Source: an optimization exercise on an open RTL-to-GDS flow (aim: small area). Production flows keep margins and buffers that such runs may drop.
At most, simulation tests tie the RTL to the original design; equivalence was not proved.
Not every run is shown, and edits may drop behaviour that the tests do not exercise.
Only the layout flow was run in run 4; the RTL was not checked for function there.
Power figures rest on the tool's default switching activity, not on a simulated workload.

==> flow/design.v <==
module SRTlut(
    input  logic [3:0] b,       
    input  logic signed [5:0] p,   
    output logic signed [2:0] q    
);
    always_comb begin
        q = 'b0;
        case(b)
            8: begin
                if (p >= -2 && p <= 1) q = 0;
                else if (p >= -12 && p <= -7) q = -2;
                else if (p >= -6 && p <= -3) q = -1;
                else if (p >= 2 && p <= 5) q = 1;
                else if (p >= 6 && p <= 11) q = 2;
            end
            9: begin
                if (p >= -3 && p <= 2) q = 0;
                else if (p >= -14 && p <= -8) q = -2;
                else if (p >= -7 && p <= -4) q = -1;
                else if (p >= 3 && p <= 6) q = 1;
                else if (p >= 7 && p <= 13) q = 2;
            end
            10: begin
                if (p >= -3 && p <= 2) q = 0;
                else if (p >= -15 && p <= -9) q = -2;
                else if (p >= -8 && p <= -4) q = -1;
                else if (p >= 3 && p <= 7) q = 1;
                else if (p >= 8 && p <= 14) q = 2;
            end
            11: begin
                if (p >= -3 && p <= 2) q = 0;
                else if (p >= -16 && p <= -9) q = -2;
                else if (p >= -9 && p <= -4) q = -1;
                else if (p >= 3 && p <= 8) q = 1;
                else if (p >= 8 && p <= 15) q = 2;
            end
            12: begin
                if (p >= -4 && p <= 3) q = 0;
                else if (p >= -18 && p <= -10) q = -2;
                else if (p >= -10 && p <= -5) q = -1;
                else if (p >= 4 && p <= 9) q = 1;
                else if (p >= 9 && p <= 17) q = 2;
            end
            13: begin
                if (p >= -4 && p <= 3) q = 0;
                else if (p >= -19 && p <= -11) q = -2;
                else if (p >= -10 && p <= -5) q = -1;
                else if (p >= 4 && p <= 9) q = 1;
                else if (p >= 10 && p <= 18) q = 2;
            end
            14: begin
                if (p >= -4 && p <= 3) q = 0;
                else if (p >= -20 && p <= -11) q = -2;
                else if (p >= -11 && p <= -5) q = -1;
                else if (p >= 4 && p <= 10) q = 1;
                else if (p >= 10 && p <= 19) q = 2;
            end
            15: begin
                if (p >= -5 && p <= 4) q = 0;
                else if (p >= -22 && p <= -12) q = -2;
                else if (p >= -12 && p <= -6) q = -1;
                else if (p >= 5 && p <= 11) q = 1;
                else if (p >= 11 && p <= 21) q = 2;
            end
            default: q = 'b0;  
        endcase
    end
endmodule
module leading_zero_count(input logic [31:0] src,
                          output logic [4:0] count);
    always_comb begin
        casez(src)
            32'b1???????????????????????????????: count = 5'b00000;
            32'b01??????????????????????????????: count = 5'b00001;
            32'b001?????????????????????????????: count = 5'b00010;
            32'b0001????????????????????????????: count = 5'b00011;
            32'b00001???????????????????????????: count = 5'b00100;
            32'b000001??????????????????????????: count = 5'b00101;
            32'b0000001?????????????????????????: count = 5'b00110;
            32'b00000001????????????????????????: count = 5'b00111;
            32'b000000001???????????????????????: count = 5'b01000;
            32'b0000000001??????????????????????: count = 5'b01001;
            32'b00000000001?????????????????????: count = 5'b01010;
            32'b000000000001????????????????????: count = 5'b01011;
            32'b0000000000001???????????????????: count = 5'b01100;
            32'b00000000000001??????????????????: count = 5'b01101;
            32'b000000000000001?????????????????: count = 5'b01110;
            32'b0000000000000001????????????????: count = 5'b01111;
            32'b00000000000000001???????????????: count = 5'b10000;
            32'b000000000000000001??????????????: count = 5'b10001;
            32'b0000000000000000001?????????????: count = 5'b10010;
            32'b00000000000000000001????????????: count = 5'b10011;
            32'b000000000000000000001???????????: count = 5'b10100;
            32'b0000000000000000000001??????????: count = 5'b10101;
            32'b00000000000000000000001?????????: count = 5'b10110;
            32'b000000000000000000000001????????: count = 5'b10111;
            32'b0000000000000000000000001???????: count = 5'b11000;
            32'b00000000000000000000000001??????: count = 5'b11001;
            32'b000000000000000000000000001?????: count = 5'b11010;
            32'b0000000000000000000000000001????: count = 5'b11011;
            32'b00000000000000000000000000001???: count = 5'b11100;
            32'b000000000000000000000000000001??: count = 5'b11101;
            32'b0000000000000000000000000000001?: count = 5'b11110;
            32'b0000_0000_0000_0000_0000_0000_0000_0001: count = 5'b11111;
            default: count = 5'b00000;
        endcase
    end
endmodule
`timescale 1ns/1ps
module alu(input logic clk,reset,
           input logic [31:0] srcA, srcB,
           input logic [3:0] aluOP,
           input logic [2:0] mul_div_func,
           input logic mul_div_op,
           output logic ALUbusy,
           output logic [31:0] aluRESULT) ; 
logic [31:0] add_sub_op, shiftL, shiftR, shiftRA, and_op, or_op, xor_op,mult_op; 
logic LessThan,LessThanSigned ;
    assign add_sub_op=aluOP[0]?srcA-srcB:srcA+srcB;
    assign shiftL=srcA<<srcB[4:0];
    assign shiftR=srcA>>srcB[4:0];
    assign shiftRA=$signed(srcA)>>>srcB[4:0];
    assign and_op=srcA&srcB;
    assign or_op=srcA|srcB;
    assign xor_op=srcA^srcB;
    assign LessThan=srcA<srcB;
    assign LessThanSigned=$signed(srcA)<$signed(srcB);
logic [32:0] srcA_reg,srcB_reg;
typedef enum logic [1:0] {IDLE,MULT,FINISH} mult_state_t;
mult_state_t mult_state,next_mult_state;
logic [31:0] mult_result;
logic [65:0] mult_result_reg;
logic mult_busy;
logic mult_assert_busy;
assign mult_assert_busy=(!mult_busy&&mul_div_op==1'b1&&!div_busy)||(mult_state==MULT);
always_ff @(posedge clk) begin
    if(reset) begin
        mult_state<=IDLE;
        next_mult_state<=IDLE;
        mult_result_reg<=66'b0;
        srcA_reg<=33'b0;
        srcB_reg<=33'b0;
        mult_busy<=1'b0;
    end
    else begin
        case(mult_state) 
            IDLE: begin  
                if(mul_div_op&&!mul_div_func[2]) begin 
                    case(mul_div_func[1:0])
                        2'b00,2'b01: begin
                           srcA_reg<={srcA[31],srcA};
                            srcB_reg<={srcB[31],srcB}; 
                        end
                        2'b10: begin
                            srcA_reg<={srcA[31],srcA};
                            srcB_reg<={1'b0,srcB};
                        end
                        2'b11: begin
                            srcA_reg<={1'b0,srcA};
                            srcB_reg<={1'b0,srcB};
                        end
                    endcase
                    mult_state<=MULT; 
                    mult_busy<=1'b1;
                end
                else begin 
                   mult_busy<=1'b0;
                end
            end
            MULT: begin 
                mult_result_reg<=$signed(srcA_reg)*$signed(srcB_reg);
                mult_state<=FINISH;
            end
            FINISH: begin  
                mult_state<=IDLE;
            end
            default: mult_state<=IDLE;
        endcase
    end
end    
always_comb begin
    case(mul_div_func)
        3'b000: mult_result=mult_result_reg[31:0];
        3'b001,3'b010,3'b011: mult_result=mult_result_reg[63:32];
        default: mult_result=32'b0;
    endcase
end
typedef enum logic [1:0] {DIV_IDLE,DIV_COMPUTE,DIV_FINISH} div_state_t;
div_state_t div_state;
logic [31:0] div_result,div_quotient,srcB_reg_div,div_remainder;
logic [31:0] abs_srcA,abs_srcB;
logic [32:0] q_digit_mul_div;
logic [64:0]div_partial_remainder,div_partial_remainder_shift;
logic [2:0] quotient_digit;
logic [4:0] srcB_lzc,div_counter;
logic div_busy,div_assert_busy;
logic div_result_sign,dividend_sign;
assign abs_srcA=(!mul_div_func[0]&&srcA[31])?-srcA:srcA;
assign abs_srcB=(!mul_div_func[0]&&srcB[31])?-srcB:srcB;
assign div_assert_busy=(!div_busy&&mul_div_op==1'b1&&!mult_busy)||(div_state==DIV_COMPUTE);
leading_zero_count lz_count(.src(abs_srcB),.count(srcB_lzc));
SRTlut SRT_LUT(.b(srcB_reg_div[31:28]),.p(div_partial_remainder[64:59]),.q(quotient_digit));
assign ALUbusy=mult_assert_busy|div_assert_busy;
assign div_partial_remainder_shift=div_partial_remainder[64:0]<<2;
logic logictesterif1,logictesterif2;
always_ff @(posedge clk) begin
    if(reset) begin
        div_state<=DIV_IDLE;
        div_quotient<=32'b0;
        div_remainder<=32'b0;
        div_partial_remainder<=65'b0;
        dividend_sign<=1'b0;
        srcB_reg_div<=32'b0;
        div_busy<=1'b0;
        div_result_sign<=1'b0;
        div_counter<=5'd16;
        logictesterif1<=1'b0;
        logictesterif2<=1'b0;
    end
    else begin
        case(div_state)
            DIV_IDLE: begin
                if(mul_div_op&&mul_div_func[2]) begin
                    if(abs_srcB[31:0]==32'b0) begin
                        div_quotient<=32'hFFFFFFFF;
                        div_remainder<=abs_srcA;
                        div_busy<=1'b1;
                        div_state<=DIV_FINISH;
                    end
                    else if(!mul_div_func[0]&&abs_srcA==32'h80000000&&abs_srcB==32'hFFFFFFFF) begin
                        div_quotient<=abs_srcA;
                        div_remainder<=0;
                        div_busy<=1'b1;
                        div_state<=DIV_FINISH;
                    end
                    else begin    
                        srcB_reg_div<=abs_srcB<<(srcB_lzc);
                        div_partial_remainder[64:0]<=abs_srcA<<(srcB_lzc);
                        div_quotient<=32'b0;
                        div_result_sign<=(!mul_div_func[0])&&(srcA[31]^srcB[31]);
                        dividend_sign<=srcA[31];
                        div_remainder<=32'b0;
                        div_busy<=1'b1;
                        div_counter<=5'd16;
                        div_state<=DIV_COMPUTE;
                    end
                end
                else begin
                    div_result_sign<=1'b0;
                    dividend_sign<=1'b0;
                    div_busy<=1'b0;
                    logictesterif1<=1'b0;
                    logictesterif2<=1'b0;
                end
            end
            DIV_COMPUTE: begin
                if(div_counter>0) begin
                    div_partial_remainder <= {
                          div_partial_remainder_shift[64:32] - q_digit_mul_div,div_partial_remainder_shift[31:0]};
                    case(quotient_digit)
                            3'b000: begin
                                div_quotient<=(div_quotient<<2)|quotient_digit[1:0];
                            end
                            3'b001: begin
                                div_quotient<=(div_quotient<<2)|quotient_digit[1:0];
                            end
                            3'b010: begin
                                div_quotient<=(div_quotient<<2)|quotient_digit[1:0];
                            end
                            3'b111: begin
                                div_quotient<=(div_quotient<<2)-2'b01;
                            end
                            3'b110: begin
                                div_quotient<=(div_quotient<<2)-2'b10;
                            end
                    endcase
                    div_counter<=div_counter-1'b1;
                end
                else begin
                    div_state<=DIV_FINISH;
                    if(div_partial_remainder[64]==1'b1) begin
                        div_remainder[31:0]<=(div_partial_remainder[64:32]+srcB_reg_div)>>srcB_lzc;
                        div_quotient<=div_quotient-1;
                        logictesterif1<=1'b1;
                    end
                    else begin
                        div_remainder[31:0]<=(div_partial_remainder[64:32])>>srcB_lzc;
                        logictesterif2<=1'b1;
                    end
                end
            end
            DIV_FINISH: begin
                div_state<=DIV_IDLE;
            end
            default: div_state<=DIV_IDLE;
        endcase
    end
end 
always_comb begin
    case(mul_div_func[1:0])
        2'b00: div_result=div_result_sign?-div_quotient:div_quotient;
        2'b01: div_result=div_quotient;
        2'b10: div_result=dividend_sign?-div_remainder:div_remainder;
        2'b11: div_result=div_remainder;
        default: div_result=32'b0;
    endcase
end
always_comb begin
    case(quotient_digit)
        3'b000: q_digit_mul_div=0;
        3'b001: q_digit_mul_div=srcB_reg_div;
        3'b010: q_digit_mul_div=srcB_reg_div<<1;
        3'b111: q_digit_mul_div=(~srcB_reg_div+1'b1);
        3'b110: q_digit_mul_div=(~srcB_reg_div+1'b1)<<1;
        default: q_digit_mul_div=0;
    endcase
end
   always_comb begin
        casez(aluOP) 
            4'b000?: aluRESULT=add_sub_op;
            4'b0010: aluRESULT=shiftL;
            4'b0011: aluRESULT={31'b0,LessThanSigned};
            4'b0100: aluRESULT={31'b0,LessThan};
            4'b0101: aluRESULT=xor_op;
            4'b0110: aluRESULT=shiftR;
            4'b0111: aluRESULT=shiftRA;
            4'b1000: aluRESULT=or_op;
            4'b1001: aluRESULT=and_op;
            4'b1010: aluRESULT=srcB; 
            4'b1011: aluRESULT=mult_result;
            4'b1100: aluRESULT=div_result;
            default: aluRESULT=32'b0;
   endcase
   end
endmodule
module BranchUnit(
                  input logic [31:0] srcA,srcB,
                  input logic [1:0] BranchAddr,
                  input logic [2:0] branchType,
                  input logic branch,
                  input logic jump,
                  output logic branchTaken,
                  output logic missaligned_exception
                  ) ;
    logic is_aligned;
    logic takeBranch;
    logic valid;
   logic equal,signed_comparison,unsigned_comparison ;
    assign equal=srcA==srcB ;
    assign unsigned_comparison=(srcA<srcB) ; 
    assign signed_comparison=($signed(srcA)<$signed(srcB)) ;
    assign is_aligned=(BranchAddr[1:0]==2'b00);
    assign valid=(takeBranch&branch)|jump;
    assign missaligned_exception=~is_aligned & valid;
    assign branchTaken=is_aligned & valid;
   always_comb begin
       case(branchType) 
           3'b000: takeBranch=equal;
           3'b001: takeBranch=~equal;
           3'b100: takeBranch=signed_comparison;
           3'b101: takeBranch=~signed_comparison;
           3'b110: takeBranch=unsigned_comparison;
           3'b111: takeBranch=~unsigned_comparison;
           default:takeBranch=0;
       endcase
   end
endmodule
localparam C_extension=0;
module AdressAdder(input logic [31:0] srcA,srcB,
             output logic [31:0] BranchAddr) ;
    assign BranchAddr=srcA+srcB;
endmodule
module HazardUnit (
                    input logic [4:0] rs1_ID,rs2_ID,
                   input logic [4:0] rs1_EX,rs2_EX,wd_EX,
                   input logic [4:0] wd_MEM,
                   input logic [4:0] wd_WB,
                   input logic mem_read_EX,
                   input logic reg_write_MEM,
                   input logic reg_write_WB,
                   input logic trapped,
                   input logic branch_taken,
                   input logic ALUbusy,
                   output logic stall,
                   output logic flushID,
                   output logic flushEX,
                   output logic flushMEM,
                   output logic [1:0] forwardA,
                   output logic [1:0] forwardB
                   ) ;
logic load_stall;
assign forwardA=(((rs1_EX==wd_MEM)&reg_write_MEM)&rs1_EX!=0)?2'b10:(((rs1_EX==wd_WB)&reg_write_WB)&rs1_EX!=0)?2'b01:2'b00;
assign forwardB=(((rs2_EX==wd_MEM)&reg_write_MEM)&rs2_EX!=0)?2'b10:(((rs2_EX==wd_WB)&reg_write_WB)&rs2_EX!=0)?2'b01:2'b00;
assign load_stall=mem_read_EX&((rs1_ID==wd_EX)|(rs2_ID==wd_EX));
assign stall=load_stall|ALUbusy;
assign flushID=branch_taken|trapped;
assign flushEX=branch_taken|load_stall|trapped;
assign flushMEM=trapped;
endmodule
`timescale 1ns/1ps
module LoadStoreUnit(input logic [31:0] LoadData,
                     input logic [31:0] StoreData,
                     input logic [1:0] Address, 
                     input logic [2:0] funct3,
                     input logic mem_write,
                     input logic mem_read,
                     output logic [31:0] LoadDataOut,
                     output logic [31:0] StoreDataOut,
                     output logic misaligned_load_exception,
                     output logic misaligned_store_exception,
                     output logic [3:0] mem_write_req,
                     output logic mem_read_req);
    logic [1:0] alignment;
    logic is_aligned;
    logic [1:0] byte_enable;
    logic mem_write_valid;
    always_comb begin
        case(funct3[1:0])
            2'b00: is_aligned=1'b1;  
            2'b01: is_aligned=~Address[0];  
            2'b10: is_aligned=~(|Address[1:0]);  
            default: is_aligned=1'b0;
        endcase
    end
    always_comb begin
        LoadDataOut=32'b0;
        if(mem_read) begin 
            case(funct3)
                3'b000: LoadDataOut={{24{LoadData[7]}},LoadData[7:0]}; 
                3'b001: LoadDataOut={{16{LoadData[15]}},LoadData[15:0]}; 
                3'b010: LoadDataOut=LoadData; 
                3'b100: LoadDataOut={24'b0,LoadData[7:0]}; 
                3'b101: LoadDataOut={16'b0,LoadData[15:0]}; 
            endcase
        end            
    end
    always_comb begin
        StoreDataOut=32'b0;
        mem_write_req=4'b0;
        if(mem_write_valid) begin
            case(funct3)
                3'b000: begin
                    StoreDataOut={24'b0,StoreData[7:0]}; 
                    mem_write_req=4'b0001;
                end
                3'b001: begin
                    StoreDataOut={16'b0,StoreData[15:0]}; 
                    mem_write_req=4'b0011;
                end
                3'b010: begin
                    StoreDataOut=StoreData; 
                    mem_write_req=4'b1111;
                end
            endcase
        end
    end
    assign misaligned_load_exception = ~is_aligned & mem_read;
    assign misaligned_store_exception = ~is_aligned & mem_write;
    assign mem_write_valid=(is_aligned & mem_write);
    assign mem_read_req=is_aligned & mem_read; 
endmodule
`timescale 1ns/1ps
module ProgramCounter(input logic clk,
                      input logic reset,
                      input logic [1:0] pc_src,
                      input logic en_n,
                      input logic [31:0] trap_vector,   
                      input logic [31:0] BranchADDR,
                      output logic [31:0] pc,
                      output logic [31:0] pc_next) ;
    localparam is_compressed=0;
    assign pc_next=pc+4; 
    always_ff @(posedge clk) begin
        if(reset) pc<=32'h00000000; 
        else if(~en_n) 
            casez(pc_src)
                2'b00: pc<=pc_next;
                2'b01: pc<=BranchADDR;
                2'b10: pc<=trap_vector;
            endcase
    end
endmodule
`timescale 1ns/1ps
module ControlUnit( input  logic [31:0] instruction,
                    output logic        branch,
                    output logic        jump,
                    output logic        is_jalr,
                    output logic [3:0]  aluOP,
                    output logic        aluSRCA,
                    output logic        aluSRCB,
                    output logic        reg_write,
                    output logic        mul_div_op,
                    output logic [1:0]  WriteBackSRC,
                    output logic        mem_write,
                    output logic        mem_read,
                    output logic        ill_instr_exception,
                    output logic        ecall_exception,
                    output logic        ebreak_exception,
                    output logic        csr_op,
                    output logic        csr_immd,
                    output logic [2:0]  csr_op_type,
                    output logic [2:0]  immd_type);
    localparam M_EXTENSION=1;
    localparam A_EXTENSION=0;
    localparam C_EXTENSION=0;
    localparam F_EXTENSION=0;
    localparam CSR_ENV=2'b00;
    localparam CSR_RW=2'b01;
    localparam CSR_RS=2'b10;
    localparam CSR_RC=2'b11;
    localparam ECALL=12'h000;
    localparam EBREAK=12'h001;
    localparam MRET=12'h302;
    logic [6:0] opcode;
    logic [2:0] funct3;
    logic [6:0] funct7;
    logic [11:0] funct12;
    assign opcode = instruction[6:0];
    assign funct3 = instruction[14:12];
    assign funct7 = instruction[31:25];
    assign funct12= instruction[31:20];
    always_comb begin 
        ill_instr_exception=(opcode[1:0]!=2'b11)&&~C_EXTENSION;
        branch      = 1'b0;
        jump        = 1'b0;
        is_jalr     = 1'b0;
        aluOP       = 4'b0;
        aluSRCA     = 1'b1;  
        aluSRCB     = 1'b0; 
        reg_write   = 1'b0;
        WriteBackSRC= 2'b00;
        mem_write   = 1'b0;
        mem_read    = 1'b0;
        mul_div_op  = 1'b0;
        immd_type   = 3'b0;
        csr_op      = 1'b0;
        csr_op_type = 3'b0;
        csr_immd    = 1'b0;
        ecall_exception =1'b0;
        ebreak_exception=1'b0;
        casez(opcode[6:2])
            5'b00000: begin  
                WriteBackSRC=2'b01;
                aluSRCB=1'b1;
                immd_type=3'b000;
                reg_write=1'b1;
                mem_read=1'b1;
                aluOP=4'b0000;
            end
            5'b01000: begin  
                mem_write=1'b1;
                aluSRCB=1'b1;
                immd_type=3'b001;
                aluOP=4'b0000;
            end
            5'b00101: begin  
                immd_type=3'b011;
                aluSRCA=1'b0;
                aluSRCB=1'b1;
                aluOP=4'b0000;
                reg_write=1'b1;
                WriteBackSRC=2'b00;
            end
             5'b01101: begin  
                immd_type=3'b011;
                aluSRCB=1'b1;
                aluOP=4'b1010;
                reg_write=1'b1;
            end
            5'b11011: begin  
                jump=1'b1;
                immd_type=3'b100;
                WriteBackSRC=2'b10;
                reg_write=1'b1;
            end
            5'b11001: begin  
                jump=1'b1;
                immd_type=3'b000;
                WriteBackSRC=2'b10;
                reg_write=1'b1;
                is_jalr  = 1'b1;
            end
            5'b11000: begin  
                branch=1'b1;
                immd_type=3'b010;
                case(funct3)
                    3'b000: aluOP=4'b0001;
                    3'b001: aluOP=4'b0001;
                    3'b100: aluOP=4'b0011;
                    3'b101: aluOP=4'b0011;
                    3'b110: aluOP=4'b0100;
                    3'b111: aluOP=4'b0100;
                endcase
            end
            5'b11100: begin  
                csr_immd=funct3[2];
                immd_type=3'b101;
                WriteBackSRC=2'b11;
                case(funct3[1:0])
                    CSR_ENV: begin
                        case(funct12)
                            ECALL: begin
                                csr_op_type=3'b000;
                                ecall_exception=1'b1;
                            end
                            EBREAK: begin
                                csr_op_type=3'b000;
                                ebreak_exception=1'b1;
                            end
                            MRET: begin
                                csr_op_type=3'b110;
                                csr_op=1'b1;
                            end
                            default: begin
                                csr_op=1'b0;
                                ill_instr_exception=1'b1;
                            end
                        endcase
                    end
                    CSR_RW: begin
                        csr_op_type=3'b001;
                        reg_write=1'b1;
                        csr_op=1'b1;
                    end
                    CSR_RS: begin
                        csr_op_type=3'b010;
                        reg_write=1'b1;
                        csr_op=1'b1;
                    end
                    CSR_RC: begin
                        csr_op_type=3'b011;
                        reg_write=1'b1;
                        csr_op=1'b1;
                    end
                    default: begin
                        csr_op=1'b0;
                        ill_instr_exception=1'b1;
                    end
                endcase
            end
            5'b0?100: begin  
                aluSRCB=~opcode[5]; 
                mul_div_op=(M_EXTENSION&&funct7[0]&&opcode[5]); 
                reg_write=1'b1;
                WriteBackSRC=2'b00;
                if(mul_div_op) begin
                    aluOP=funct3[2]?4'b1100:4'b1011; 
                end
                else begin
                    case(funct3)
                        3'b000: aluOP=(funct7[5]&&opcode[5])?4'b0001:4'b0000;  
                        3'b001: aluOP=4'b0010; 
                        3'b010: aluOP=4'b0011; 
                        3'b011: aluOP=4'b0100; 
                        3'b100: aluOP=4'b0101; 
                        3'b101: aluOP=(funct7[5])?4'b0111:4'b0110; 
                        3'b110: aluOP=4'b1000; 
                        3'b111: aluOP=4'b1001; 
                    endcase
                end
            end
        endcase
    end
endmodule
`timescale 1ns/1ps
module CSRUnit(input logic clk,
               input logic reset,
               input logic csr_op,
               input logic [2:0] csr_type,
               input logic [11:0] csr_addr,
               input logic [31:0] csr_in,
               input logic [31:0] pc_on_exception,
               input logic ill_instr_exception,
               input logic ecall_exception,
               input logic ebreak_exception,
               input logic misaligned_store_exception,
               input logic misaligned_load_exception,
               output logic [31:0] csr_out,
               output logic [31:0] trap_vector,
               output logic trap_REQ);
localparam ECALL=3'b000;
localparam EBREAK=3'b000;
localparam MRET=3'b110;
localparam CSRRW=3'b001;
localparam CSRRS=3'b010;
localparam CSRRC=3'b011;
localparam XLEN=32;
localparam MXL=1;
localparam [1:0]U_MODE=2'b00;
localparam [1:0]S_MODE=2'b01;
localparam [1:0]M_MODE=2'b11;
localparam mvendorid_addr=12'hF11; 
localparam marchid_addr=12'hF12;
localparam mimpid_addr=12'hF13;
localparam mhartid_addr=12'hF14;
localparam mconfigptr_addr=12'hF15;
localparam mstatus_addr=12'h300;
localparam misa_addr=12'h301;
localparam medeleg_addr=12'h302;
localparam mideleg_addr=12'h303;
localparam mie_addr=12'h304;
localparam mtvec_addr=12'h305; 
localparam mcounteren_addr=12'h306;
localparam mstatush_addr=12'h310;
localparam mscratch_addr=12'h340;
localparam mepc_addr=12'h341;
localparam mcause_addr=12'h342;
localparam mtval_addr=12'h343;
localparam mip_addr=12'h344;
localparam mtinst_addr=12'h34A;
localparam mtval2_addr=12'h34B;
localparam MISALIGN_INSTR_ADDR_CAUSE=0;
localparam INSTR_ACCESS_FAULT_CAUSE=1;
localparam ILL_INSTR_CAUSE=2;
localparam EBREAK_CAUSE=3;
localparam LOAD_MISALIGN_CAUSE=4;
localparam LOAD_ACCESS_FAULT_CAUSE=5;
localparam STORE_MISALIGN_CAUSE=6;
localparam STORE_ACCESS_FAULT_CAUSE=7;
localparam ECALL_U_CAUSE=8;
localparam ECALL_S_CAUSE=9;
localparam ECALL_M_CAUSE=11;
localparam INSTR_PAGE_FAULT_CAUSE=12;
localparam LOAD_PAGE_FAULT_CAUSE=13;
localparam STORE_PAGE_FAULT_CAUSE=15;
localparam SW_CHECK_CAUSE=18;
localparam HW_ERR_CAUSE=19;
localparam SUPERVISOR_SW_INT_CAUSE=1;
localparam SUPERVISOR_TIMER_INT_CAUSE=5;
localparam SUPERVISOR_EXT_INT_CAUSE=9;
localparam MACHINE_SW_INT=3;
localparam MACHINE_TIMER_INT=7;
localparam MACHINE_EXT_INT=11;
logic exception,trapped;
logic ill_csr,csr_acces_permitted;
logic [1:0] current_privilege,previous_privilege;
logic [31:0] misa,mvendorid,marchid,mimpid,mhartid,mstatus,mstatush,mideleg,medeleg,mie,mtvec,mcounteren,mscratch,mepc,mcause,mtval,mip,mtinst;
assign exception= ecall_exception|ebreak_exception|misaligned_store_exception|misaligned_load_exception;
always_comb begin 
    csr_acces_permitted=current_privilege>=csr_addr[9:8]; 
end
always_comb begin
    csr_out=32'b0;
    ill_csr=1'b0;
    if(csr_acces_permitted)
        case(csr_addr)
            mstatus_addr: csr_out=mstatus;
            misa_addr: csr_out=misa;
            mtvec_addr: csr_out=mtvec;
            mcause_addr: csr_out=mcause;
            mscratch_addr: csr_out=mscratch;
            mepc_addr: csr_out=mepc;
            mtval_addr: csr_out=mtval;
            medeleg_addr: csr_out=medeleg;
            mideleg_addr: csr_out=mideleg;
            mie_addr: csr_out=mie;
            default: ill_csr=1'b1;
        endcase 
    else
        ill_csr=1'b1;
end
logic test;
always_ff @(posedge clk) begin
    if(reset) begin
        misa<=32'b0100_0000_0000_0000_0000_0000_1000_0000;
        mvendorid<=32'b0; 
        marchid<=32'b0; 
        mimpid<=32'b0; 
        mhartid<=32'b0; 
        mcause<=32'b0; 
        current_privilege<=M_MODE; 
        previous_privilege<=M_MODE;
        mstatus<=32'b0;
        mscratch<=32'b0;
        medeleg<=32'b0;
        mideleg<=32'b0;
        mie<=32'b0;
        mepc<=32'b0;
        mtval<=32'b0;
        mtvec<=32'b0;
        trap_vector<=32'b0;
        trapped<=1'b0;
        trap_REQ<=1'b0;
        test<=1'b0;
    end
    else begin
        trap_REQ<=1'b0;
        if(!ill_csr&&csr_op) begin
            case(csr_type)
                CSRRW: begin
                    case(csr_addr)
                        mstatus_addr: mstatus<=csr_in;
                        misa_addr: misa<=csr_in;
                        mtvec_addr: mtvec<=csr_in;
                        mcause_addr: mcause<=csr_in;
                        mscratch_addr: mscratch<=csr_in;
                        mepc_addr: mepc<=csr_in;
                        mtval_addr: mtval<=csr_in;
                    endcase
                end
                CSRRS: begin
                    case(csr_addr)
                        mstatus_addr: mstatus<=mstatus|csr_in;
                        misa_addr: misa<=misa|csr_in;
                        mtvec_addr: mtvec<=mtvec|csr_in;
                        mcause_addr: mcause<=mcause|csr_in;
                        mscratch_addr: mscratch<=mscratch|csr_in;
                        mepc_addr: mepc<=mepc|csr_in;
                        mtval_addr: mtval<=mtval|csr_in;
                    endcase
                end
                CSRRC: begin
                    case(csr_addr)
                        mstatus_addr: mstatus<=mstatus&(~csr_in);
                        misa_addr: misa<=misa&(~csr_in);
                        mtvec_addr: mtvec<=mtvec&(~csr_in);
                        mcause_addr: mcause<=mcause&(~csr_in);
                        mscratch_addr: mscratch<=mscratch&(~csr_in);
                        mepc_addr: mepc<=mepc&(~csr_in);
                        mtval_addr: mtval<=mtval&(~csr_in);
                    endcase
                end
                MRET: begin  
                        trap_REQ<=1'b1;
                        mstatus[3]<=mstatus[7]; 
                        mstatus[7]<=1'b1; 
                        trap_vector<=mepc;
                        trapped<=1'b0;
                end
            endcase
        end
        if(exception&&!trapped) begin
            trapped<=1'b1;
            trap_REQ<=1'b1;
            mepc<=pc_on_exception;
            trap_vector<=mtvec;
            mstatus[7]<=mstatus[3]; 
            mstatus[3]<=1'b0; 
            if(ecall_exception) begin
                mcause<=ECALL_M_CAUSE;
            end
            else if(ebreak_exception) begin
                mcause<=EBREAK_CAUSE;
            end
            else if(misaligned_store_exception) begin
                mcause<=STORE_MISALIGN_CAUSE;
            end
            else if(misaligned_load_exception) begin
                mcause<=LOAD_MISALIGN_CAUSE;
            end
            else 
                mcause<=ILL_INSTR_CAUSE;
        end  
    end
end        
endmodule
`timescale 1ns/1ps
module ImmediateGenerator(input logic  [31:7] instruction,
                          input logic  [2:0]  ImmSrc,
                          output logic [31:0] Immd
                         );
    always_comb begin
        case(ImmSrc)
            3'b000: Immd={{21{instruction[31]}},instruction[30:20]};
            3'b001: Immd={{21{instruction[31]}},instruction[30:25],instruction[11:7]};
            3'b010: Immd={{20{instruction[31]}},instruction[7],instruction[30:25],instruction[11:8],1'b0};
            3'b011: Immd={instruction[31:12],12'b0};
            3'b100: Immd={{12{instruction[31]}},instruction[19:12],instruction[20],instruction[30:21],1'b0};
            3'b101: Immd={27'b0,instruction[19:15]}; 
            default: Immd=32'bx;
        endcase
     end
endmodule
`timescale 1ns/1ps
module mux2to1 #(parameter WIDTH=8)
                (input logic             SEL,
                 input logic [WIDTH-1:0] in_a,in_b,
                 output logic [WIDTH-1:0] out);
assign out=(SEL)?in_b:in_a;
endmodule
`timescale 1ns/1ps
module mux3to1 #(parameter WIDTH=8)
                (input logic [1:0]       SEL,
                 input logic [WIDTH-1:0] in_a,in_b,in_c,in_d,
                 output logic [WIDTH-1:0] out);
assign out=(SEL==2'b00)?in_a:(SEL==2'b01)?in_b:(SEL==2'b10)?in_c:in_d; 
endmodule
module pipeline_reg #(parameter WIDTH=8,INIT_VALUE=0)
                (input logic clk,
                 input logic reset,
                 input logic en_n,
                 input logic [WIDTH-1:0] in,
                 output logic [WIDTH-1:0] out) ;
    logic [WIDTH-1:0] REGISTER ;
    always_ff @(posedge clk )
    begin
        if(reset)
            REGISTER<=INIT_VALUE;
        else if(~en_n)
            REGISTER<=in;
    end
    assign out=REGISTER;
endmodule
`timescale 1ns/1ps
module regfile(input  logic         clk,
               input  logic         WE,
               input  logic [4:0]  readPort1SEL,readPort2SEL,writePortSEL,
               input  logic [31:0] writePort,
               output logic [31:0] readPort1, readPort2) ;
    logic [31:0] regs[31:0];
    always_ff @(posedge clk)
        if(WE&&(writePortSEL!=5'b0)) regs[writePortSEL]<=writePort;
    assign readPort1=(readPort1SEL==5'b0)?32'b0:
                     (WE&&(writePortSEL==readPort1SEL))?writePort:regs[readPort1SEL];
    assign readPort2=(readPort2SEL==5'b0)?32'b0:
                     (WE&&(writePortSEL==readPort2SEL))?writePort:regs[readPort2SEL];
endmodule
`timescale 1ns/1ps
module pipelined_core( input  logic         clk,
             input  logic         reset,
             input  logic [31:0]  instruction,
             input  logic [31:0]  ReadData,
             output logic [31:0]  pc_out,
             output logic [31:0]  DataADDR,WriteData,
             output logic         missaligned_exception,
             output logic         misaligned_load_exception,
             output logic         misaligned_store_exception,
             output logic [3:0]   mem_write_req,
             output logic         mem_read_req,
             output logic         ill_instr_exception
             );
logic [1:0] pc_src;
logic  [31:0] pc_next;
logic branch,jump,aluSRC,is_jalr;
logic reg_write,mul_div_op;
logic mem_read,mem_write;
logic [3:0] aluOP;
logic [2:0] immd_type;
logic [4:0]  readPort1SEL,readPort2SEL,writePortSEL;
logic [1:0] WriteBackSRC;
logic  [31:0] immd_ext,writeBack,readPort1,readPort2,aluPortB,aluPortA,aluRESULT,addrADDERPortA;
logic [31:0] ID_instruction,pc_out_ID,pc_next_ID;
logic [2:0] funct3;
logic [31:0] pc_out_EX,pc_next_EX,readPort2_EX,immd_ext_EX,BranchADDR;
logic [2:0] funct3_EX;
logic [3:0] aluOP_EX;
logic [1:0] WriteBackSRC_EX;
logic [4:0] writePortSEL_EX,readPort1SEL_EX,readPort2SEL_EX;
logic branch_EX,jump_EX,mem_read_EX,mem_write_EX,reg_write_EX,aluSRCB_EX,is_jalr_EX;
logic [31:0] aluPortB_mux_out_EX,aluPortA_mux_out_EX,addrADDERPortA_EX;
logic branchTaken;
logic [31:0] pc_next_MEM,readPort2_MEM,aluRESULT_MEM;
logic [2:0] funct3_MEM;
logic mem_write_MEM;
logic mem_read_MEM,reg_write_MEM;
logic [4:0] writePortSEL_MEM;
logic [1:0] WriteBackSRC_MEM;
logic [31:0] ReadDataLSU_out;
logic [4:0] writePortSEL_WB;
logic [31:0] pc_next_WB,aluRESULT_WB,ReadDataLSU_out_WB;
logic [1:0] WriteBackSRC_WB;
logic reg_write_WB;
logic stall,flushID,flushEX;
logic [1:0] forwardA,forwardB;
logic [31:0] addr_adder_inputA_mux_out,aluPortA_mux_out,aluPortB_mux_out;
logic [31:0] csr_out,csr_out_MEM,csr_out_WB,csr_in,trap_vector;
logic [11:0] csr_addr,csr_addr_EX;
logic [2:0] csr_op_type,csr_op_type_EX;
logic csr_op,csr_op_EX,ebreak_exception,ecall_exception,trap_REQ;
logic [31:0] csr_mux;
logic csr_immd, csr_immd_EX;
logic pc_on_exception;
logic aluSRCA,aluSRCB,ALUbusy,flushMEM,csr_op_MEM;
logic ill_instr_exception_EX,ecall_exception_EX,ebreak_exception_EX,mul_div_op_EX;
assign csr_mux=(csr_immd_EX)?immd_ext_EX:aluPortA_mux_out_EX;  
assign csr_addr=ID_instruction[31:20];
assign csr_in=(forwardA==2'b10)?DataADDR:((forwardA==2'b01)?writeBack:csr_mux);
    assign pc_src[0] = branchTaken&~trap_REQ;
    assign pc_src[1] = trap_REQ;
    ProgramCounter PC(.clk(clk),
                      .reset(reset),
                      .pc_src(pc_src),
                      .en_n(stall),
                      .trap_vector(trap_vector),
                      .BranchADDR(BranchADDR),
                      .pc(pc_out),
                      .pc_next(pc_next)
                     );
    pipeline_reg #(96,32'h00000013) IF_ID_reg(.clk(clk),
                                 .reset(reset|flushID),
                                 .en_n(stall),
                                 .in({pc_out,pc_next,instruction}),
                                 .out({pc_out_ID,pc_next_ID,ID_instruction}));
assign funct3 = ID_instruction[14:12];
assign readPort1SEL=ID_instruction[19:15];
assign readPort2SEL=ID_instruction[24:20];
assign writePortSEL=ID_instruction[11:7];
    ControlUnit CU(.instruction(ID_instruction),
                   .branch(branch),
                   .jump(jump),
                   .is_jalr(is_jalr),
                   .aluOP(aluOP),
                   .aluSRCA(aluSRCA),
                   .aluSRCB(aluSRCB),
                   .reg_write(reg_write),
                   .mul_div_op(mul_div_op),
                   .WriteBackSRC(WriteBackSRC),
                   .mem_write(mem_write),
                   .mem_read(mem_read),
                   .ill_instr_exception(ill_instr_exception),
                   .ecall_exception(ecall_exception),
                   .ebreak_exception(ebreak_exception),
                   .csr_op(csr_op),
                   .csr_immd(csr_immd),
                   .csr_op_type(csr_op_type),
                   .immd_type(immd_type));
    regfile REGFILE(.clk(clk),
                    .WE(reg_write_WB),
                    .readPort1SEL(readPort1SEL),
                    .readPort2SEL(readPort2SEL),
                    .writePortSEL(writePortSEL_WB),
                    .writePort(writeBack),
                    .readPort1(readPort1),
                    .readPort2(readPort2));
    ImmediateGenerator IMMD_GEN(.instruction(ID_instruction[31:7]),
                                .ImmSrc(immd_type),
                                .Immd(immd_ext));
    mux2to1 #(32) alu_portA_mux(.SEL(aluSRCA),
                                .in_a(pc_out_ID),
                                .in_b(readPort1),
                                .out(aluPortA_mux_out));
    mux2to1 #(32) addr_adder_inputA_mux(.SEL(is_jalr),
                                        .in_a(pc_out_ID),
                                        .in_b(readPort1),
                                        .out(addr_adder_inputA_mux_out));                                
    pipeline_reg #(244) ID_EX_reg(.clk(clk),
                                 .reset(reset|flushEX),
                                 .en_n(ALUbusy),
                                 .in({pc_out_ID,pc_next_ID,readPort2,immd_ext,
                                      aluPortA_mux_out,addr_adder_inputA_mux_out,WriteBackSRC,funct3,
                                      branch,jump,mem_read,mem_write,reg_write,writePortSEL,readPort1SEL,readPort2SEL,aluOP,aluSRCB,is_jalr,csr_immd,csr_op,csr_op_type,csr_addr, ill_instr_exception,ecall_exception,ebreak_exception,mul_div_op}),
                                 .out({pc_out_EX,pc_next_EX,readPort2_EX,immd_ext_EX,
         aluPortA_mux_out_EX,addrADDERPortA_EX,WriteBackSRC_EX,funct3_EX,branch_EX,jump_EX,mem_read_EX,mem_write_EX,reg_write_EX,
        writePortSEL_EX,readPort1SEL_EX,readPort2SEL_EX,aluOP_EX,aluSRCB_EX,is_jalr_EX,csr_immd_EX,csr_op_EX,csr_op_type_EX,csr_addr_EX,ill_instr_exception_EX,ecall_exception_EX,ebreak_exception_EX,mul_div_op_EX}));
assign aluPortA= (forwardA==2'b10&&!csr_op_MEM)?DataADDR:(forwardA==2'b10&&csr_op_MEM)?csr_out_MEM:((forwardA==2'b01)?writeBack:aluPortA_mux_out_EX);
assign aluPortB_mux_out_EX= (forwardB==2'b10)?DataADDR:((forwardB==2'b01)?writeBack:readPort2_EX);
mux2to1 #(32) alu_portB_mux(.SEL(aluSRCB_EX),
                                .in_a(aluPortB_mux_out_EX),
                                .in_b(immd_ext_EX),
                                .out(aluPortB));
assign addrADDERPortA= is_jalr_EX?((forwardA==2'b10)?DataADDR:((forwardA==2'b01)?writeBack:addrADDERPortA_EX)):addrADDERPortA_EX;     
    BranchUnit BRANCH_UNIT(.srcA(aluPortA),
                            .srcB(aluPortB),
                            .BranchAddr(BranchADDR[1:0]),
                           .branchType(funct3_EX),
                           .branch(branch_EX),
                           .jump(jump_EX),
                           .branchTaken(branchTaken),
                           .missaligned_exception(missaligned_exception)
                        );
    AdressAdder ADDRESS_ADDER(.srcA(addrADDERPortA),.srcB(immd_ext_EX),.BranchAddr(BranchADDR));
    alu ALU(.clk(clk),
            .reset(reset),
            .srcA(aluPortA),
            .srcB(aluPortB),
            .aluOP(aluOP_EX),
            .mul_div_func(funct3_EX),
            .mul_div_op(mul_div_op_EX),
            .ALUbusy(ALUbusy),
            .aluRESULT(aluRESULT));
    pipeline_reg #(142) EX_MEM_reg(.clk(clk),
                                 .reset(reset|flushMEM),
                                 .en_n(ALUbusy),
                                 .in({pc_next_EX,aluPortB_mux_out_EX ,aluRESULT,funct3_EX,WriteBackSRC_EX,mem_read_EX,mem_write_EX,reg_write_EX,writePortSEL_EX,csr_out,csr_op_EX}),
                                 .out({pc_next_MEM,readPort2_MEM,DataADDR,funct3_MEM,WriteBackSRC_MEM,mem_read_MEM,mem_write_MEM,reg_write_MEM,writePortSEL_MEM,csr_out_MEM,csr_op_MEM}));
    LoadStoreUnit LSU_MEM(.LoadData(ReadData),
                        .StoreData(readPort2_MEM),
                        .Address(DataADDR[1:0]),
                        .funct3(funct3_MEM),
                        .mem_read(mem_read_MEM),
                        .mem_write(mem_write_MEM),
                        .LoadDataOut(ReadDataLSU_out),
                        .StoreDataOut(WriteData),
                        .misaligned_load_exception(misaligned_load_exception),
                        .misaligned_store_exception(misaligned_store_exception),
                        .mem_write_req(mem_write_req),
                        .mem_read_req(mem_read_req));
    pipeline_reg #(136) MEM_WB_reg(.clk(clk),
                                 .reset(reset),
                                 .en_n(1'b0),
                                 .in({pc_next_MEM,DataADDR,ReadDataLSU_out,WriteBackSRC_MEM,reg_write_MEM,writePortSEL_MEM,csr_out_MEM}),
                                 .out({pc_next_WB,aluRESULT_WB,ReadDataLSU_out_WB,WriteBackSRC_WB,reg_write_WB,writePortSEL_WB,csr_out_WB}));
    mux3to1 #(32) regfile_write_src(.SEL(WriteBackSRC_WB),
                                   .in_a(aluRESULT_WB),
                                   .in_b(ReadDataLSU_out_WB),
                                   .in_c(pc_next_WB),
                                   .in_d(csr_out_WB),
                                   .out(writeBack));
    HazardUnit HAZARD_UNIT(
    .rs1_ID(readPort1SEL),
    .rs2_ID(readPort2SEL),
    .rs1_EX(readPort1SEL_EX),
    .rs2_EX(readPort2SEL_EX),
    .wd_EX(writePortSEL_EX),
    .wd_MEM(writePortSEL_MEM),
    .wd_WB(writePortSEL_WB),
    .mem_read_EX(mem_read_EX),
    .reg_write_MEM(reg_write_MEM),
    .reg_write_WB(reg_write_WB),
    .trapped(trap_REQ),
    .branch_taken(branchTaken),
    .ALUbusy(ALUbusy),
    .stall(stall),
    .flushID(flushID),
    .flushEX(flushEX),
    .flushMEM(flushMEM),
    .forwardA(forwardA),
    .forwardB(forwardB)
    );
    CSRUnit CSR_UNIT(.clk(clk),
                     .reset(reset),
                     .csr_op(csr_op_EX),
                     .csr_type(csr_op_type_EX),
                     .csr_addr(csr_addr_EX),
                     .csr_in(csr_in),
                     .pc_on_exception(pc_out_EX),
                     .ill_instr_exception(ill_instr_exception_EX),
                     .ecall_exception(ecall_exception_EX),
                     .ebreak_exception(ebreak_exception_EX),
                     .misaligned_store_exception(misaligned_store_exception),
                     .misaligned_load_exception(misaligned_load_exception),
                     .csr_out(csr_out),
                     .trap_vector(trap_vector),
                     .trap_REQ(trap_REQ));
endmodule
==> flow/run.sh <==
#!/bin/bash
# synth_recipe.tcl (not shown) runs the flow's synth.tcl, then flattens the netlist and writes it again
# the make line also repeats each setting of config.mk as NAME=value (left out here)
make -C /OpenROAD-flow-scripts/flow DESIGN_CONFIG=/design/flow/config.mk WORK_HOME=/design/flow/orfs CLKGATE_MAP_FILE= SYNTH_SCRIPT=/design/flow/synth_recipe.tcl finish
==> flow/config.mk <==
export PLATFORM = sky130hd
export DESIGN_NAME = pipelined_core
export DESIGN_NICKNAME = pipelined_core
export VERILOG_FILES = /design/flow/design.v
export SDC_FILE = /design/flow/constraint.sdc
export NUM_CORES = 4
export LEC_CHECK = 0
export CAP_MARGIN = 20
export CORE_MARGIN = 2
export CORE_UTILIZATION = 40
export SLEW_MARGIN = 20
==> flow/constraint.sdc <==
create_clock -name core_clock -period 15.0 [get_ports {clk}]
set_input_delay 3.0000 -clock core_clock [delete_from_list [all_inputs] [get_ports {clk}]]
set_output_delay 3.0000 -clock core_clock [all_outputs]
set_load 0.01 [all_outputs]
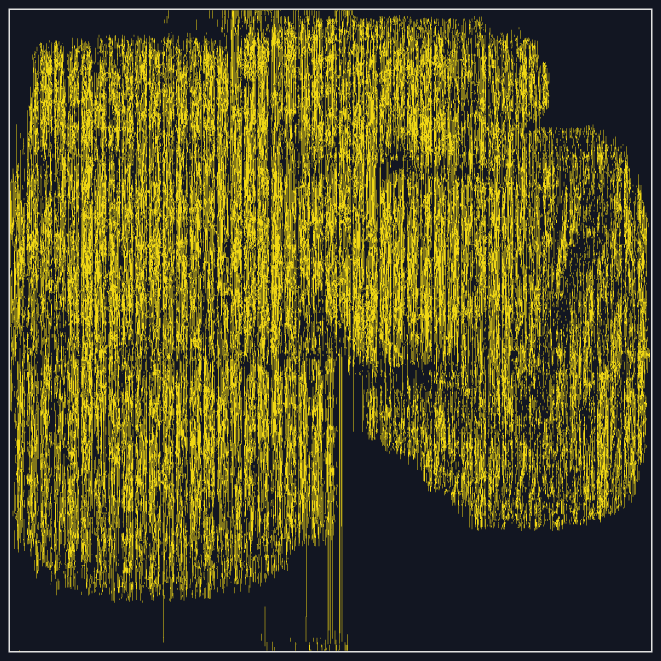
(run_1/layer_met2.png)
Scale: 1 px per um.
share of all routed wire = 45%
wire length on this layer = 287 mm
nets with wire on the layer = 14615
longest straight run = 295 um
main direction = vertical
met2 Use GR: 47.6%
final wirelength: 639 mm
Vias: 132k

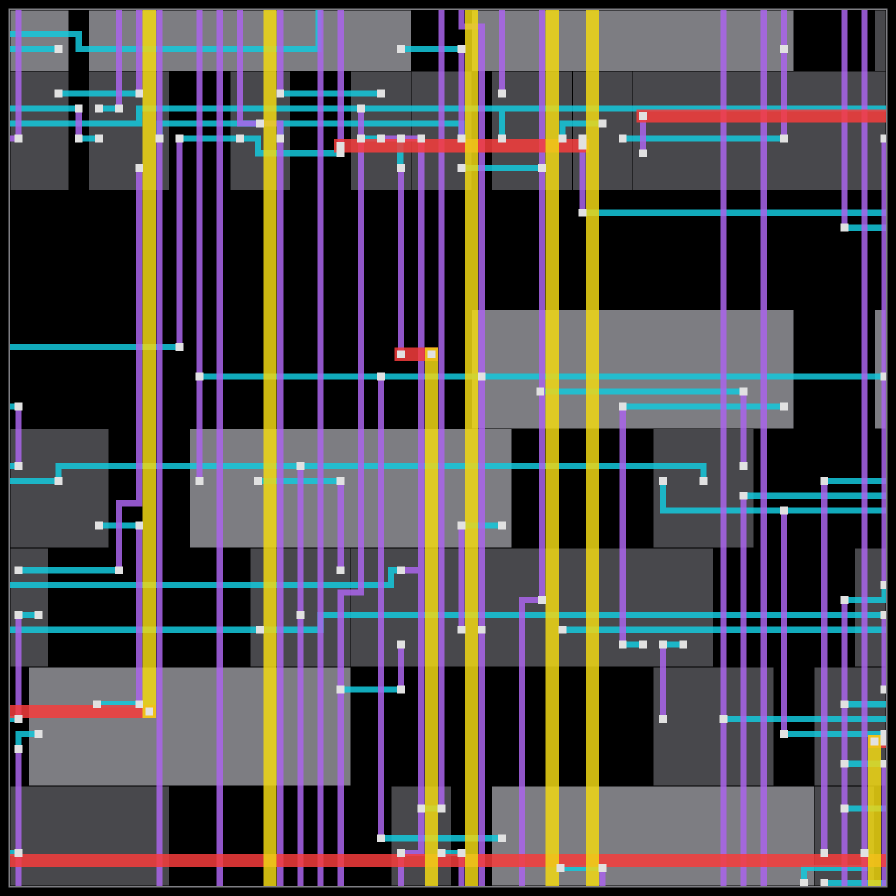
(run_1/detail.png)
Window x 150 to 170, y 471 to 491 um. Cells in grey, sequential cells in the stronger grey; small squares are vias.
metal 2 -> purple
metal 3 -> red
metal 1 -> cyan
metal 4 -> yellow
most frequent = nand2_1 (7), dfxtp_1 (6), nor2b_1 (4)
netlist names of flops here include = MEM_WB_reg.REGISTER (3)
sequential cells in the window = 6
cells with their middle in the window = 23

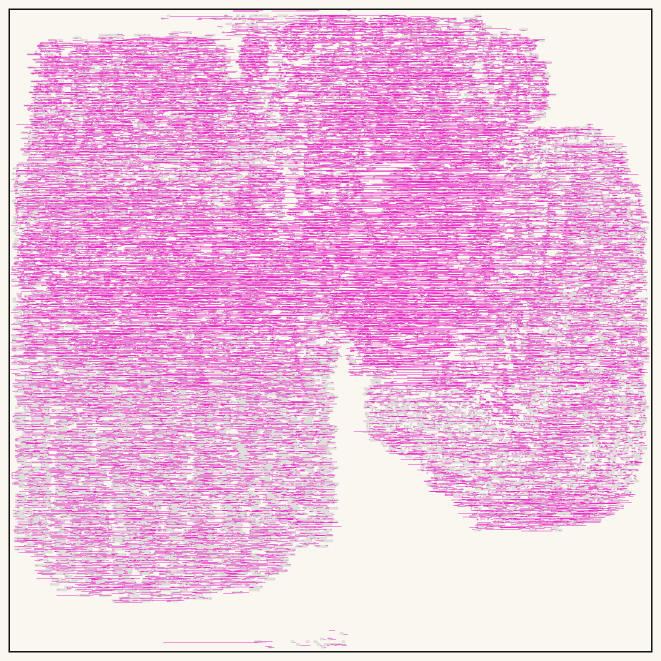
(run_1/layer_met1.png)
Scale: 1 px per um.
nets with wire on the layer = 16511
wire length on this layer = 247 mm
longest straight run = 125 um
share of all routed wire = 39%
GR met1 Demand/Resource: 39.6%

==> flow_summary_export.csv, run 1 <==
group,metric,value,unit
status,status,"no timing/DRC/antenna violations",
logic_synthesis,yosysWarnings,14,
cells_and_area,postLayoutCoreUtil,44.1,%
worst_setup_path,path_class,"reg -> out",
worst_setup_path,critPathLaunch,"MEM_WB_reg.REGISTER[38]",
pwr,vdd_drop_max,0.216,mV
global_routing,gr-usage-all-layers,30.5,%
clock_network,clk_latency,1.00,ns
cells_and_area,fill_cells,38800,
drt,dr_wl_met2,287,mm
worst_setup_path,cp-endpoint,"missaligned_exception",
worst_setup_path,cpPeakStageDelay,0.90,ns
timing,setup_tns,0,ns
pwr,p_sw_share,39.8,%
hold_path,whs_path_depth,2,
clock_network,cts_sinks,2236,
clock_network,holdBufCountCts,0,
cells_and_area,drive_above_1_share,11.1,%
global_routing,antenna_found_initial,25,
worst_setup_path,crit_required,12.00,ns
global_routing,grt_pass1_wl,920,mm
timing,report.final.slew_viol_count,0,
logic_synthesis,yosysMostFrequentCell,"nand2_1",
worst_setup_path,cp-end-kind,"primary output",
pwr,pg_comb,7840,uW
timing,tightest_slew,1.23,ns
logic_synthesis,synthSimpleGateAreaFrac,13.9,%
drt,via_per_inst,6.10,
floorplan,core_region_area,403000,sq um
timing,period_minus_slack,13.52,ns
clock_network,cts-root-buf,"clkbuf_16",
cells_and_area,buf_share,2.78,%
cells_and_area,register_area,55100,sq um
cells_and_area,syn2layout_area_growth,9.57,%
floorplan,chipHeight,641,um
logic_synthesis,yosysSeqAreaShare,33.9,%
pwr,p_int,12700,uW
timing,finalHoldViolCount,0,
drt,dr_wl_met3,60.5,mm
worst_setup_path,reg2reg_depth,30,
drt,drt_pass1_iterations,8,
pwr,switchingPower,8420,uW
drt,drc,0,
cells_and_area,largest_register_ffs,1024,
timing,max_freq,0.0740,GHz
pwr,fin_total_pwr,21100,uW
global_routing,grt_use_met3,5.78,%
logic_synthesis,synth.distinct_cells,115,
drt,route.antenna.remaining_nets,0,
worst_setup_path,cp_num_buf_inv,6,
cells_and_area,clock_area_share,4.61,%
global_routing,top_usage_layer,"met2",
drt,drt_iter0_drc,16500,
logic_synthesis,synth_edf_count,1024,
worst_setup_path,critical_path.startpoint_type,"flip-flop",
place,preCtsSetupSlack,2.82,ns
pwr,p_leak,0.0681,uW
cells_and_area,reg_top3,"REGFILE.regs (1024), ID_EX_reg.REGISTER (236), EX_MEM_reg.REGISTER (142)",
place,post_dp_cell_area,170000,sq um
place,dpl.hpwl,451,mm
flow_run,maxCapViolCount,0,
clock_network,cts-resized-gates,0,
cells_and_area,largest-register,"REGFILE.regs",
worst_setup_path,crit_slowest_cell,"mux4_2",
pwr,powerClk,6280,uW
hold_path,hold_class,"reg -> reg",
timing,worst_hold_slack,0.385,ns
cells_and_area,top_area_cell_class,"multi-input gates",
worst_setup_path,cpLargestDelayFamily,"compound AO/OA/AOI/OAI gates",
cells_and_area,final_cell_mix,"nand2_1 (2106), a21oi_1 (1269), inv_1 (1240)",
worst_setup_path,arrival,10.52,ns
timing,skew,0.118,ns
clock_network,cts_buffer_depth,4,
cells_and_area,mostFrequentLayoutCell,"nand2_1",
global_routing,grt_overflow_total,0,
worst_setup_path,r2r-start,"MEM_WB_reg.REGISTER[38]",
floorplan,rows,233,
cells_and_area,multi_input_comb_cells,11800,
place,gp_congestion,1.03,
worst_setup_path,worst-path-max-fanout,59,
hold_path,hold_path_startpoint,"ID_EX_reg.REGISTER[182]",
floorplan,start_util,40.2,%
logic_synthesis,synth_compound_area_share,13.8,%
cells_and_area,multi_input_area,98200,sq um
logic_synthesis,synth_area,162000,sq um
floorplan,io_pins,171,
logic_synthesis,synth_top_family_by_area,"adder cells",
drt,met1Wirelength,247,mm
worst_setup_path,reg2reg_to,"ID_EX_reg.REGISTER[230]",
global_routing,grt_max_degree,171,
worst_setup_path,path_depth,26,
cells_and_area,num-clock-buffers,306,
timing,setup_viol,0,
cells_and_area,design_area,178000,sq um
clock_network,tritoncts.num_buffers,241,
cells_and_area,nonClockBufferCount,588,
cells_and_area,multi_input_area_share,55.2,%
logic_synthesis,synth_fa_ha_area_share,17.1,%
cells_and_area,fin_nets,17700,
pwr,clkPwrFrac,29.7,%
logic_synthesis,synth-main-ff-cell,"dfxtp_1",
place,io_buffers,170,
place,placedCellCount,21200,
pwr,seq_power_share,33.2,%
hold_path,hold_path_end,"EX_MEM_reg.REGISTER[112]",
logic_synthesis,synth-seq-cells,2236,
worst_setup_path,cpMostUsedCell,"a21o_1",
floorplan,tap_cells,5405,
logic_synthesis,synth_top_cell_by_area,"edfxtp_1",
logic_synthesis,synth_xor_area_share,2.14,%
logic_synthesis,synth_commonest_cells,"nand2_1 (2120), a21oi_1 (1275), inv_1 (1242)",
pwr,seq_power,7010,uW
floorplan,die_area,411000,sq um
logic_synthesis,syn_area_per_cell,9.82,sq um
clock_network,clk_pin_slew,0.07,ns
--- run 2 (changed files replaced; the others as in run 1) ---
==> flow/design.v <==
module SRTlut(
    input  logic [3:0] b,       
    input  logic signed [5:0] p,   
    output logic signed [2:0] q    
);
    always_comb begin
        q = 'b0;
        case(b)
            8: begin
                if (p >= -2 && p <= 1) q = 0;
                else if (p >= -12 && p <= -7) q = -2;
                else if (p >= -6 && p <= -3) q = -1;
                else if (p >= 2 && p <= 5) q = 1;
                else if (p >= 6 && p <= 11) q = 2;
            end
            9: begin
                if (p >= -3 && p <= 2) q = 0;
                else if (p >= -14 && p <= -8) q = -2;
                else if (p >= -7 && p <= -4) q = -1;
                else if (p >= 3 && p <= 6) q = 1;
                else if (p >= 7 && p <= 13) q = 2;
            end
            10: begin
                if (p >= -3 && p <= 2) q = 0;
                else if (p >= -15 && p <= -9) q = -2;
                else if (p >= -8 && p <= -4) q = -1;
                else if (p >= 3 && p <= 7) q = 1;
                else if (p >= 8 && p <= 14) q = 2;
            end
            11: begin
                if (p >= -3 && p <= 2) q = 0;
                else if (p >= -16 && p <= -9) q = -2;
                else if (p >= -9 && p <= -4) q = -1;
                else if (p >= 3 && p <= 8) q = 1;
                else if (p >= 8 && p <= 15) q = 2;
            end
            12: begin
                if (p >= -4 && p <= 3) q = 0;
                else if (p >= -18 && p <= -10) q = -2;
                else if (p >= -10 && p <= -5) q = -1;
                else if (p >= 4 && p <= 9) q = 1;
                else if (p >= 9 && p <= 17) q = 2;
            end
            13: begin
                if (p >= -4 && p <= 3) q = 0;
                else if (p >= -19 && p <= -11) q = -2;
                else if (p >= -10 && p <= -5) q = -1;
                else if (p >= 4 && p <= 9) q = 1;
                else if (p >= 10 && p <= 18) q = 2;
            end
            14: begin
                if (p >= -4 && p <= 3) q = 0;
                else if (p >= -20 && p <= -11) q = -2;
                else if (p >= -11 && p <= -5) q = -1;
                else if (p >= 4 && p <= 10) q = 1;
                else if (p >= 10 && p <= 19) q = 2;
            end
            15: begin
                if (p >= -5 && p <= 4) q = 0;
                else if (p >= -22 && p <= -12) q = -2;
                else if (p >= -12 && p <= -6) q = -1;
                else if (p >= 5 && p <= 11) q = 1;
                else if (p >= 11 && p <= 21) q = 2;
            end
            default: q = 'b0;  
        endcase
    end
endmodule
module leading_zero_count(input logic [31:0] src,
                          output logic [4:0] count);
    always_comb begin
        casez(src)
            32'b1???????????????????????????????: count = 5'b00000;
            32'b01??????????????????????????????: count = 5'b00001;
            32'b001?????????????????????????????: count = 5'b00010;
            32'b0001????????????????????????????: count = 5'b00011;
            32'b00001???????????????????????????: count = 5'b00100;
            32'b000001??????????????????????????: count = 5'b00101;
            32'b0000001?????????????????????????: count = 5'b00110;
            32'b00000001????????????????????????: count = 5'b00111;
            32'b000000001???????????????????????: count = 5'b01000;
            32'b0000000001??????????????????????: count = 5'b01001;
            32'b00000000001?????????????????????: count = 5'b01010;
            32'b000000000001????????????????????: count = 5'b01011;
            32'b0000000000001???????????????????: count = 5'b01100;
            32'b00000000000001??????????????????: count = 5'b01101;
            32'b000000000000001?????????????????: count = 5'b01110;
            32'b0000000000000001????????????????: count = 5'b01111;
            32'b00000000000000001???????????????: count = 5'b10000;
            32'b000000000000000001??????????????: count = 5'b10001;
            32'b0000000000000000001?????????????: count = 5'b10010;
            32'b00000000000000000001????????????: count = 5'b10011;
            32'b000000000000000000001???????????: count = 5'b10100;
            32'b0000000000000000000001??????????: count = 5'b10101;
            32'b00000000000000000000001?????????: count = 5'b10110;
            32'b000000000000000000000001????????: count = 5'b10111;
            32'b0000000000000000000000001???????: count = 5'b11000;
            32'b00000000000000000000000001??????: count = 5'b11001;
            32'b000000000000000000000000001?????: count = 5'b11010;
            32'b0000000000000000000000000001????: count = 5'b11011;
            32'b00000000000000000000000000001???: count = 5'b11100;
            32'b000000000000000000000000000001??: count = 5'b11101;
            32'b0000000000000000000000000000001?: count = 5'b11110;
            32'b0000_0000_0000_0000_0000_0000_0000_0001: count = 5'b11111;
            default: count = 5'b00000;
        endcase
    end
endmodule
`timescale 1ns/1ps
module pipelined_core( input  logic         clk,
             input  logic         reset,
             input  logic [31:0]  instruction,
             input  logic [31:0]  ReadData,
             output logic [31:0]  pc_out,
             output logic [31:0]  DataADDR,WriteData,
             output logic         missaligned_exception,
             output logic         misaligned_load_exception,
             output logic         misaligned_store_exception,
             output logic [3:0]   mem_write_req,
             output logic         mem_read_req,
             output logic         ill_instr_exception
             );
logic stall, load_stall, flushID, flushEX, flushMEM, ALUbusy;
logic branchTaken, trap_REQ;
logic [31:0] trap_vector, BranchADDR;
logic [31:0] pc_ID, ir_ID;
logic [31:0] pc_EX, a_EX, b_EX;
logic [31:7] ir_EX;
logic [4:0]  ops_EX;
logic [31:0] alt_MEM, sd_MEM;
logic [2:0]  f3_MEM;
logic [1:0]  wbsrc_MEM;
logic        mem_read_MEM, mem_write_MEM, reg_write_MEM, csr_op_MEM;
logic [4:0]  wd_MEM;
logic [31:0] wbval;
logic        reg_write_WB;
logic [4:0]  wd_WB;
logic [31:0] pc;
assign pc_out = pc;
always_ff @(posedge clk) begin
    if (reset) pc <= 32'h0;
    else if (!stall) begin
        if (trap_REQ) pc <= trap_vector;
        else if (branchTaken) pc <= BranchADDR;
        else pc <= {pc[31:2] + 30'd1, pc[1:0]};
    end
end
always_ff @(posedge clk) begin
    if (reset | flushID) begin
        pc_ID <= 32'h0;
        ir_ID <= 32'h00000013;
    end else if (!stall) begin
        pc_ID <= pc;
        ir_ID <= instruction;
    end
end
wire [4:0] rs1_ID = ir_ID[19:15];
wire [4:0] rs2_ID = ir_ID[24:20];
assign ill_instr_exception = (ir_ID[1:0] != 2'b11) |
    ((ir_ID[6:2] == 5'b11100) && (ir_ID[13:12] == 2'b00) &&
     !((ir_ID[31:20] == 12'h000) || (ir_ID[31:20] == 12'h001) || (ir_ID[31:20] == 12'h302)));
logic [31:0] regs [31:0];
always_ff @(posedge clk)
    if (reg_write_WB && (wd_WB != 5'b0)) regs[wd_WB] <= wbval;
wire [31:0] rf1 = (rs1_ID == 5'b0) ? 32'b0 :
                  (reg_write_WB && (wd_WB == rs1_ID)) ? wbval : regs[rs1_ID];
wire [31:0] rf2 = (rs2_ID == 5'b0) ? 32'b0 :
                  (reg_write_WB && (wd_WB == rs2_ID)) ? wbval : regs[rs2_ID];
always_ff @(posedge clk) begin
    if (reset | flushEX) begin
        pc_EX <= 32'h0; a_EX <= 32'h0; b_EX <= 32'h0;
        ir_EX <= 25'h0; ops_EX <= 5'h0;
    end else if (!ALUbusy) begin
        pc_EX <= pc_ID; a_EX <= rf1; b_EX <= rf2;
        ir_EX <= ir_ID[31:7]; ops_EX <= ir_ID[6:2] ^ 5'b00011;
    end
end
wire [4:0] op = ops_EX ^ 5'b00011;
wire [2:0] f3 = ir_EX[14:12];
wire [6:0] f7 = ir_EX[31:25];
wire [11:0] f12 = ir_EX[31:20];
wire [4:0] rs1_EX = ir_EX[19:15];
wire [4:0] rs2_EX = ir_EX[24:20];
wire [4:0] wd_EX  = ir_EX[11:7];
wire isLOAD  = (op == 5'b00000);
wire isSTORE = (op == 5'b01000);
wire isAUIPC = (op == 5'b00101);
wire isLUI   = (op == 5'b01101);
wire isJAL   = (op == 5'b11011);
wire isJALR  = (op == 5'b11001);
wire isBR    = (op == 5'b11000);
wire isSYS   = (op == 5'b11100);
wire isOP    = (op[4] == 1'b0) && (op[2:0] == 3'b100);
wire mul_div_op = isOP & f7[0] & op[3];
wire sys_env = isSYS & (f3[1:0] == 2'b00);
wire ecall_EX  = sys_env & (f12 == 12'h000);
wire ebreak_EX = sys_env & (f12 == 12'h001);
wire mret_EX   = sys_env & (f12 == 12'h302);
wire csrrw_EX  = isSYS & (f3[1:0] == 2'b01);
wire csrrs_EX  = isSYS & (f3[1:0] == 2'b10);
wire csrrc_EX  = isSYS & (f3[1:0] == 2'b11);
wire csr_rmw   = isSYS & (f3[1:0] != 2'b00);
wire csr_op_EX = csr_rmw | mret_EX;
wire jump_EX   = isJAL | isJALR;
wire reg_write_EX = isLOAD | isAUIPC | isLUI | jump_EX | isOP | csr_rmw;
wire [1:0] wbsrc_EX = isLOAD ? 2'b01 : jump_EX ? 2'b10 : isSYS ? 2'b11 : 2'b00;
wire aluSRCB = isLOAD | isSTORE | isAUIPC | isLUI | (isOP & ~op[3]);
logic [3:0] aluOP;
always_comb begin
    aluOP = 4'b0000;
    if (isLUI) aluOP = 4'b1010;
    else if (isBR) begin
        case (f3)
            3'b000, 3'b001: aluOP = 4'b0001;
            3'b100, 3'b101: aluOP = 4'b0011;
            3'b110, 3'b111: aluOP = 4'b0100;
            default: aluOP = 4'b0000;
        endcase
    end else if (isOP) begin
        if (mul_div_op) aluOP = f3[2] ? 4'b1100 : 4'b1011;
        else case (f3)
            3'b000: aluOP = (f7[5] && op[3]) ? 4'b0001 : 4'b0000;
            3'b001: aluOP = 4'b0010;
            3'b010: aluOP = 4'b0011;
            3'b011: aluOP = 4'b0100;
            3'b100: aluOP = 4'b0101;
            3'b101: aluOP = f7[5] ? 4'b0111 : 4'b0110;
            3'b110: aluOP = 4'b1000;
            3'b111: aluOP = 4'b1001;
        endcase
    end
end
logic [31:0] imm;
always_comb begin
    if (isSTORE)            imm = {{21{ir_EX[31]}}, ir_EX[30:25], ir_EX[11:7]};
    else if (isBR)          imm = {{20{ir_EX[31]}}, ir_EX[7], ir_EX[30:25], ir_EX[11:8], 1'b0};
    else if (isAUIPC|isLUI) imm = {ir_EX[31:12], 12'b0};
    else if (isJAL)         imm = {{12{ir_EX[31]}}, ir_EX[19:12], ir_EX[20], ir_EX[30:21], 1'b0};
    else if (isSYS)         imm = {27'b0, ir_EX[19:15]};
    else                    imm = {{21{ir_EX[31]}}, ir_EX[30:20]};
end
wire fA_mem = reg_write_MEM & (rs1_EX == wd_MEM) & (rs1_EX != 5'b0);
wire fA_wb  = reg_write_WB  & (rs1_EX == wd_WB)  & (rs1_EX != 5'b0);
wire fB_mem = reg_write_MEM & (rs2_EX == wd_MEM) & (rs2_EX != 5'b0);
wire fB_wb  = reg_write_WB  & (rs2_EX == wd_WB)  & (rs2_EX != 5'b0);
wire [31:0] fwdA = fA_mem ? DataADDR : fA_wb ? wbval : a_EX;
wire [31:0] fwdB = fB_mem ? DataADDR : fB_wb ? wbval : b_EX;
wire [31:0] srcA = (fA_mem & csr_op_MEM) ? alt_MEM :
                   (!fA_mem & !fA_wb & isAUIPC) ? pc_EX : fwdA;
wire [31:0] srcB = aluSRCB ? imm : fwdB;
wire [31:0] csr_in = (f3[2] & !fA_mem & !fA_wb) ? imm : fwdA;
assign BranchADDR = (isJALR ? fwdA : pc_EX) + imm;
wire sub = (aluOP != 4'b0000);
wire [32:0] addr = {1'b0, srcA} + {1'b0, srcB ^ {32{sub}}} + {32'b0, sub};
wire [31:0] add_sub_op = addr[31:0];
wire [31:0] xor_op = srcA ^ srcB;
wire eq = (xor_op == 32'b0);
wire lt_u = ~addr[32];
wire lt_s = (srcA[31] ^ srcB[31]) ? srcA[31] : addr[31];
typedef enum logic [1:0] {IDLE,MULT,FINISH} mult_state_t;
mult_state_t mult_state;
logic mult_busy;
typedef enum logic [1:0] {DIV_IDLE,DIV_COMPUTE,DIV_FINISH} div_state_t;
div_state_t div_state;
logic div_busy;
logic [4:0] div_counter;
wire mult_assert_busy = (!mult_busy && mul_div_op && !div_busy) || (mult_state == MULT);
wire div_assert_busy  = (!div_busy && mul_div_op && !mult_busy) || (div_state == DIV_COMPUTE);
assign ALUbusy = mult_assert_busy | div_assert_busy;
wire [31:0] abs_srcA = (!f3[0] && srcA[31]) ? -srcA : srcA;
wire [31:0] abs_srcB = (!f3[0] && srcB[31]) ? -srcB : srcB;
logic [4:0] srcB_lzc;
leading_zero_count lz_count(.src(abs_srcB), .count(srcB_lzc));
wire div_start = (div_state == DIV_IDLE) && mul_div_op && f3[2];
wire div_last  = (div_state == DIV_COMPUTE) && (div_counter == 5'd0);
logic [32:0] dv_sum;    
wire sh_left = div_start | ((aluOP == 4'b0010) & ~div_last);
wire [4:0] sh_amt = (div_start | div_last) ? srcB_lzc : srcB[4:0];
logic [31:0] sh_src;
always_comb begin
    sh_src = div_start ? abs_srcB : srcA;
end
wire [31:0] sh_rev;
genvar gi;
generate for (gi = 0; gi < 32; gi = gi + 1) begin : g_rev
    assign sh_rev[gi] = sh_src[31-gi];
end endgenerate
wire sh_fill = (aluOP == 4'b0111) & ~div_last & ~div_start & srcA[31];
wire [32:0] sh_in = div_last ? dv_sum : {sh_fill, sh_left ? sh_rev : sh_src};
wire [32:0] sh_out = $signed({sh_fill, sh_in}) >>> sh_amt;
wire [31:0] sh_out_rev;
generate for (gi = 0; gi < 32; gi = gi + 1) begin : g_rev2
    assign sh_out_rev[gi] = sh_out[31-gi];
end endgenerate
wire [31:0] shift_res = sh_left ? sh_out_rev : sh_out[31:0];
logic [32:0] mA;
logic [21:0] mB;
logic [43:0] mX;
logic [21:0] mY;
wire m_c0 = (mult_state == IDLE);
wire m_c2 = (mult_state == FINISH);
wire mult_start = m_c0 && mul_div_op && !f3[2];
wire [32:0] A33 = {(f3[1:0] != 2'b11) & srcA[31], srcA};
wire [32:0] B33 = {~f3[1] & srcB[31], srcB};
wire [32:0] mAm = m_c0 ? A33 : mA;
wire [10:0] mBs = m_c0 ? B33[10:0] : (mult_state == MULT) ? mB[10:0] : mB[21:11];
wire mneg = m_c2 & mBs[10];
wire [43:0] macc = m_c0 ? 44'd0 : {{11{mX[43]}}, mX[43:11]};
wire [43:0] mrow = {44{mBs[10]}} & {{1{mAm[32]}}, mAm, 10'b0};
wire signed [43:0] mprod = $signed(mAm) * $signed({1'b0, mBs[9:0]});
wire [43:0] mR = mprod + (mrow ^ {44{mneg}}) + {43'b0, mneg} + macc;
wire [31:0] mlo = m_c2 ? {mR[9:0], mX[10:0], mY[10:0]} : {mX[9:0], mY[21:0]};
wire [31:0] mhi = m_c2 ? mR[41:10] : mX[41:10];
wire [31:0] mult_result = (f3[1:0] == 2'b00) ? mlo : mhi;
always_ff @(posedge clk) begin
    if (reset) begin
        mult_state <= IDLE;
        mult_busy <= 1'b0;
        mX <= 44'b0;
        mY <= 22'b0;
    end else begin
        case (mult_state)
            IDLE: begin
                if (mul_div_op && !f3[2]) begin
                    mA <= A33;
                    mB <= B33[32:11];
                    mX <= mR;
                    mult_state <= MULT;
                    mult_busy <= 1'b1;
                end else mult_busy <= 1'b0;
            end
            MULT: begin
                mX <= mR;
                mY[10:0] <= mX[10:0];
                mult_state <= FINISH;
            end
            FINISH: begin
                mX <= mR;
                mY[21:11] <= mX[10:0];
                mult_state <= IDLE;
            end
            default: mult_state <= IDLE;
        endcase
    end
end
logic [64:0] P;           
logic [31:0] D;           
logic div_result_sign, dividend_sign;
logic [2:0] qd;
SRTlut SRT_LUT(.b(D[31:28]), .p(P[64:59]), .q(qd));
wire [62:0] a_norm = {31'b0, abs_srcA} << srcB_lzc;
wire [32:0] dv_a = div_last ? P[64:32] : P[62:30];
wire [2:0]  dq   = div_last ? (P[64] ? 3'b111 : 3'b000) : qd;
logic [32:0] dv_m;
always_comb begin
    case (dq)
        3'b001: dv_m = {1'b0, D};
        3'b010: dv_m = {D, 1'b0};
        3'b111: dv_m = ~{1'b0, D} + 33'd1;
        3'b110: dv_m = {~{1'b0, D} + 33'd1} << 1;
        default: dv_m = 33'd0;
    endcase
end
assign dv_sum = dv_a - dv_m;
wire [4:0] dk = 5'd16 - div_counter;
logic [29:0] q_low;
always_comb begin : qupd
    logic bor;
    bor = qd[2];
    for (int i = 0; i < 30; i++) begin
        logic inq;
        inq = (i < 2*dk);
        q_low[i] = P[i] ^ (bor & inq);
        bor = bor & ~P[i] & inq;
    end
end
wire [31:0] q_dec = P[31:0] - {31'b0, P[64]};
always_ff @(posedge clk) begin
    if (reset) begin
        div_state <= DIV_IDLE;
        P <= 65'b0;
        div_busy <= 1'b0;
        div_result_sign <= 1'b0;
        dividend_sign <= 1'b0;
        div_counter <= 5'd16;
    end else begin
        case (div_state)
            DIV_IDLE: begin
                if (mul_div_op && f3[2]) begin
                    if (abs_srcB == 32'b0) begin
                        P[31:0] <= 32'hFFFFFFFF;
                        P[63:32] <= abs_srcA;
                        div_busy <= 1'b1;
                        div_state <= DIV_FINISH;
                    end else begin
                        D <= shift_res;
                        P <= {2'b0, a_norm};
                        div_result_sign <= (!f3[0]) && (srcA[31] ^ srcB[31]);
                        dividend_sign <= srcA[31];
                        div_busy <= 1'b1;
                        div_counter <= 5'd16;
                        div_state <= DIV_COMPUTE;
                    end
                end else begin
                    div_result_sign <= 1'b0;
                    dividend_sign <= 1'b0;
                    div_busy <= 1'b0;
                end
            end
            DIV_COMPUTE: begin
                if (div_counter != 5'd0) begin
                    P <= {dv_sum, q_low, qd[1:0]};
                    div_counter <= div_counter - 5'd1;
                end else begin
                    div_state <= DIV_FINISH;
                    P[63:32] <= shift_res;
                    P[31:0] <= q_dec;
                end
            end
            DIV_FINISH: div_state <= DIV_IDLE;
            default: div_state <= DIV_IDLE;
        endcase
    end
end
wire [31:0] dsel = f3[1] ? P[63:32] : P[31:0];
wire dneg = !f3[0] & (f3[1] ? dividend_sign : div_result_sign);
wire [31:0] div_result = (dsel ^ {32{dneg}}) + {31'b0, dneg};
logic [31:0] aluRESULT;
always_comb begin
    case (aluOP)
        4'b0000, 4'b0001: aluRESULT = add_sub_op;
        4'b0010: aluRESULT = shift_res;
        4'b0011: aluRESULT = {31'b0, lt_s};
        4'b0100: aluRESULT = {31'b0, lt_u};
        4'b0101: aluRESULT = xor_op;
        4'b0110: aluRESULT = shift_res;
        4'b0111: aluRESULT = shift_res;
        4'b1000: aluRESULT = srcA | srcB;
        4'b1001: aluRESULT = srcA & srcB;
        4'b1010: aluRESULT = srcB;
        4'b1011: aluRESULT = mult_result;
        4'b1100: aluRESULT = div_result;
        default: aluRESULT = 32'b0;
    endcase
end
logic takeBranch;
always_comb begin
    case (f3)
        3'b000: takeBranch = eq;
        3'b001: takeBranch = ~eq;
        3'b100: takeBranch = lt_s;
        3'b101: takeBranch = ~lt_s;
        3'b110: takeBranch = lt_u;
        3'b111: takeBranch = ~lt_u;
        default: takeBranch = 1'b0;
    endcase
end
wire br_valid = (takeBranch & isBR) | jump_EX;
wire br_aligned = (BranchADDR[1:0] == 2'b00);
assign missaligned_exception = ~br_aligned & br_valid;
assign branchTaken = br_aligned & br_valid;
logic [31:0] mstatus, misa, mtvec, mcause, mscratch, mepc, mtval;
logic trapped;
logic [31:0] csr_out;
logic csr_hit;
always_comb begin
    csr_hit = 1'b1;
    case (f12)
        12'h300: csr_out = mstatus;
        12'h301: csr_out = misa;
        12'h305: csr_out = mtvec;
        12'h342: csr_out = mcause;
        12'h340: csr_out = mscratch;
        12'h341: csr_out = mepc;
        12'h343: csr_out = mtval;
        default: begin csr_out = 32'b0; csr_hit = 1'b0; end
    endcase
end
wire [31:0] csr_wdata = csrrw_EX ? csr_in : csrrs_EX ? (csr_out | csr_in) : (csr_out & ~csr_in);
wire csr_we = csr_rmw & csr_hit;
wire exception = ecall_EX | ebreak_EX | misaligned_store_exception | misaligned_load_exception;
wire trap_fire = exception & !trapped;
always_ff @(posedge clk) begin
    if (reset) begin
        misa <= 32'h40000080;
        mcause <= 32'b0;
        mstatus <= 32'b0;
        mscratch <= 32'b0;
        mepc <= 32'b0;
        mtval <= 32'b0;
        mtvec <= 32'b0;
        trapped <= 1'b0;
        trap_REQ <= 1'b0;
    end else begin
        trap_REQ <= 1'b0;
        if (csr_we) begin
            case (f12)
                12'h300: mstatus <= csr_wdata;
                12'h301: misa <= csr_wdata;
                12'h305: mtvec <= csr_wdata;
                12'h342: mcause <= csr_wdata;
                12'h340: mscratch <= csr_wdata;
                12'h341: mepc <= csr_wdata;
                12'h343: mtval <= csr_wdata;
                default: ;
            endcase
        end
        if (mret_EX) begin
            trap_REQ <= 1'b1;
            mstatus[3] <= mstatus[7];
            mstatus[7] <= 1'b1;
            trap_vector <= mepc;
            trapped <= 1'b0;
        end
        if (trap_fire) begin
            trapped <= 1'b1;
            trap_REQ <= 1'b1;
            mepc <= pc_EX;
            trap_vector <= mtvec;
            mstatus[7] <= mstatus[3];
            mstatus[3] <= 1'b0;
            if (ecall_EX) mcause <= 32'd11;
            else if (ebreak_EX) mcause <= 32'd3;
            else if (misaligned_store_exception) mcause <= 32'd6;
            else mcause <= 32'd4;
        end
    end
end
wire [31:0] pc4_EX = {pc_EX[31:2] + 30'd1, pc_EX[1:0]};
always_ff @(posedge clk) begin
    if (reset | flushMEM) begin
        DataADDR <= 32'b0;
        mem_read_MEM <= 1'b0;
        mem_write_MEM <= 1'b0;
        reg_write_MEM <= 1'b0;
    end else if (!ALUbusy) begin
        DataADDR <= aluRESULT;
        mem_read_MEM <= isLOAD;
        mem_write_MEM <= isSTORE;
        reg_write_MEM <= reg_write_EX;
    end
end
always_ff @(posedge clk) begin
    if (!ALUbusy) begin
        alt_MEM <= wbsrc_EX[0] ? csr_out : pc4_EX;
        sd_MEM <= fwdB;
        f3_MEM <= f3;
        wbsrc_MEM <= wbsrc_EX;
        wd_MEM <= wd_EX;
        csr_op_MEM <= csr_op_EX;
    end
end
logic is_aligned;
always_comb begin
    case (f3_MEM[1:0])
        2'b00: is_aligned = 1'b1;
        2'b01: is_aligned = ~DataADDR[0];
        2'b10: is_aligned = ~(|DataADDR[1:0]);
        default: is_aligned = 1'b0;
    endcase
end
assign misaligned_load_exception  = ~is_aligned & mem_read_MEM;
assign misaligned_store_exception = ~is_aligned & mem_write_MEM;
assign mem_read_req = is_aligned & mem_read_MEM;
wire mem_write_valid = is_aligned & mem_write_MEM;
always_comb begin
    WriteData = 32'b0;
    mem_write_req = 4'b0;
    if (mem_write_valid) begin
        case (f3_MEM)
            3'b000: begin WriteData = {24'b0, sd_MEM[7:0]};  mem_write_req = 4'b0001; end
            3'b001: begin WriteData = {16'b0, sd_MEM[15:0]}; mem_write_req = 4'b0011; end
            3'b010: begin WriteData = sd_MEM;                mem_write_req = 4'b1111; end
            default: ;
        endcase
    end
end
logic [31:0] load_val;
always_comb begin
    case (f3_MEM)
        3'b000: load_val = {{24{ReadData[7]}}, ReadData[7:0]};
        3'b001: load_val = {{16{ReadData[15]}}, ReadData[15:0]};
        3'b010: load_val = ReadData;
        3'b100: load_val = {24'b0, ReadData[7:0]};
        3'b101: load_val = {16'b0, ReadData[15:0]};
        default: load_val = 32'b0;
    endcase
end
wire [31:0] wb_next = wbsrc_MEM[1] ? alt_MEM : wbsrc_MEM[0] ? load_val : DataADDR;
always_ff @(posedge clk) begin
    if (reset) reg_write_WB <= 1'b0;
    else reg_write_WB <= reg_write_MEM;
    wbval <= wb_next;
    wd_WB <= wd_MEM;
end
assign load_stall = isLOAD & ((rs1_ID == wd_EX) | (rs2_ID == wd_EX));
assign stall = load_stall | ALUbusy;
assign flushID = branchTaken | trap_REQ;
assign flushEX = branchTaken | load_stall | trap_REQ;
assign flushMEM = trap_REQ;
endmodule
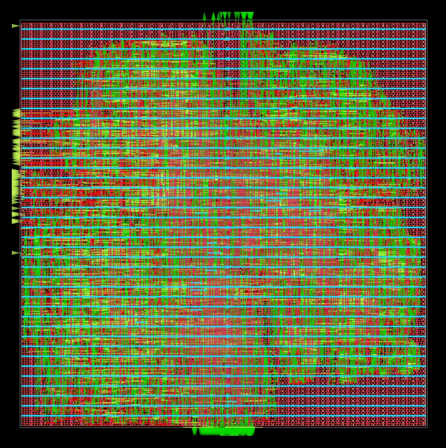
(run_2/layout.png)
Rows: 203
Design Area, Final: 138000 sq um

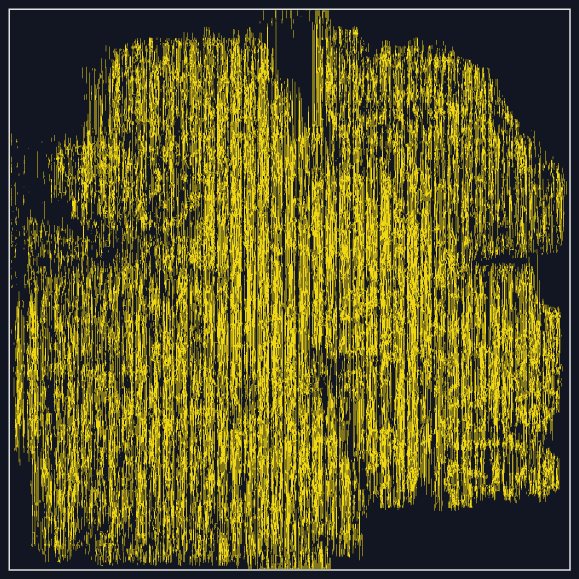
(run_2/layer_met2.png)
Scale: 1 px per um.
share of all routed wire = 44%
wire length on this layer = 240 mm
nets with wire on the layer = 10433
main direction = vertical
longest straight run = 159 um
final wirelength: 548 mm
met2 Use GR: 51.5%
Vias: 104k

==> flow_summary_export.csv, run 2 <==
group,metric,value,unit
status,status,"no timing/DRC/antenna violations",
place,gp_congestion,1.06,
drt,met1Wirelength,206,mm
place,io_buffers,170,
hold_path,hold_path_end,"pc_EX[14]",
worst_setup_path,cpPeakStageDelay,0.91,ns
place,dpl.hpwl,391,mm
global_routing,top_usage_layer,"met2",
logic_synthesis,synthSimpleGateAreaFrac,13.0,%
cells_and_area,multi_input_area,68800,sq um
hold_path,hold_path_startpoint,"pc_ID[14]",
place,preCtsSetupSlack,2.71,ns
place,post_dp_cell_area,130000,sq um
cells_and_area,reg_top3,"regs (1024), P (65), mX (44)",
logic_synthesis,yosysWarnings,3,
drt,dr_wl_met3,53.3,mm
worst_setup_path,worst-path-max-fanout,29,
clock_network,cts-resized-gates,0,
floorplan,io_pins,171,
logic_synthesis,syn_area_per_cell,10.4,sq um
cells_and_area,fin_nets,12500,
clock_network,holdBufCountCts,0,
drt,drt_pass1_iterations,8,
timing,period_minus_slack,13.42,ns
worst_setup_path,path_depth,26,
worst_setup_path,crit_slowest_cell,"dfxtp_1",
cells_and_area,drive_above_1_share,14.5,%
pwr,clkPwrFrac,33.7,%
worst_setup_path,cpMostUsedCell,"nor2_1",
clock_network,cts_sinks,1893,
logic_synthesis,synth.distinct_cells,113,
logic_synthesis,synth_commonest_cells,"nand2_1 (1516), edfxtp_1 (1218), nor2_1 (1196)",
timing,max_freq,0.0745,GHz
flow_run,maxCapViolCount,0,
worst_setup_path,path_class,"reg -> out",
pwr,p_sw_share,36.0,%
logic_synthesis,yosysSeqAreaShare,40.6,%
floorplan,core_region_area,306000,sq um
timing,setup_tns,0,ns
worst_setup_path,reg2reg_depth,35,
pwr,fin_total_pwr,16400,uW
cells_and_area,syn2layout_area_growth,11.8,%
pwr,seq_power,6180,uW
global_routing,gr-usage-all-layers,34.0,%
logic_synthesis,synth_area,123000,sq um
pwr,vdd_drop_max,0.106,mV
cells_and_area,top_area_cell_class,"multi-input gates",
logic_synthesis,yosysMostFrequentCell,"nand2_1",
worst_setup_path,cp-end-kind,"primary output",
cells_and_area,nonClockBufferCount,533,
clock_network,cts-root-buf,"clkbuf_16",
drt,via_per_inst,6.44,
global_routing,antenna_found_initial,42,
global_routing,grt_max_degree,125,
cells_and_area,fill_cells,28600,
worst_setup_path,r2r-start,"wd_WB[4]",
worst_setup_path,critical_path.startpoint_type,"flip-flop",
pwr,switchingPower,5890,uW
cells_and_area,postLayoutCoreUtil,45.0,%
clock_network,cts_buffer_depth,4,
floorplan,chipHeight,559,um
worst_setup_path,cp-endpoint,"missaligned_exception",
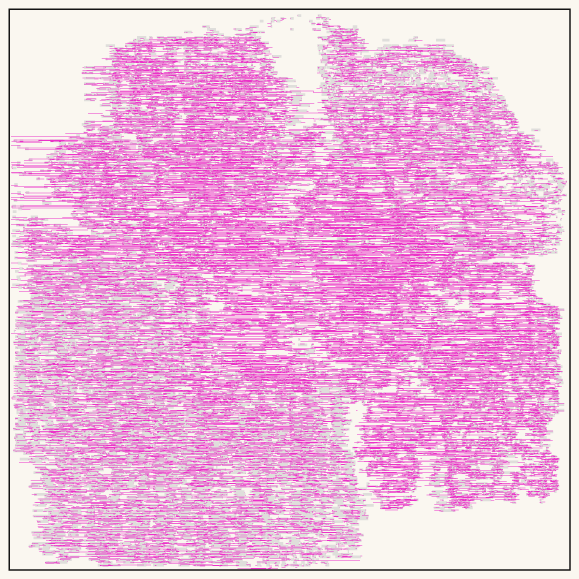
(run_2/layer_met1.png)
Scale: 1 px per um.
main direction = horizontal
nets with wire on the layer = 11894
wire length on this layer = 206 mm
GR met1 Demand/Resource: 43.3%

==> run 3: too many edits to list; what changed since run 2 <==
flow/design.v: 601 -> 1301 lines; modules unchanged: 2
  booth_mac: new, 657 lines
  cla_add: new, 29 lines
  pipelined_core: edited, 492 -> 506 lines
==> module cla_add as of run 3 <==
module cla_add #(parameter N = 32) (input logic [N-1:0] a, b, input logic ci,
                                   output logic [N-1:0] s, output logic co);
    localparam NB = (N + 3) / 4;
    logic [N-1:0] p, g;
    logic [NB:0] bc;
    assign p = a ^ b;
    assign g = a & b;
    always_comb begin
        bc[0] = ci;
        for (int k = 0; k < NB; k++) begin
            logic G, P;
            G = 1'b0; P = 1'b1;
            for (int i = 4*k; i < 4*k+4 && i < N; i++) begin
                G = g[i] | (p[i] & G);
                P = P & p[i];
            end
            bc[k+1] = G | (P & bc[k]);
        end
        for (int k = 0; k < NB; k++) begin
            logic c;
            c = bc[k];
            for (int i = 4*k; i < 4*k+4 && i < N; i++) begin
                s[i] = p[i] ^ c;
                c = g[i] | (p[i] & c);
            end
        end
        co = bc[NB];
    end
endmodule
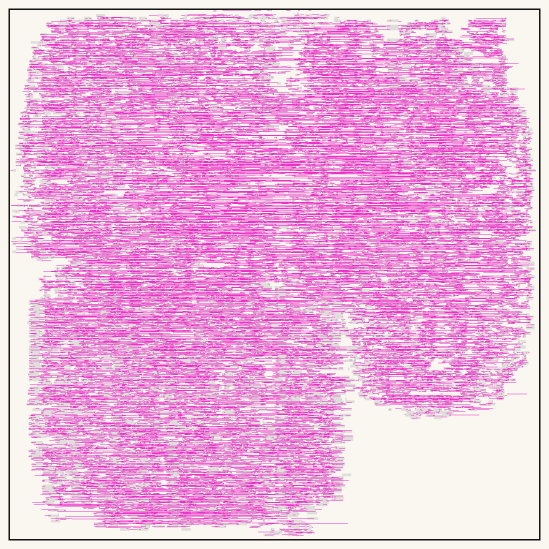
(run_3/layer_met1.png)
Scale: 1 px per um.
main direction = horizontal
wire length on this layer = 208 mm
share of all routed wire = 36%
longest straight run = 159 um
Vias: 103k
final wirelength: 569 mm
GR met1 Demand/Resource: 49.6%

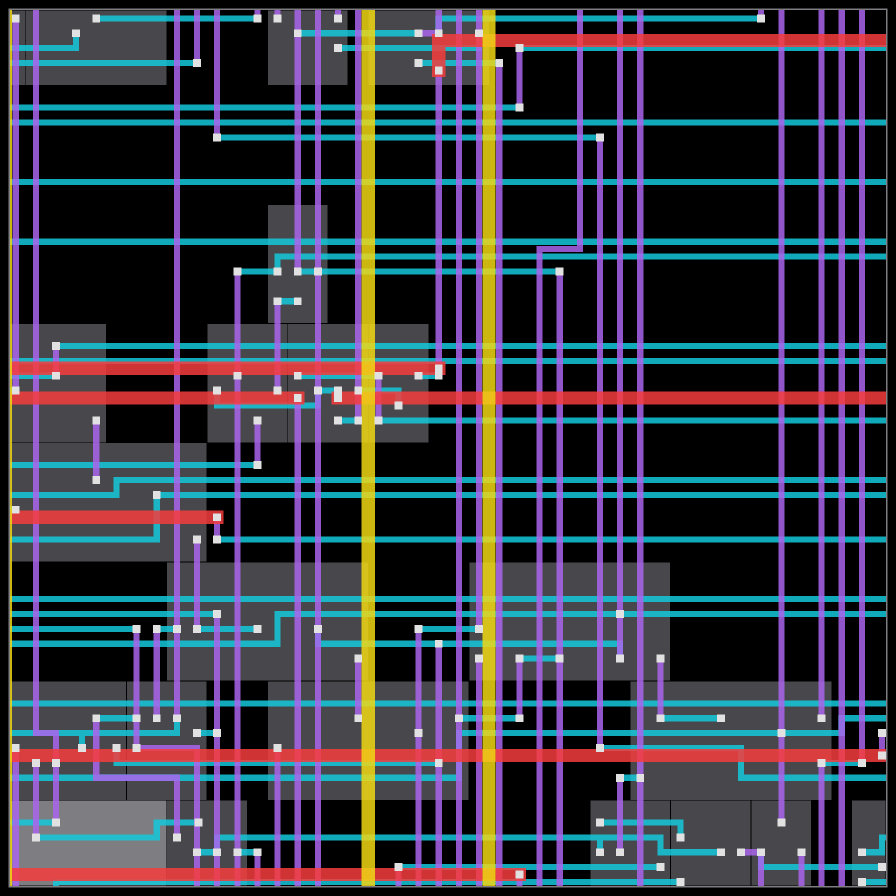
(run_3/detail.png)
Window x 122 to 142, y 387 to 407 um. Cells in grey, sequential cells in the stronger grey; small squares are vias.
metal 2 -> purple
metal 1 -> cyan
metal 4 -> yellow
metal 3 -> red
cells with their middle in the window = 19
sequential cells in the window = 0
most frequent = ha_1 (5), nand2_1 (4), o21ai_0 (3)

==> flow_summary_export.csv, run 3 <==
group,metric,value,unit
status,status,"no timing/DRC/antenna violations",
timing,relSlewSlack,11.2,%
cells_and_area,largest_register_ffs,992,
worst_setup_path,path_depth,33,
logic_synthesis,syn_area_per_cell,9.98,sq um
place,dpl.hpwl,377,mm
drt,dr_wl_met2,237,mm
logic_synthesis,synth_top_cell_area_share,32.3,%
logic_synthesis,synth_commonest_cells,"edfxtp_1 (1186), nor2_1 (1092), nand2_1 (1057)",
hold_path,hold_path_startpoint,"wd_MEM[3]",
cells_and_area,drive_above_1_share,9.93,%
pwr,vdd_drop_max,0.103,mV
pwr,fin_total_pwr,16900,uW
clock_network,cts-root-buf,"clkbuf_16",
cells_and_area,syn2layout_area_growth,12.8,%
logic_synthesis,yosysSeqAreaShare,44.4,%
worst_setup_path,cpMostUsedCell,"a21oi_1",
drt,via_per_inst,6.96,
pwr,switchingPower,6330,uW
worst_setup_path,crit_slowest_cell,"or4b_1",
hold_path,hold_path_end,"wd_WB[3]",
logic_synthesis,yosysWarnings,7,
worst_setup_path,r2r-start,"ir_EX[21]",
cells_and_area,design_area,124000,sq um
worst_setup_path,cp-endpoint,"missaligned_exception",
logic_synthesis,synth_edf_count,1186,
cells_and_area,top_area_cell_class,"multi-input gates",
floorplan,core_region_area,274000,sq um
pwr,p_sw_share,37.3,%
floorplan,io_pins,171,
clock_network,cts-resized-gates,0,
logic_synthesis,synthSimpleGateAreaFrac,12.4,%
cells_and_area,reg_top3,"regs (992), P (65), mX (44)",
cells_and_area,largest-register,"regs",
pwr,seq_power,5970,uW
worst_setup_path,cp-end-kind,"primary output",
cells_and_area,postLayoutCoreUtil,45.4,%
drt,met1Wirelength,208,mm
global_routing,grt_max_degree,89,
cells_and_area,nonClockBufferCount,571,
worst_setup_path,path_class,"reg -> out",
cells_and_area,fill_cells,25800,
worst_setup_path,r2r_setup_slack,1.54,ns
worst_setup_path,critPathLaunch,"ir_EX[21]",
timing,period_minus_slack,14.46,ns
global_routing,gr-usage-all-layers,39.3,%
place,preCtsSetupSlack,1.80,ns
floorplan,rows,192,
cells_and_area,multi_input_area,57400,sq um
logic_synthesis,yosysMostFrequentCell,"edfxtp_1",
timing,max_freq,0.0692,GHz
pwr,clkPwrFrac,31.2,%
clock_network,holdBufCountCts,0,
flow_run,maxCapViolCount,0,
place,post_dp_cell_area,117000,sq um
logic_synthesis,synth_area,110000,sq um
clock_network,cts_buffer_depth,4,
floorplan,chipHeight,529,um
global_routing,top_usage_layer,"met2",
logic_synthesis,synth-seq-cells,1851,
worst_setup_path,reg2reg_depth,49,
drt,route.antenna.remaining_nets,0,
worst_setup_path,critical_path.startpoint_type,"flip-flop",
timing,setup_tns,0,ns
cells_and_area,fin_nets,11700,
worst_setup_path,cpPeakStageDelay,0.75,ns
clock_network,cts_sinks,1851,
drt,dr_wl_met3,73.0,mm
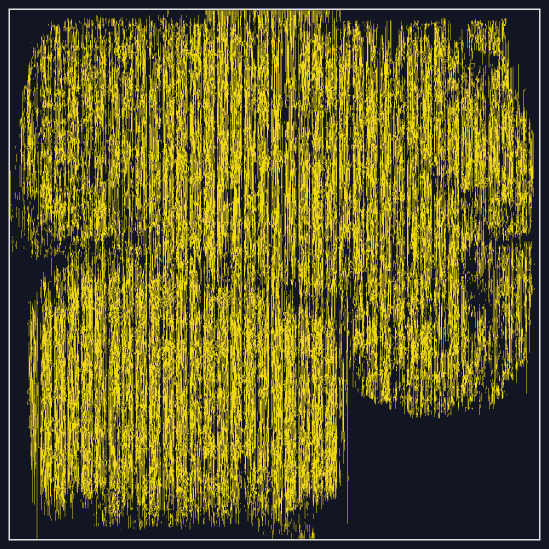
(run_3/layer_met2.png)
Scale: 1 px per um.
longest straight run = 246 um
wire length on this layer = 237 mm
met2 Use GR: 57.2%

==> inputs of run 4 (changes only) <==
--- a/flow/design.v
+++ b/flow/design.v
@@ -811,7 +811,7 @@
 logic [31:0] trap_vector, BranchADDR;
-logic [31:0] pc_ID, ir_ID;
-logic [31:0] pc_EX, a_EX, b_EX;
+logic [31:0] ir_ID;
+logic [31:0] a_EX, b_EX;
 logic [31:7] ir_EX;
 logic [4:0]  ops_EX;
-logic [31:0] alt_MEM, sd_MEM;
+logic [31:0] sd_MEM;    
 logic [2:0]  f3_MEM;
@@ -842,8 +842,9 @@
 end
+logic f_ID, f_EX;
 always_ff @(posedge clk) begin
     if (reset | flushID) begin
-        pc_ID <= 32'h0;
+        f_ID <= 1'b0;
         ir_ID <= 32'h00000013;
     end else if (!stall) begin
-        pc_ID <= pc;
+        f_ID <= 1'b1;
         ir_ID <= instruction;
@@ -858,13 +859,12 @@
 logic [31:0] rf1, rf2;
-wire byp1 = reg_write_WB && (wd_WB == rs1_ID) && (rs1_ID != 5'b0);
-wire byp2 = reg_write_WB && (wd_WB == rs2_ID) && (rs2_ID != 5'b0);
+logic [31:0] wb_next;
 always_ff @(posedge clk)
     for (int r = 1; r < 32; r++)
-        if (reg_write_WB && (wd_WB == r[4:0])) regs[r] <= wbval;
+        if (reg_write_MEM && !reset && (wd_MEM == r[4:0])) regs[r] <= wb_next;
 always_comb begin
-    rf1 = {32{byp1}} & wbval;
-    rf2 = {32{byp2}} & wbval;
+    rf1 = 32'b0;
+    rf2 = 32'b0;
     for (int r = 1; r < 32; r++) begin
-        rf1 = rf1 | ({32{!byp1 && (rs1_ID == r[4:0])}} & regs[r]);
-        rf2 = rf2 | ({32{!byp2 && (rs2_ID == r[4:0])}} & regs[r]);
+        rf1 = rf1 | ({32{rs1_ID == r[4:0]}} & regs[r]);
+        rf2 = rf2 | ({32{rs2_ID == r[4:0]}} & regs[r]);
     end
@@ -873,6 +873,6 @@
     if (reset | flushEX) begin
-        pc_EX <= 32'h0; a_EX <= 32'h0; b_EX <= 32'h0;
+        f_EX <= 1'b0; a_EX <= 32'h0; b_EX <= 32'h0;
         ir_EX <= 25'h0; ops_EX <= 5'h0;
     end else if (!ALUbusy) begin
-        pc_EX <= pc_ID; a_EX <= rf1; b_EX <= rf2;
+        f_EX <= f_ID; a_EX <= rf1; b_EX <= rf2;
         ir_EX <= ir_ID[31:7]; ops_EX <= ir_ID[6:2] ^ 5'b00011;
@@ -880,2 +880,4 @@
 end
+wire [28:0] pc_m8 = pc[31:3] - 29'd1;
+wire [31:0] pc_EX = {32{f_EX}} & {pc_m8, pc[2:0]};
 wire [4:0] op = ops_EX ^ 5'b00011;
@@ -950,3 +952,3 @@
 wire [31:0] fwdB = fB_mem ? DataADDR : fB_wb ? wbval : b_EX;
-wire [31:0] srcA = (fA_mem & csr_op_MEM) ? alt_MEM :
+wire [31:0] srcA = (fA_mem & csr_op_MEM) ? sd_MEM :
                    (!fA_mem & !fA_wb & isAUIPC) ? pc_EX : fwdA;
@@ -1005,5 +1007,4 @@
 logic [32:0] mA;
-logic [21:0] mB;
 logic [43:0] mX;
-logic [21:0] mY;
+logic [32:0] mZ;    
 wire m_c0 = (mult_state == IDLE);
@@ -1014,6 +1015,6 @@
 wire [32:0] mAm = m_c0 ? A33 : mA;
-wire [10:0] mBs = m_c0 ? B33[10:0] : (mult_state == MULT) ? mB[10:0] : mB[21:11];
+wire [10:0] mBs = m_c0 ? B33[10:0] : (mult_state == MULT) ? mZ[21:11] : mZ[32:22];
 wire [43:0] mR;
 booth_mac MULT_ARRAY(.A(mAm), .S(mBs), .top_neg(m_c2), .gate(!m_c0), .X(mX[43:11]), .R(mR));
-wire [31:0] mlo = m_c2 ? {mR[9:0], mX[10:0], mY[10:0]} : {mX[9:0], mY[21:0]};
+wire [31:0] mlo = {m_c2 ? mR[9:0] : mX[9:0], mZ[21:0]};
 wire [31:0] mhi = m_c2 ? mR[41:10] : mX[41:10];
@@ -1025,3 +1026,3 @@
         mX <= 44'b0;
-        mY <= 22'b0;
+        mZ[21:0] <= 22'b0;
     end else begin
@@ -1031,3 +1032,3 @@
                     mA <= A33;
-                    mB <= B33[32:11];
+                    mZ <= {B33[32:11], mR[10:0]};
                     mX <= mR;
@@ -1039,3 +1040,3 @@
                 mX <= mR;
-                mY[10:0] <= mX[10:0];
+                mZ[21:11] <= mR[10:0];
                 mult_state <= FINISH;
@@ -1044,3 +1045,2 @@
                 mX <= mR;
-                mY[21:11] <= mX[10:0];
                 mult_state <= IDLE;
@@ -1052,6 +1052,7 @@
 logic [64:0] P;           
-logic [31:0] D;           
+logic [30:0] Dl;          
+wire [31:0] D = {1'b1, Dl};
 logic div_result_sign, dividend_sign;
 logic [2:0] qd;
-SRTlut SRT_LUT(.b(D[31:28]), .p(P[64:59]), .q(qd));
+SRTlut SRT_LUT(.b({1'b1, D[30:28]}), .p(P[64:59]), .q(qd));
 wire [62:0] a_norm = {31'b0, abs_srcA} << srcB_lzc;
@@ -1088,10 +1089,8 @@
                 if (mul_div_op && f3[2]) begin
+                    P <= {1'b0, (abs_srcB == 32'b0) ? 32'hFFFFFFFF : {1'b0, a_norm[62:32]}, a_norm[31:0]};
+                    div_busy <= 1'b1;
                     if (abs_srcB == 32'b0) begin
-                        P[31:0] <= 32'hFFFFFFFF;
-                        P[63:32] <= abs_srcA;
-                        div_busy <= 1'b1;
                         div_state <= DIV_FINISH;
                     end else begin
-                        D <= shift_res;
-                        P <= {2'b0, a_norm};
+                        Dl <= shift_res[30:0];
                         div_result_sign <= (!f3[0]) && (srcA[31] ^ srcB[31]);
@@ -1114,4 +1113,4 @@
                     div_state <= DIV_FINISH;
-                    P[63:32] <= shift_res;
-                    P[31:0] <= q_dec;
+                    P[63:32] <= q_dec;
+                    P[31:0] <= shift_res;
                 end
@@ -1123,3 +1122,3 @@
 end
-wire [31:0] dsel = f3[1] ? P[63:32] : P[31:0];
+wire [31:0] dsel = f3[1] ? P[31:0] : P[63:32];
 wire dneg = !f3[0] & (f3[1] ? dividend_sign : div_result_sign);
@@ -1181,11 +1180,26 @@
 wire trap_fire = exception & !trapped;
+wire tf = trap_fire & !reset;
+wire mret_f = mret_EX & !reset;
+wire [31:0] wbus = csr_wdata & {32{!reset}};
+wire we_ms = csr_we & (f12 == 12'h300);
+wire [31:0] ms_d = {wbus[31:8], tf ? mstatus[3] : (mret_f | wbus[7] & we_ms), wbus[6:4],
+                    !tf & (mret_f ? mstatus[7] : wbus[3]), wbus[2:0]};
 always_ff @(posedge clk) begin
+    if (reset | (csr_we & (f12 == 12'h301))) misa <= wbus | (reset ? 32'h40000080 : 32'h0);
+    if (reset | (csr_we & (f12 == 12'h305))) mtvec <= wbus;
+    if (reset | (csr_we & (f12 == 12'h340))) mscratch <= wbus;
+    if (reset | (csr_we & (f12 == 12'h343))) mtval <= wbus;
+    if (reset | tf | (csr_we & (f12 == 12'h341))) mepc <= tf ? pc_EX : wbus;
+    if (reset | tf | (csr_we & (f12 == 12'h342)))
+        mcause <= !tf ? wbus : ecall_EX ? 32'd11 : ebreak_EX ? 32'd3 :
+                  misaligned_store_exception ? 32'd6 : 32'd4;
+    if (reset | we_ms) mstatus[31:8] <= ms_d[31:8];
+    if (reset | we_ms) mstatus[6:4] <= ms_d[6:4];
+    if (reset | we_ms) mstatus[2:0] <= ms_d[2:0];
+    if (reset | we_ms | tf | mret_f) begin
+        mstatus[7] <= ms_d[7];
+        mstatus[3] <= ms_d[3];
+    end
+    if (tf | mret_f) trap_vector <= tf ? mtvec : mepc;
     if (reset) begin
-        misa <= 32'h40000080;
-        mcause <= 32'b0;
-        mstatus <= 32'b0;
-        mscratch <= 32'b0;
-        mepc <= 32'b0;
-        mtval <= 32'b0;
-        mtvec <= 32'b0;
         trapped <= 1'b0;
@@ -1193,34 +1207,5 @@
     end else begin
-        trap_REQ <= 1'b0;
-        if (csr_we) begin
-            case (f12)
-                12'h300: mstatus <= csr_wdata;
-                12'h301: misa <= csr_wdata;
-                12'h305: mtvec <= csr_wdata;
-                12'h342: mcause <= csr_wdata;
-                12'h340: mscratch <= csr_wdata;
-                12'h341: mepc <= csr_wdata;
-                12'h343: mtval <= csr_wdata;
-                default: ;
-            endcase
-        end
-        if (mret_EX) begin
-            trap_REQ <= 1'b1;
-            mstatus[3] <= mstatus[7];
-            mstatus[7] <= 1'b1;
-            trap_vector <= mepc;
-            trapped <= 1'b0;
-        end
-        if (trap_fire) begin
-            trapped <= 1'b1;
-            trap_REQ <= 1'b1;
-            mepc <= pc_EX;
-            trap_vector <= mtvec;
-            mstatus[7] <= mstatus[3];
-            mstatus[3] <= 1'b0;
-            if (ecall_EX) mcause <= 32'd11;
-            else if (ebreak_EX) mcause <= 32'd3;
-            else if (misaligned_store_exception) mcause <= 32'd6;
-            else mcause <= 32'd4;
-        end
+        trap_REQ <= mret_EX | trap_fire;
+        if (trap_fire) trapped <= 1'b1;
+        else if (mret_EX) trapped <= 1'b0;
     end
@@ -1244,4 +1229,3 @@
     if (!ALUbusy) begin
-        alt_MEM <= wbsrc_EX[0] ? csr_out : pc4_EX;
-        sd_MEM <= fwdB;
+        sd_MEM <= !wbsrc_EX[1] ? fwdB : wbsrc_EX[0] ? csr_out : pc4_EX;
         f3_MEM <= f3;
@@ -1288,3 +1272,3 @@
 end
-wire [31:0] wb_next = wbsrc_MEM[1] ? alt_MEM : wbsrc_MEM[0] ? load_val : DataADDR;
+assign wb_next = wbsrc_MEM[1] ? sd_MEM : wbsrc_MEM[0] ? load_val : DataADDR;
 always_ff @(posedge clk) begin
==> flow/flow/run.sh (new file) <==
#!/bin/bash
set -o pipefail
export REMOVE_ABC_BUFFERS=1
export CTS_ARGS="-sink_clustering_enable -repair_clock_nets -dont_use_dummy_load -sink_clustering_size 30 -sink_clustering_max_diameter 100"
bash standard.sh 2>&1 | tee standard_flow.log
==> flow/standard.sh (new file) <==
#!/bin/bash
# synth_recipe.tcl (not shown) runs the flow's synth.tcl, then flattens the netlist and writes it again
# the make line also repeats each setting of config.mk as NAME=value (left out here)
make -C /OpenROAD-flow-scripts/flow DESIGN_CONFIG=/design/flow/config.mk WORK_HOME=/design/flow/orfs CLKGATE_MAP_FILE= SYNTH_SCRIPT=/design/flow/synth_recipe.tcl "${@:-finish}"
removed: flow/run.sh
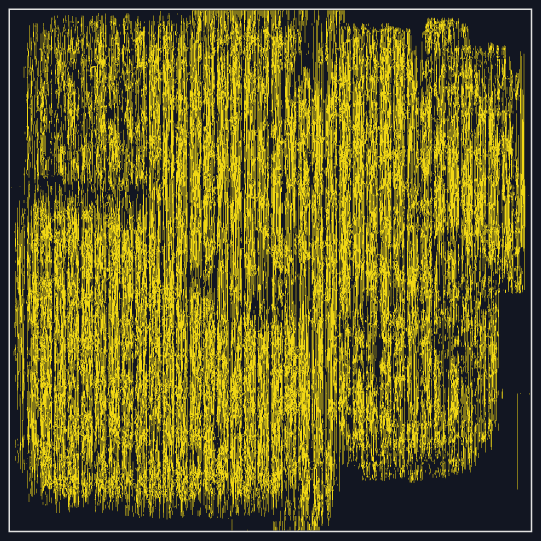
(run_4/layer_met2.png)
Scale: 1 px per um.
wire length on this layer = 244 mm
share of all routed wire = 42%
nets with wire on the layer = 9226
main direction = vertical
longest straight run = 195 um
Vias: 98.5k
final wirelength: 584 mm
met2 Use GR: 60.8%

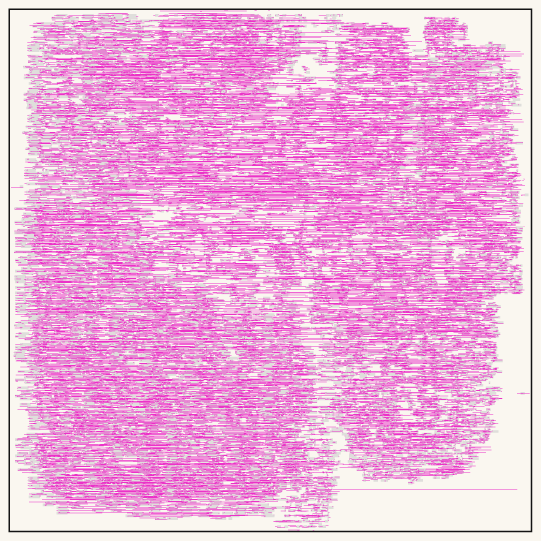
(run_4/layer_met1.png)
Scale: 1 px per um.
nets with wire on the layer = 10458
share of all routed wire = 36%
longest straight run = 184 um
main direction = horizontal
GR met1 Demand/Resource: 51.6%

==> flow_summary_export.csv, run 4 <==
group,metric,value,unit
status,status,"no timing/DRC/antenna violations",
logic_synthesis,synth-seq-cells,1745,
cells_and_area,fin_nets,11000,
worst_setup_path,r2r-start,"ir_EX[21]",
logic_synthesis,yosysMostFrequentCell,"edfxtp_1",
global_routing,grt_max_degree,70,
cells_and_area,seqAreaFraction,41.5,%
worst_setup_path,cpPeakStageDelay,0.73,ns
logic_synthesis,synth_top_family_by_area,"compound AO/OA/AOI/OAI gates",
cells_and_area,nonClockBufferCount,593,
worst_setup_path,cp-end-kind,"flip-flop",
place,placedCellCount,13700,
clock_network,cts-root-buf,"clkbuf_16",
global_routing,gr-usage-all-layers,41.5,%
drt,via_per_inst,7.15,
drt,dr_wl_met3,76.8,mm
drt,route.antenna.remaining_nets,0,
cells_and_area,largest_register_ffs,992,
cells_and_area,drive_above_1_share,8.70,%
cells_and_area,reg_top3,"regs (992), P (65), mX (44)",
worst_setup_path,crit_slowest_cell,"or4b_1",
flow_run,maxCapViolCount,0,
pwr,p_per_area,122,nW/um^2
timing,post-route-period-util,88.7,%
global_routing,top_usage_layer,"met2",
logic_synthesis,yosysWarnings,7,
pwr,combPwrFrac,40.2,%
worst_setup_path,cpMostUsedCell,"fa_1",
logic_synthesis,synth_top_cell_area_share,38.4,%
cells_and_area,largest-register,"regs",
worst_setup_path,reg2reg_depth,40,
cells_and_area,fill_cells,25100,
timing,setup_tns,0,ns
floorplan,core_region_area,265000,sq um
hold_path,hold_path_end,"ir_EX[8]",
logic_synthesis,synth_area,107000,sq um
clock_network,cts-resized-gates,0,
timing,relSlewSlack,15.5,%
clock_network,cts_buffer_depth,3,
logic_synthesis,synth_edf_count,1366,
timing,max_freq,0.0751,GHz
logic_synthesis,synthSimpleGateAreaFrac,10.8,%
hold_path,hold_path_startpoint,"ir_ID[8]",
clock_network,holdBufCountCts,0,
timing,skew,0.180,ns
clock_network,cts_sinks,1745,
worst_setup_path,r2r_setup_slack,1.69,ns
worst_setup_path,critPathLaunch,"ir_EX[21]",
worst_setup_path,critical_path.startpoint_type,"flip-flop",
logic_synthesis,syn_area_per_cell,10.4,sq um
drt,drt_iter0_drc,19500,
worst_setup_path,path_depth,40,
drt,dr_wl_met2,244,mm
cells_and_area,num_antenna_cells,35,
cells_and_area,syn2layout_area_growth,9.54,%
pwr,switchingPower,5770,uW
cells_and_area,multi_input_area,54600,sq um
cells_and_area,postLayoutCoreUtil,44.1,%
place,preCtsSetupSlack,2.04,ns
pwr,seq_power,5750,uW
pwr,p_sw_share,40.4,%
timing,finalHoldViolCount,0,
cells_and_area,design.seq.count,1745,
floorplan,chipHeight,521,um
place,post_dp_cell_area,115000,sq um
logic_synthesis,synth_commonest_cells,"edfxtp_1 (1366), nand2_1 (1025), nor2_1 (703)",
pwr,vdd_drop_max,0.0969,mV
timing,period_minus_slack,13.31,ns
place,dpl.hpwl,395,mm
pwr,clkPwrFrac,19.5,%
pwr,fin_total_pwr,14300,uW
floorplan,rows,189,
cells_and_area,top_area_cell_class,"multi-input gates",
logic_synthesis,yosysSeqAreaShare,45.5,%
worst_setup_path,path_class,"reg -> reg",
worst_setup_path,cp-endpoint,"DataADDR[28]",
drt,met1Wirelength,208,mm
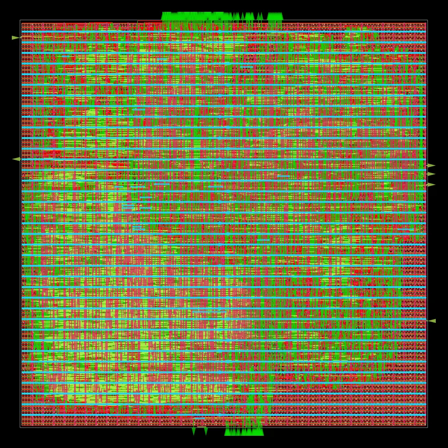
(run_4/layout.png)
Design Area, Final: 117000 sq um
io pins: 171
Final Non-Filler Cells: 13.8k
die area: 271000 sq um

==> inputs of run 5 (changes only) <==
--- a/flow/design.v
+++ b/flow/design.v
@@ -811,3 +811,4 @@
 logic [31:0] trap_vector, BranchADDR;
-logic [31:0] ir_ID;
+logic [31:2] ir_ID;
+logic        ill_lo_ID;    
 logic [31:0] a_EX, b_EX;
@@ -818,3 +819,3 @@
 logic [1:0]  wbsrc_MEM;
-logic        mem_read_MEM, mem_write_MEM, reg_write_MEM, csr_op_MEM;
+logic        mem_read_MEM, mem_write_MEM, reg_write_MEM;
 logic [4:0]  wd_MEM;
@@ -846,6 +847,8 @@
         f_ID <= 1'b0;
-        ir_ID <= 32'h00000013;
+        ir_ID <= 30'h00000004;    
+        ill_lo_ID <= 1'b0;
     end else if (!stall) begin
         f_ID <= 1'b1;
-        ir_ID <= instruction;
+        ir_ID <= instruction[31:2];
+        ill_lo_ID <= (instruction[1:0] != 2'b11);
     end
@@ -854,3 +857,3 @@
 wire [4:0] rs2_ID = ir_ID[24:20];
-assign ill_instr_exception = (ir_ID[1:0] != 2'b11) |
+assign ill_instr_exception = ill_lo_ID |
     ((ir_ID[6:2] == 5'b11100) && (ir_ID[13:12] == 2'b00) &&
@@ -952,3 +955,3 @@
 wire [31:0] fwdB = fB_mem ? DataADDR : fB_wb ? wbval : b_EX;
-wire [31:0] srcA = (fA_mem & csr_op_MEM) ? sd_MEM :
+wire [31:0] srcA = (fA_mem & (wbsrc_MEM == 2'b11)) ? sd_MEM :
                    (!fA_mem & !fA_wb & isAUIPC) ? pc_EX : fwdA;
@@ -1233,3 +1236,2 @@
         wd_MEM <= wd_EX;
-        csr_op_MEM <= csr_op_EX;
     end
==> flow/flow/run.sh (replaced) <==
#!/bin/bash
set -o pipefail
export CTS_ARGS="-sink_clustering_enable -repair_clock_nets -dont_use_dummy_load -sink_clustering_size 25 -sink_clustering_max_diameter 70"
export BUFFER_PORTS_ARGS="-buffer_cell sky130_fd_sc_hd__buf_1"
bash standard.sh 2>&1 | tee standard_flow.log
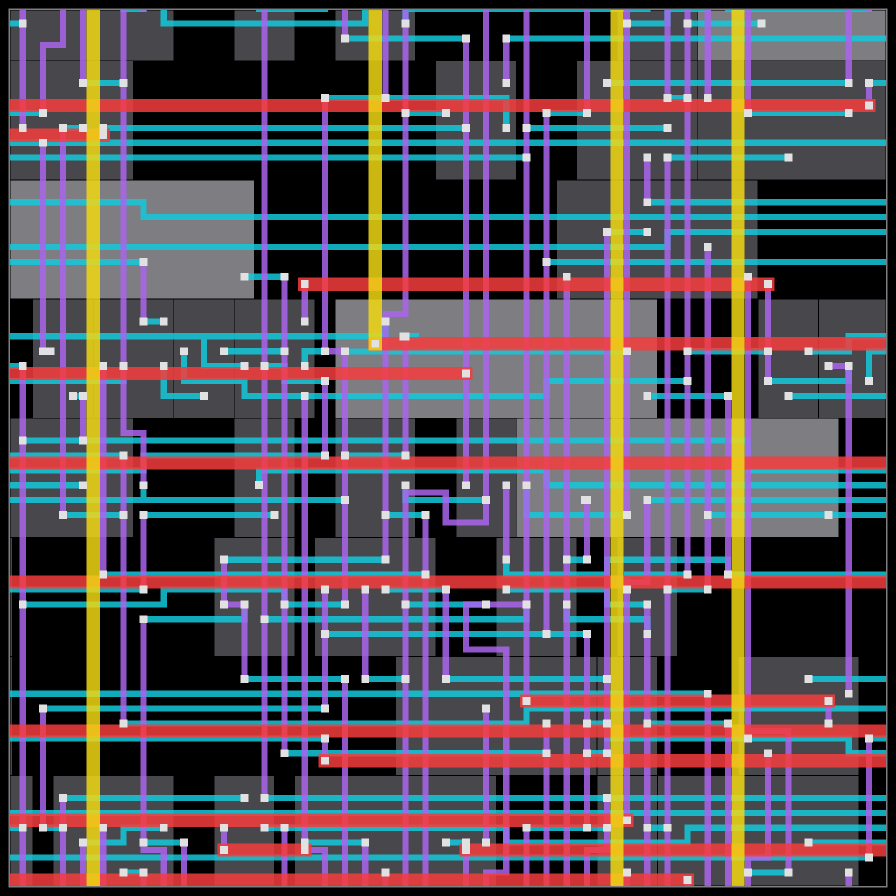
(run_5/detail.png)
Window x 120 to 140, y 381 to 401 um. Cells in grey, sequential cells in the stronger grey; small squares are vias.
metal 2 -> purple
metal 1 -> cyan
metal 4 -> yellow
metal 3 -> red
netlist names of flops here include = pc (3)
sequential cells in the window = 3
most frequent = ha_1 (7), o21ai_0 (6), nand2_1 (6)
cells with their middle in the window = 30

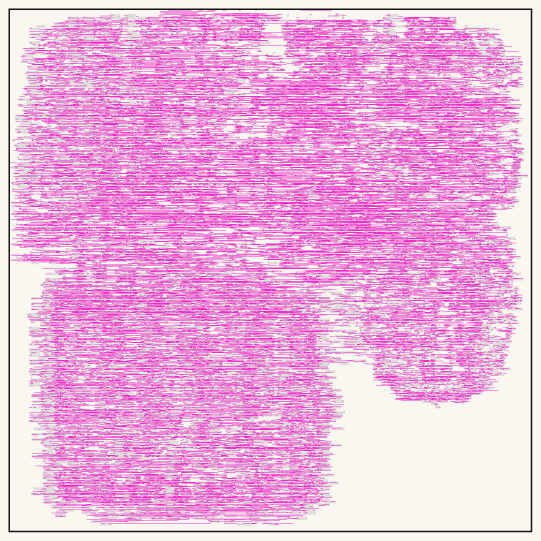
(run_5/layer_met1.png)
Scale: 1 px per um.
wire length on this layer = 203 mm
nets with wire on the layer = 10423
Vias: 98.6k
GR met1 Demand/Resource: 50.8%

==> flow_summary_export.csv, run 5 <==
group,metric,value,unit
worst_setup_path,r2r_setup_slack,1.38,ns
worst_setup_path,cpLargestDelayFamily,"compound AO/OA/AOI/OAI gates",
clock_network,clk_pin_slew,0.09,ns
pwr,switchingPower,6350,uW
drt,route.antenna.remaining_nets,0,
cells_and_area,stdcell_count,13800,
pwr,fin_total_pwr,15600,uW
cells_and_area,num_antenna_cells,49,
worst_setup_path,crit_slowest_cell,"nor2_4",
pwr,clkPwrFrac,21.7,%
pwr,p_per_area,134,nW/um^2
drt,top_layer_used,"met5",
cells_and_area,nonClockBufferCount,572,
global_routing,gr-usage-all-layers,39.8,%
worst_setup_path,path_class,"reg -> reg",
cells_and_area,top_area_cell_class,"multi-input gates",
cells_and_area,postLayoutCoreUtil,44.1,%
timing,finalHoldViolCount,0,
worst_setup_path,cp-end-kind,"flip-flop",
clock_network,holdBufCountCts,0,
drt,met1Wirelength,203,mm
drt,drc,0,
timing,setup_tns,0,ns
pwr,vdd_drop_max,0.0926,mV
logic_synthesis,yosysMostFrequentCell,"edfxtp_1",
cells_and_area,design.seq.count,1743,
global_routing,top_usage_layer,"met2",
logic_synthesis,syn_area_per_cell,10.4,sq um
floorplan,core_region_area,265000,sq um
logic_synthesis,synth_top_cell_area_share,38.4,%
worst_setup_path,reg2reg_depth,47,
pwr,combPwrFrac,41.1,%
logic_synthesis,synth_top_family_by_area,"compound AO/OA/AOI/OAI gates",
timing,period_minus_slack,13.62,ns
logic_synthesis,synth_area,107000,sq um
status,status,"no timing/DRC/antenna violations",
cells_and_area,seqAreaFraction,41.5,%
timing,max_freq,0.0734,GHz
place,io_buffers,170,
place,placedCellCount,13600,
global_routing,grt_max_degree,95,
timing,skew,0.133,ns
drt,dr_wl_met2,225,mm
hold_path,hold_class,"reg -> reg",
timing,post-route-period-util,90.8,%
drt,drt_iter0_drc,20100,
worst_setup_path,r2r-start,"ir_EX[21]",
pwr,p_sw_share,40.6,%
drt,routed_wl,560,mm
worst_setup_path,critPathLaunch,"ir_EX[21]",
logic_synthesis,yosysSeqAreaShare,45.4,%
logic_synthesis,synth_commonest_cells,"edfxtp_1 (1365), nand2_1 (956), nor2_1 (659)",
floorplan,io_pins,171,
clock_network,cts-root-buf,"clkbuf_16",
cells_and_area,fin_nets,10900,
global_routing,antenna_found_initial,54,
cells_and_area,multi_input_area,54600,sq um
place,dpl.hpwl,368,mm
worst_setup_path,critical_path.startpoint_type,"flip-flop",
clock_network,cts_sinks,1743,
worst_setup_path,cpPeakStageDelay,0.81,ns
logic_synthesis,netlist_instances,10200,
logic_synthesis,synthMuxAreaShare,4.71,%
cells_and_area,design_area,117000,sq um
cells_and_area,largest-register,"regs",
logic_synthesis,synth-seq-cells,1743,
pwr,seq_power,5810,uW
pwr,powerClk,3400,uW
drt,via_per_inst,7.16,
timing,relSlewSlack,10.1,%
logic_synthesis,synth_edf_count,1365,
worst_setup_path,cp-endpoint,"DataADDR[25]",
logic_synthesis,synthSimpleGateAreaFrac,10.4,%
global_routing,use_met2,56.0,%
clock_network,cts_buffer_depth,4,
drt,dr_wl_met3,81.6,mm
clock_network,cts-resized-gates,0,
logic_synthesis,yosysWarnings,7,
cells_and_area,drive_above_1_share,9.07,%
place,preCtsSetupSlack,1.76,ns
hold_path,hold_path_end,"ir_EX[7]",
cells_and_area,reg_top3,"regs (992), P (65), mX (44)",
cells_and_area,largest_register_ffs,992,
cells_and_area,fill_cells,25100,
cells_and_area,syn2layout_area_growth,9.48,%
cells_and_area,nNonClkInverters,526,
worst_setup_path,path_depth,47,
flow_run,maxCapViolCount,0,
hold_path,hold_path_startpoint,"ir_ID[7]",
logic_synthesis,synth_fa_ha_area_share,9.78,%
place,post_dp_cell_area,113000,sq um
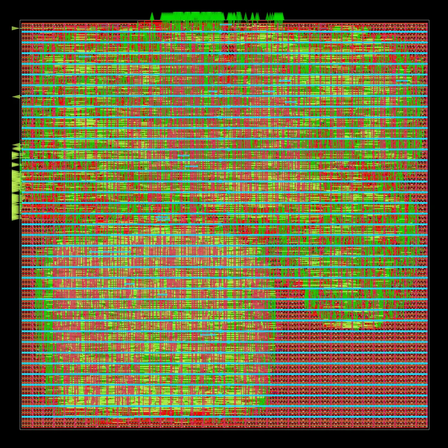
(run_5/layout.png)
die width: 521 um
die area: 271000 sq um
Rows: 189
Chip Height: 521 um

==> inputs of run 6 (changes only) <==
--- a/flow/config.mk
+++ b/flow/config.mk
@@ -9,3 +9,3 @@
 export CORE_MARGIN = 2
-export CORE_UTILIZATION = 40
+export CORE_UTILIZATION = 55
 export SLEW_MARGIN = 20
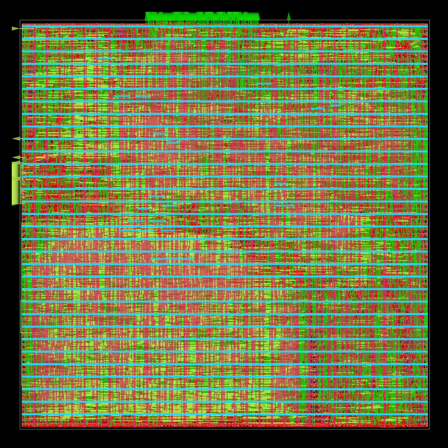
(run_6/layout.png)
final wirelength: 534 mm
die width: 445 um

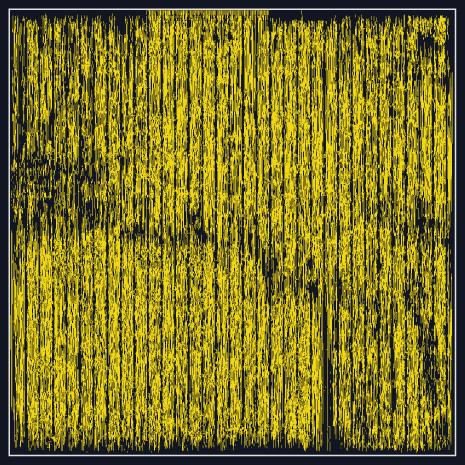
(run_6/layer_met2.png)
Scale: 1 px per um.
wire length on this layer = 210 mm
longest straight run = 178 um
nets with wire on the layer = 9158
share of all routed wire = 39%
Vias: 99.6k
met2 Use GR: 72.0%

==> flow_summary_export.csv, run 6 <==
group,metric,value,unit
status,status,"no timing/DRC/antenna violations",
logic_synthesis,ys_async_sr_fraction,0,%
floorplan,io_pins,171,
pwr,p_per_area,132,nW/um^2
pwr,powerClk,2990,uW
cells_and_area,buf_share,3.08,%
clock_network,cts_buffer_depth,3,
place,post_dp_cell_area,112000,sq um
drt,met1Wirelength,176,mm
logic_synthesis,synth-seq-cells,1743,
pwr,p_sw_share,40.9,%
worst_setup_path,crit_required,15.66,ns
drt,drt_iter0_drc,21800,
logic_synthesis,yosysWarnings,7,
logic_synthesis,synth_top_cell_by_area,"edfxtp_1",
worst_setup_path,worst-path-max-fanout,51,
logic_synthesis,yosysSeqAreaShare,45.4,%
worst_setup_path,cp-endpoint,"DataADDR[28]",
logic_synthesis,synth_compound_area_share,21.5,%
timing,skew,0.215,ns
cells_and_area,nNonClkInverters,526,
pwr,vdd_drop_max,0.145,mV
cells_and_area,multi_input_area,54600,sq um
cells_and_area,multi_input_comb_cells,7209,
logic_synthesis,netlist_instances,10200,
floorplan,die_area,198000,sq um
clock_network,cts_sinks,1743,
drt,via_per_inst,7.83,
global_routing,grt_max_degree,74,
pwr,switchingPower,6220,uW
floorplan,rows,161,
cells_and_area,clock_area_share,2.51,%
hold_path,hold_path_end,"f_EX",
cells_and_area,nonClockBufferCount,549,
timing,worst_slack,1.57,ns
hold_path,hold_class,"reg -> reg",
place,io_buffers,170,
clock_network,holdBufCountCts,0,
worst_setup_path,path_depth,47,
logic_synthesis,synthMuxAreaShare,4.71,%
logic_synthesis,synthSimpleGateAreaFrac,10.4,%
timing,report.final.slew_viol_count,0,
cells_and_area,largest-register,"regs",
worst_setup_path,cpPeakStageDelay,0.98,ns
worst_setup_path,arrival,14.09,ns
cells_and_area,fin_nets,10900,
floorplan,core_region_area,193000,sq um
worst_setup_path,path_class,"reg -> reg",
cells_and_area,seqAreaFraction,42.3,%
pwr,pg_comb,6400,uW
clock_network,clk_latency,0.92,ns
logic_synthesis,syn_area_per_cell,10.4,sq um
cells_and_area,design.seq.count,1743,
drt,wl_per_cell,41.9,um
drt,top_layer_used,"met5",
flow_run,maxCapViolCount,0,
hold_path,whs_path_depth,2,
timing,max_freq,0.0745,GHz
global_routing,antenna_found_initial,52,
clock_network,cts_tree,"built",
cells_and_area,drive_above_1_share,8.67,%
worst_setup_path,critical_path.startpoint_type,"flip-flop",
worst_setup_path,r2r_setup_slack,1.57,ns
hold_path,hold_path_startpoint,"f_ID",
worst_setup_path,cpLargestDelayFamily,"compound AO/OA/AOI/OAI gates",
place,preCtsSetupSlack,1.95,ns
cells_and_area,multi_input_area_share,47.5,%
worst_setup_path,reg2reg_to,"DataADDR[28]",
clock_network,cts-resized-gates,0,
timing,setup_tns,0,ns
floorplan,tap_cells,2526,
pwr,seq_power_share,38.2,%
timing,worst_hold_slack,0.451,ns
worst_setup_path,critPathLaunch,"ir_EX[21]",
pwr,p_int,8980,uW
logic_synthesis,synth_edf_count,1365,
global_routing,grt_use_met3,22.0,%
logic_synthesis,synth_top_family_by_area,"compound AO/OA/AOI/OAI gates",
global_routing,top_usage_layer,"met2",
logic_synthesis,synth_area,107000,sq um
worst_setup_path,crit_slowest_cell,"o311ai_2",
cells_and_area,postLayoutCoreUtil,59.6,%
global_routing,grt_pass1_wl,726,mm
pwr,clkPwrFrac,19.7,%
cells_and_area,stdcell_count,12700,
drt,dr_wl_met3,88.4,mm
global_routing,gr-usage-all-layers,52.3,%
logic_synthesis,synth_commonest_cells,"edfxtp_1 (1365), nand2_1 (956), nor2_1 (659)",
drt,drt_pass1_iterations,12,
pwr,combPwrFrac,42.1,%
cells_and_area,mostFrequentLayoutCell,"edfxtp_1",
cells_and_area,num_antenna_cells,53,
pwr,power_leader,"combinational cells",
drt,drc,0,
worst_setup_path,cp-end-kind,"flip-flop",
timing,setup_viol,0,
clock_network,tritoncts.num_buffers,115,
place,gp_congestion,1.12,
pwr,fin_total_pwr,15200,uW
timing,post-route-period-util,89.5,%
logic_synthesis,synth-main-ff-cell,"edfxtp_1",
clock_network,htree_levels,3,
worst_setup_path,reg2reg_depth,47,
drt,route.antenna.remaining_nets,0,
floorplan,start_util,55.4,%
logic_synthesis,synth_top_cell_area_share,38.4,%
cells_and_area,fill_cells,16200,
drt,dr_wl_met2,210,mm
place,dpl.hpwl,350,mm
logic_synthesis,yosys-top-cells-area,"edfxtp_1 (38%), dfxtp_1 (7.1%), fa_1 (4.9%)",
clock_network,clk_pin_slew,0.07,ns
logic_synthesis,yosysMostFrequentCell,"edfxtp_1",
cells_and_area,reg_top3,"regs (992), P (65), mX (44)",
cells_and_area,final_cell_mix,"edfxtp_1 (1365), nand2_1 (952), nor2_1 (539)",
pwr,seq_power,5820,uW
timing,relSlewSlack,9.52,%
cells_and_area,top_area_cell_class,"multi-input gates",
cells_and_area,syn2layout_area_growth,7.48,%
clock_network,cts-root-buf,"clkbuf_16",
global_routing,grt_overflow_total,0,
logic_synthesis,synth_xor_area_share,3.60,%
cells_and_area,design_area,115000,sq um
cells_and_area,register_area,48600,sq um
timing,finalHoldViolCount,0,
global_routing,grt_pass1_vias,92400,
logic_synthesis,synth_fa_ha_area_share,9.78,%
worst_setup_path,r2r-start,"ir_EX[21]",
timing,period_minus_slack,13.43,ns
place,placedCellCount,12500,
cells_and_area,largest_register_ffs,992,
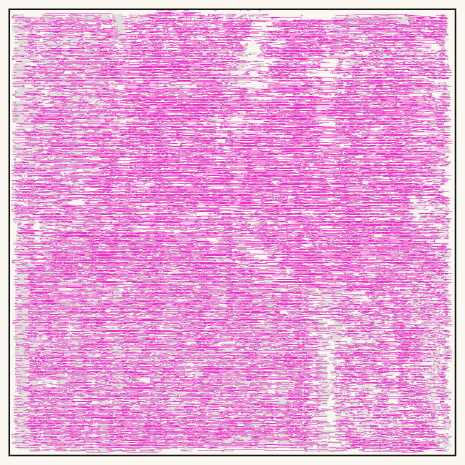
(run_6/layer_met1.png)
Scale: 1 px per um.
share of all routed wire = 33%
nets with wire on the layer = 10373
longest straight run = 112 um
main direction = horizontal
wire length on this layer = 176 mm
GR met1 Demand/Resource: 63.8%

==> inputs of run 7 (changes only) <==
--- a/flow/config.mk
+++ b/flow/config.mk
@@ -9,3 +9,3 @@
 export CORE_MARGIN = 2
-export CORE_UTILIZATION = 55
+export CORE_UTILIZATION = 48
 export SLEW_MARGIN = 20
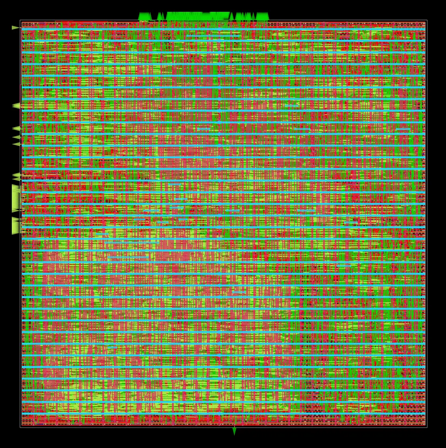
(run_7/layout.png)
Design Area, Final: 116000 sq um
Final Non-Filler Cells: 13.2k
Chip Height: 476 um
die width: 476 um

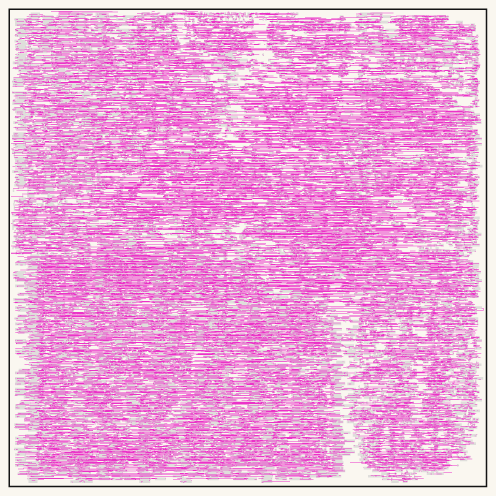
(run_7/layer_met1.png)
Scale: 1 px per um.
main direction = horizontal
wire length on this layer = 194 mm
Vias: 98.7k
final wirelength: 559 mm
GR met1 Demand/Resource: 59.5%

==> flow_summary_export.csv, run 7 <==
group,metric,value,unit
global_routing,grt_max_degree,123,
clock_network,cts-root-buf,"clkbuf_16",
drt,dr_wl_met3,83.6,mm
logic_synthesis,synth_area,107000,sq um
clock_network,clk_latency,0.90,ns
logic_synthesis,synth_top_family_by_area,"compound AO/OA/AOI/OAI gates",
hold_path,hold_path_end,"ir_EX[7]",
timing,worst_hold_slack,0.457,ns
cells_and_area,nNonClkInverters,526,
logic_synthesis,netlist_instances,10200,
floorplan,rows,173,
global_routing,grt_pass1_vias,92000,
clock_network,cts_buffer_depth,3,
global_routing,grt_pass1_wl,754,mm
worst_setup_path,critPathLaunch,"ir_EX[16]",
cells_and_area,seqAreaFraction,42.0,%
timing,relSlewSlack,13.9,%
drt,top_layer_used,"met5",
logic_synthesis,synth_edf_count,1365,
logic_synthesis,synth_xor_area_share,3.60,%
global_routing,antenna_found_initial,58,
global_routing,top_usage_layer,"met2",
cells_and_area,nonClockBufferCount,565,
clock_network,cts_tree,"built",
worst_setup_path,path_depth,30,
logic_synthesis,synth_compound_area_share,21.5,%
cells_and_area,multi_input_comb_cells,7209,
timing,skew,0.224,ns
logic_synthesis,synthMuxAreaShare,4.71,%
logic_synthesis,synth_commonest_cells,"edfxtp_1 (1365), nand2_1 (956), nor2_1 (659)",
worst_setup_path,cpLargestDelayFamily,"compound AO/OA/AOI/OAI gates",
worst_setup_path,cp-endpoint,"missaligned_exception",
cells_and_area,design.seq.count,1743,
drt,drt_iter0_drc,19400,
logic_synthesis,synth-seq-cells,1743,
worst_setup_path,path_class,"reg -> out",
flow_run,maxCapViolCount,0,
place,dpl.hpwl,369,mm
cells_and_area,largest-register,"regs",
worst_setup_path,reg2reg_depth,46,
pwr,combPwrFrac,42.2,%
cells_and_area,num_antenna_cells,45,
global_routing,use_met2,67.7,%
drt,dr_wl_met2,227,mm
hold_path,hold_class,"reg -> reg",
pwr,p_per_area,133,nW/um^2
drt,route.antenna.remaining_nets,0,
timing,report.final.slew_viol_count,0,
pwr,vdd_drop_max,0.115,mV
floorplan,die_area,226000,sq um
cells_and_area,final_cell_mix,"edfxtp_1 (1365), nand2_1 (953), nor2_1 (544)",
hold_path,whs_path_depth,2,
pwr,p_int,9030,uW
timing,worst_slack,1.99,ns
timing,max_freq,0.0768,GHz
pwr,seq_power,5840,uW
logic_synthesis,synth-main-ff-cell,"edfxtp_1",
worst_setup_path,critical_path.startpoint_type,"flip-flop",
worst_setup_path,worst-path-max-fanout,16,
clock_network,cts_sinks,1743,
place,post_dp_cell_area,112000,sq um
status,status,"no timing/DRC/antenna violations",
floorplan,core_region_area,222000,sq um
drt,wl_per_cell,42.4,um
pwr,fin_total_pwr,15400,uW
floorplan,io_pins,171,
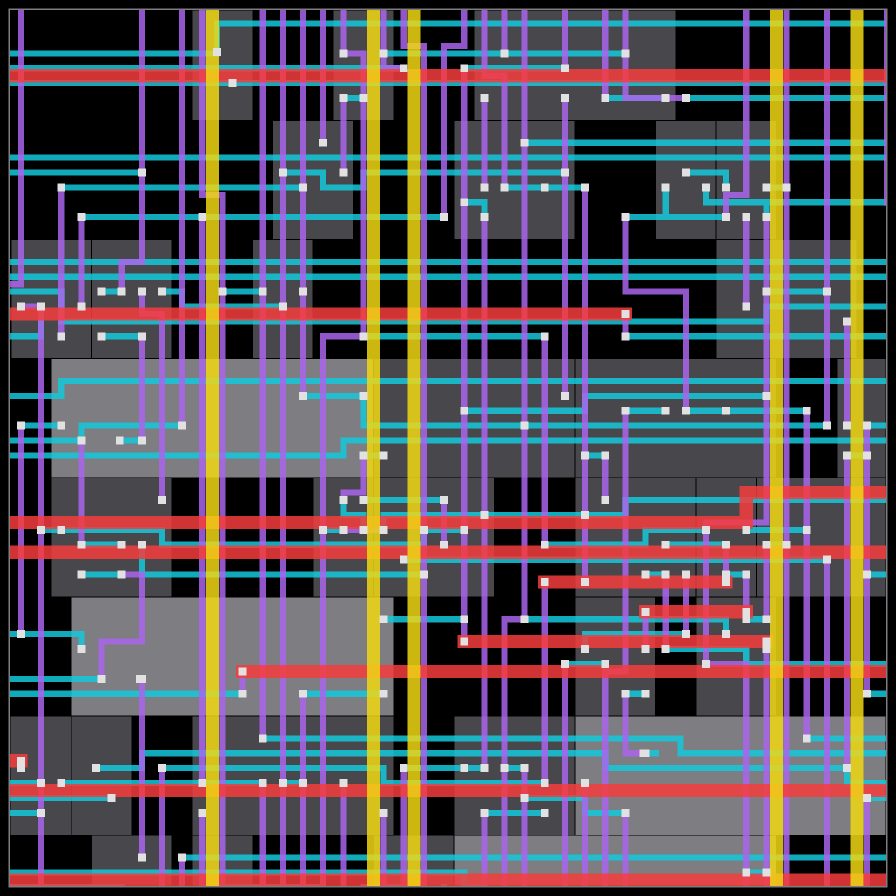
(run_7/detail.png)
Window x 109 to 129, y 347 to 367 um. Cells in grey, sequential cells in the stronger grey; small squares are vias.
metal 1 -> cyan
metal 3 -> red
metal 4 -> yellow
metal 2 -> purple
netlist names of flops here include = pc (3)
cells with their middle in the window = 29
sequential cells in the window = 3
most frequent = nand2_1 (6), o21ai_0 (4), ha_1 (4)

-- separate check: timing with driven ports --
No port has a modelled driver above. Below, the same layouts with a new extraction and two added sets of constraints. Step 1, drivers: a clkbuf_16 drives clk and a buf_2 each remaining input, both assumed. Step 2 adds t to the input delays and takes it off the output delays; t is the mean of the earliest and latest rising clock arrival at the registers after step 1. Input paths then give back, and output paths get back, about the clock's delay inside the block. Three values: ideal ports, drivers, drivers and shift; two values: the first two.
run	t, ns	setup slack, ns	worst register clock-pin slew, ns
run 1	1.056	1.484 / 1.374 / 2.430	0.08 / 0.08
run 2	1.012	1.584 / 1.485 / 2.062	0.07 / 0.07
run 3	1.030	0.539 / 0.448 / 1.478	0.07 / 0.07
run 4	0.895	1.691 / 1.670 / 1.691	0.12 / 0.12
run 5	0.960	1.376 / 1.376 / 1.376	0.10 / 0.10
run 6	0.907	1.569 / 1.569 / 1.569	0.11 / 0.11
run 7	0.888	1.987 / 1.886 / 2.081	0.11 / 0.11
After both steps every run listed still meets setup and hold.
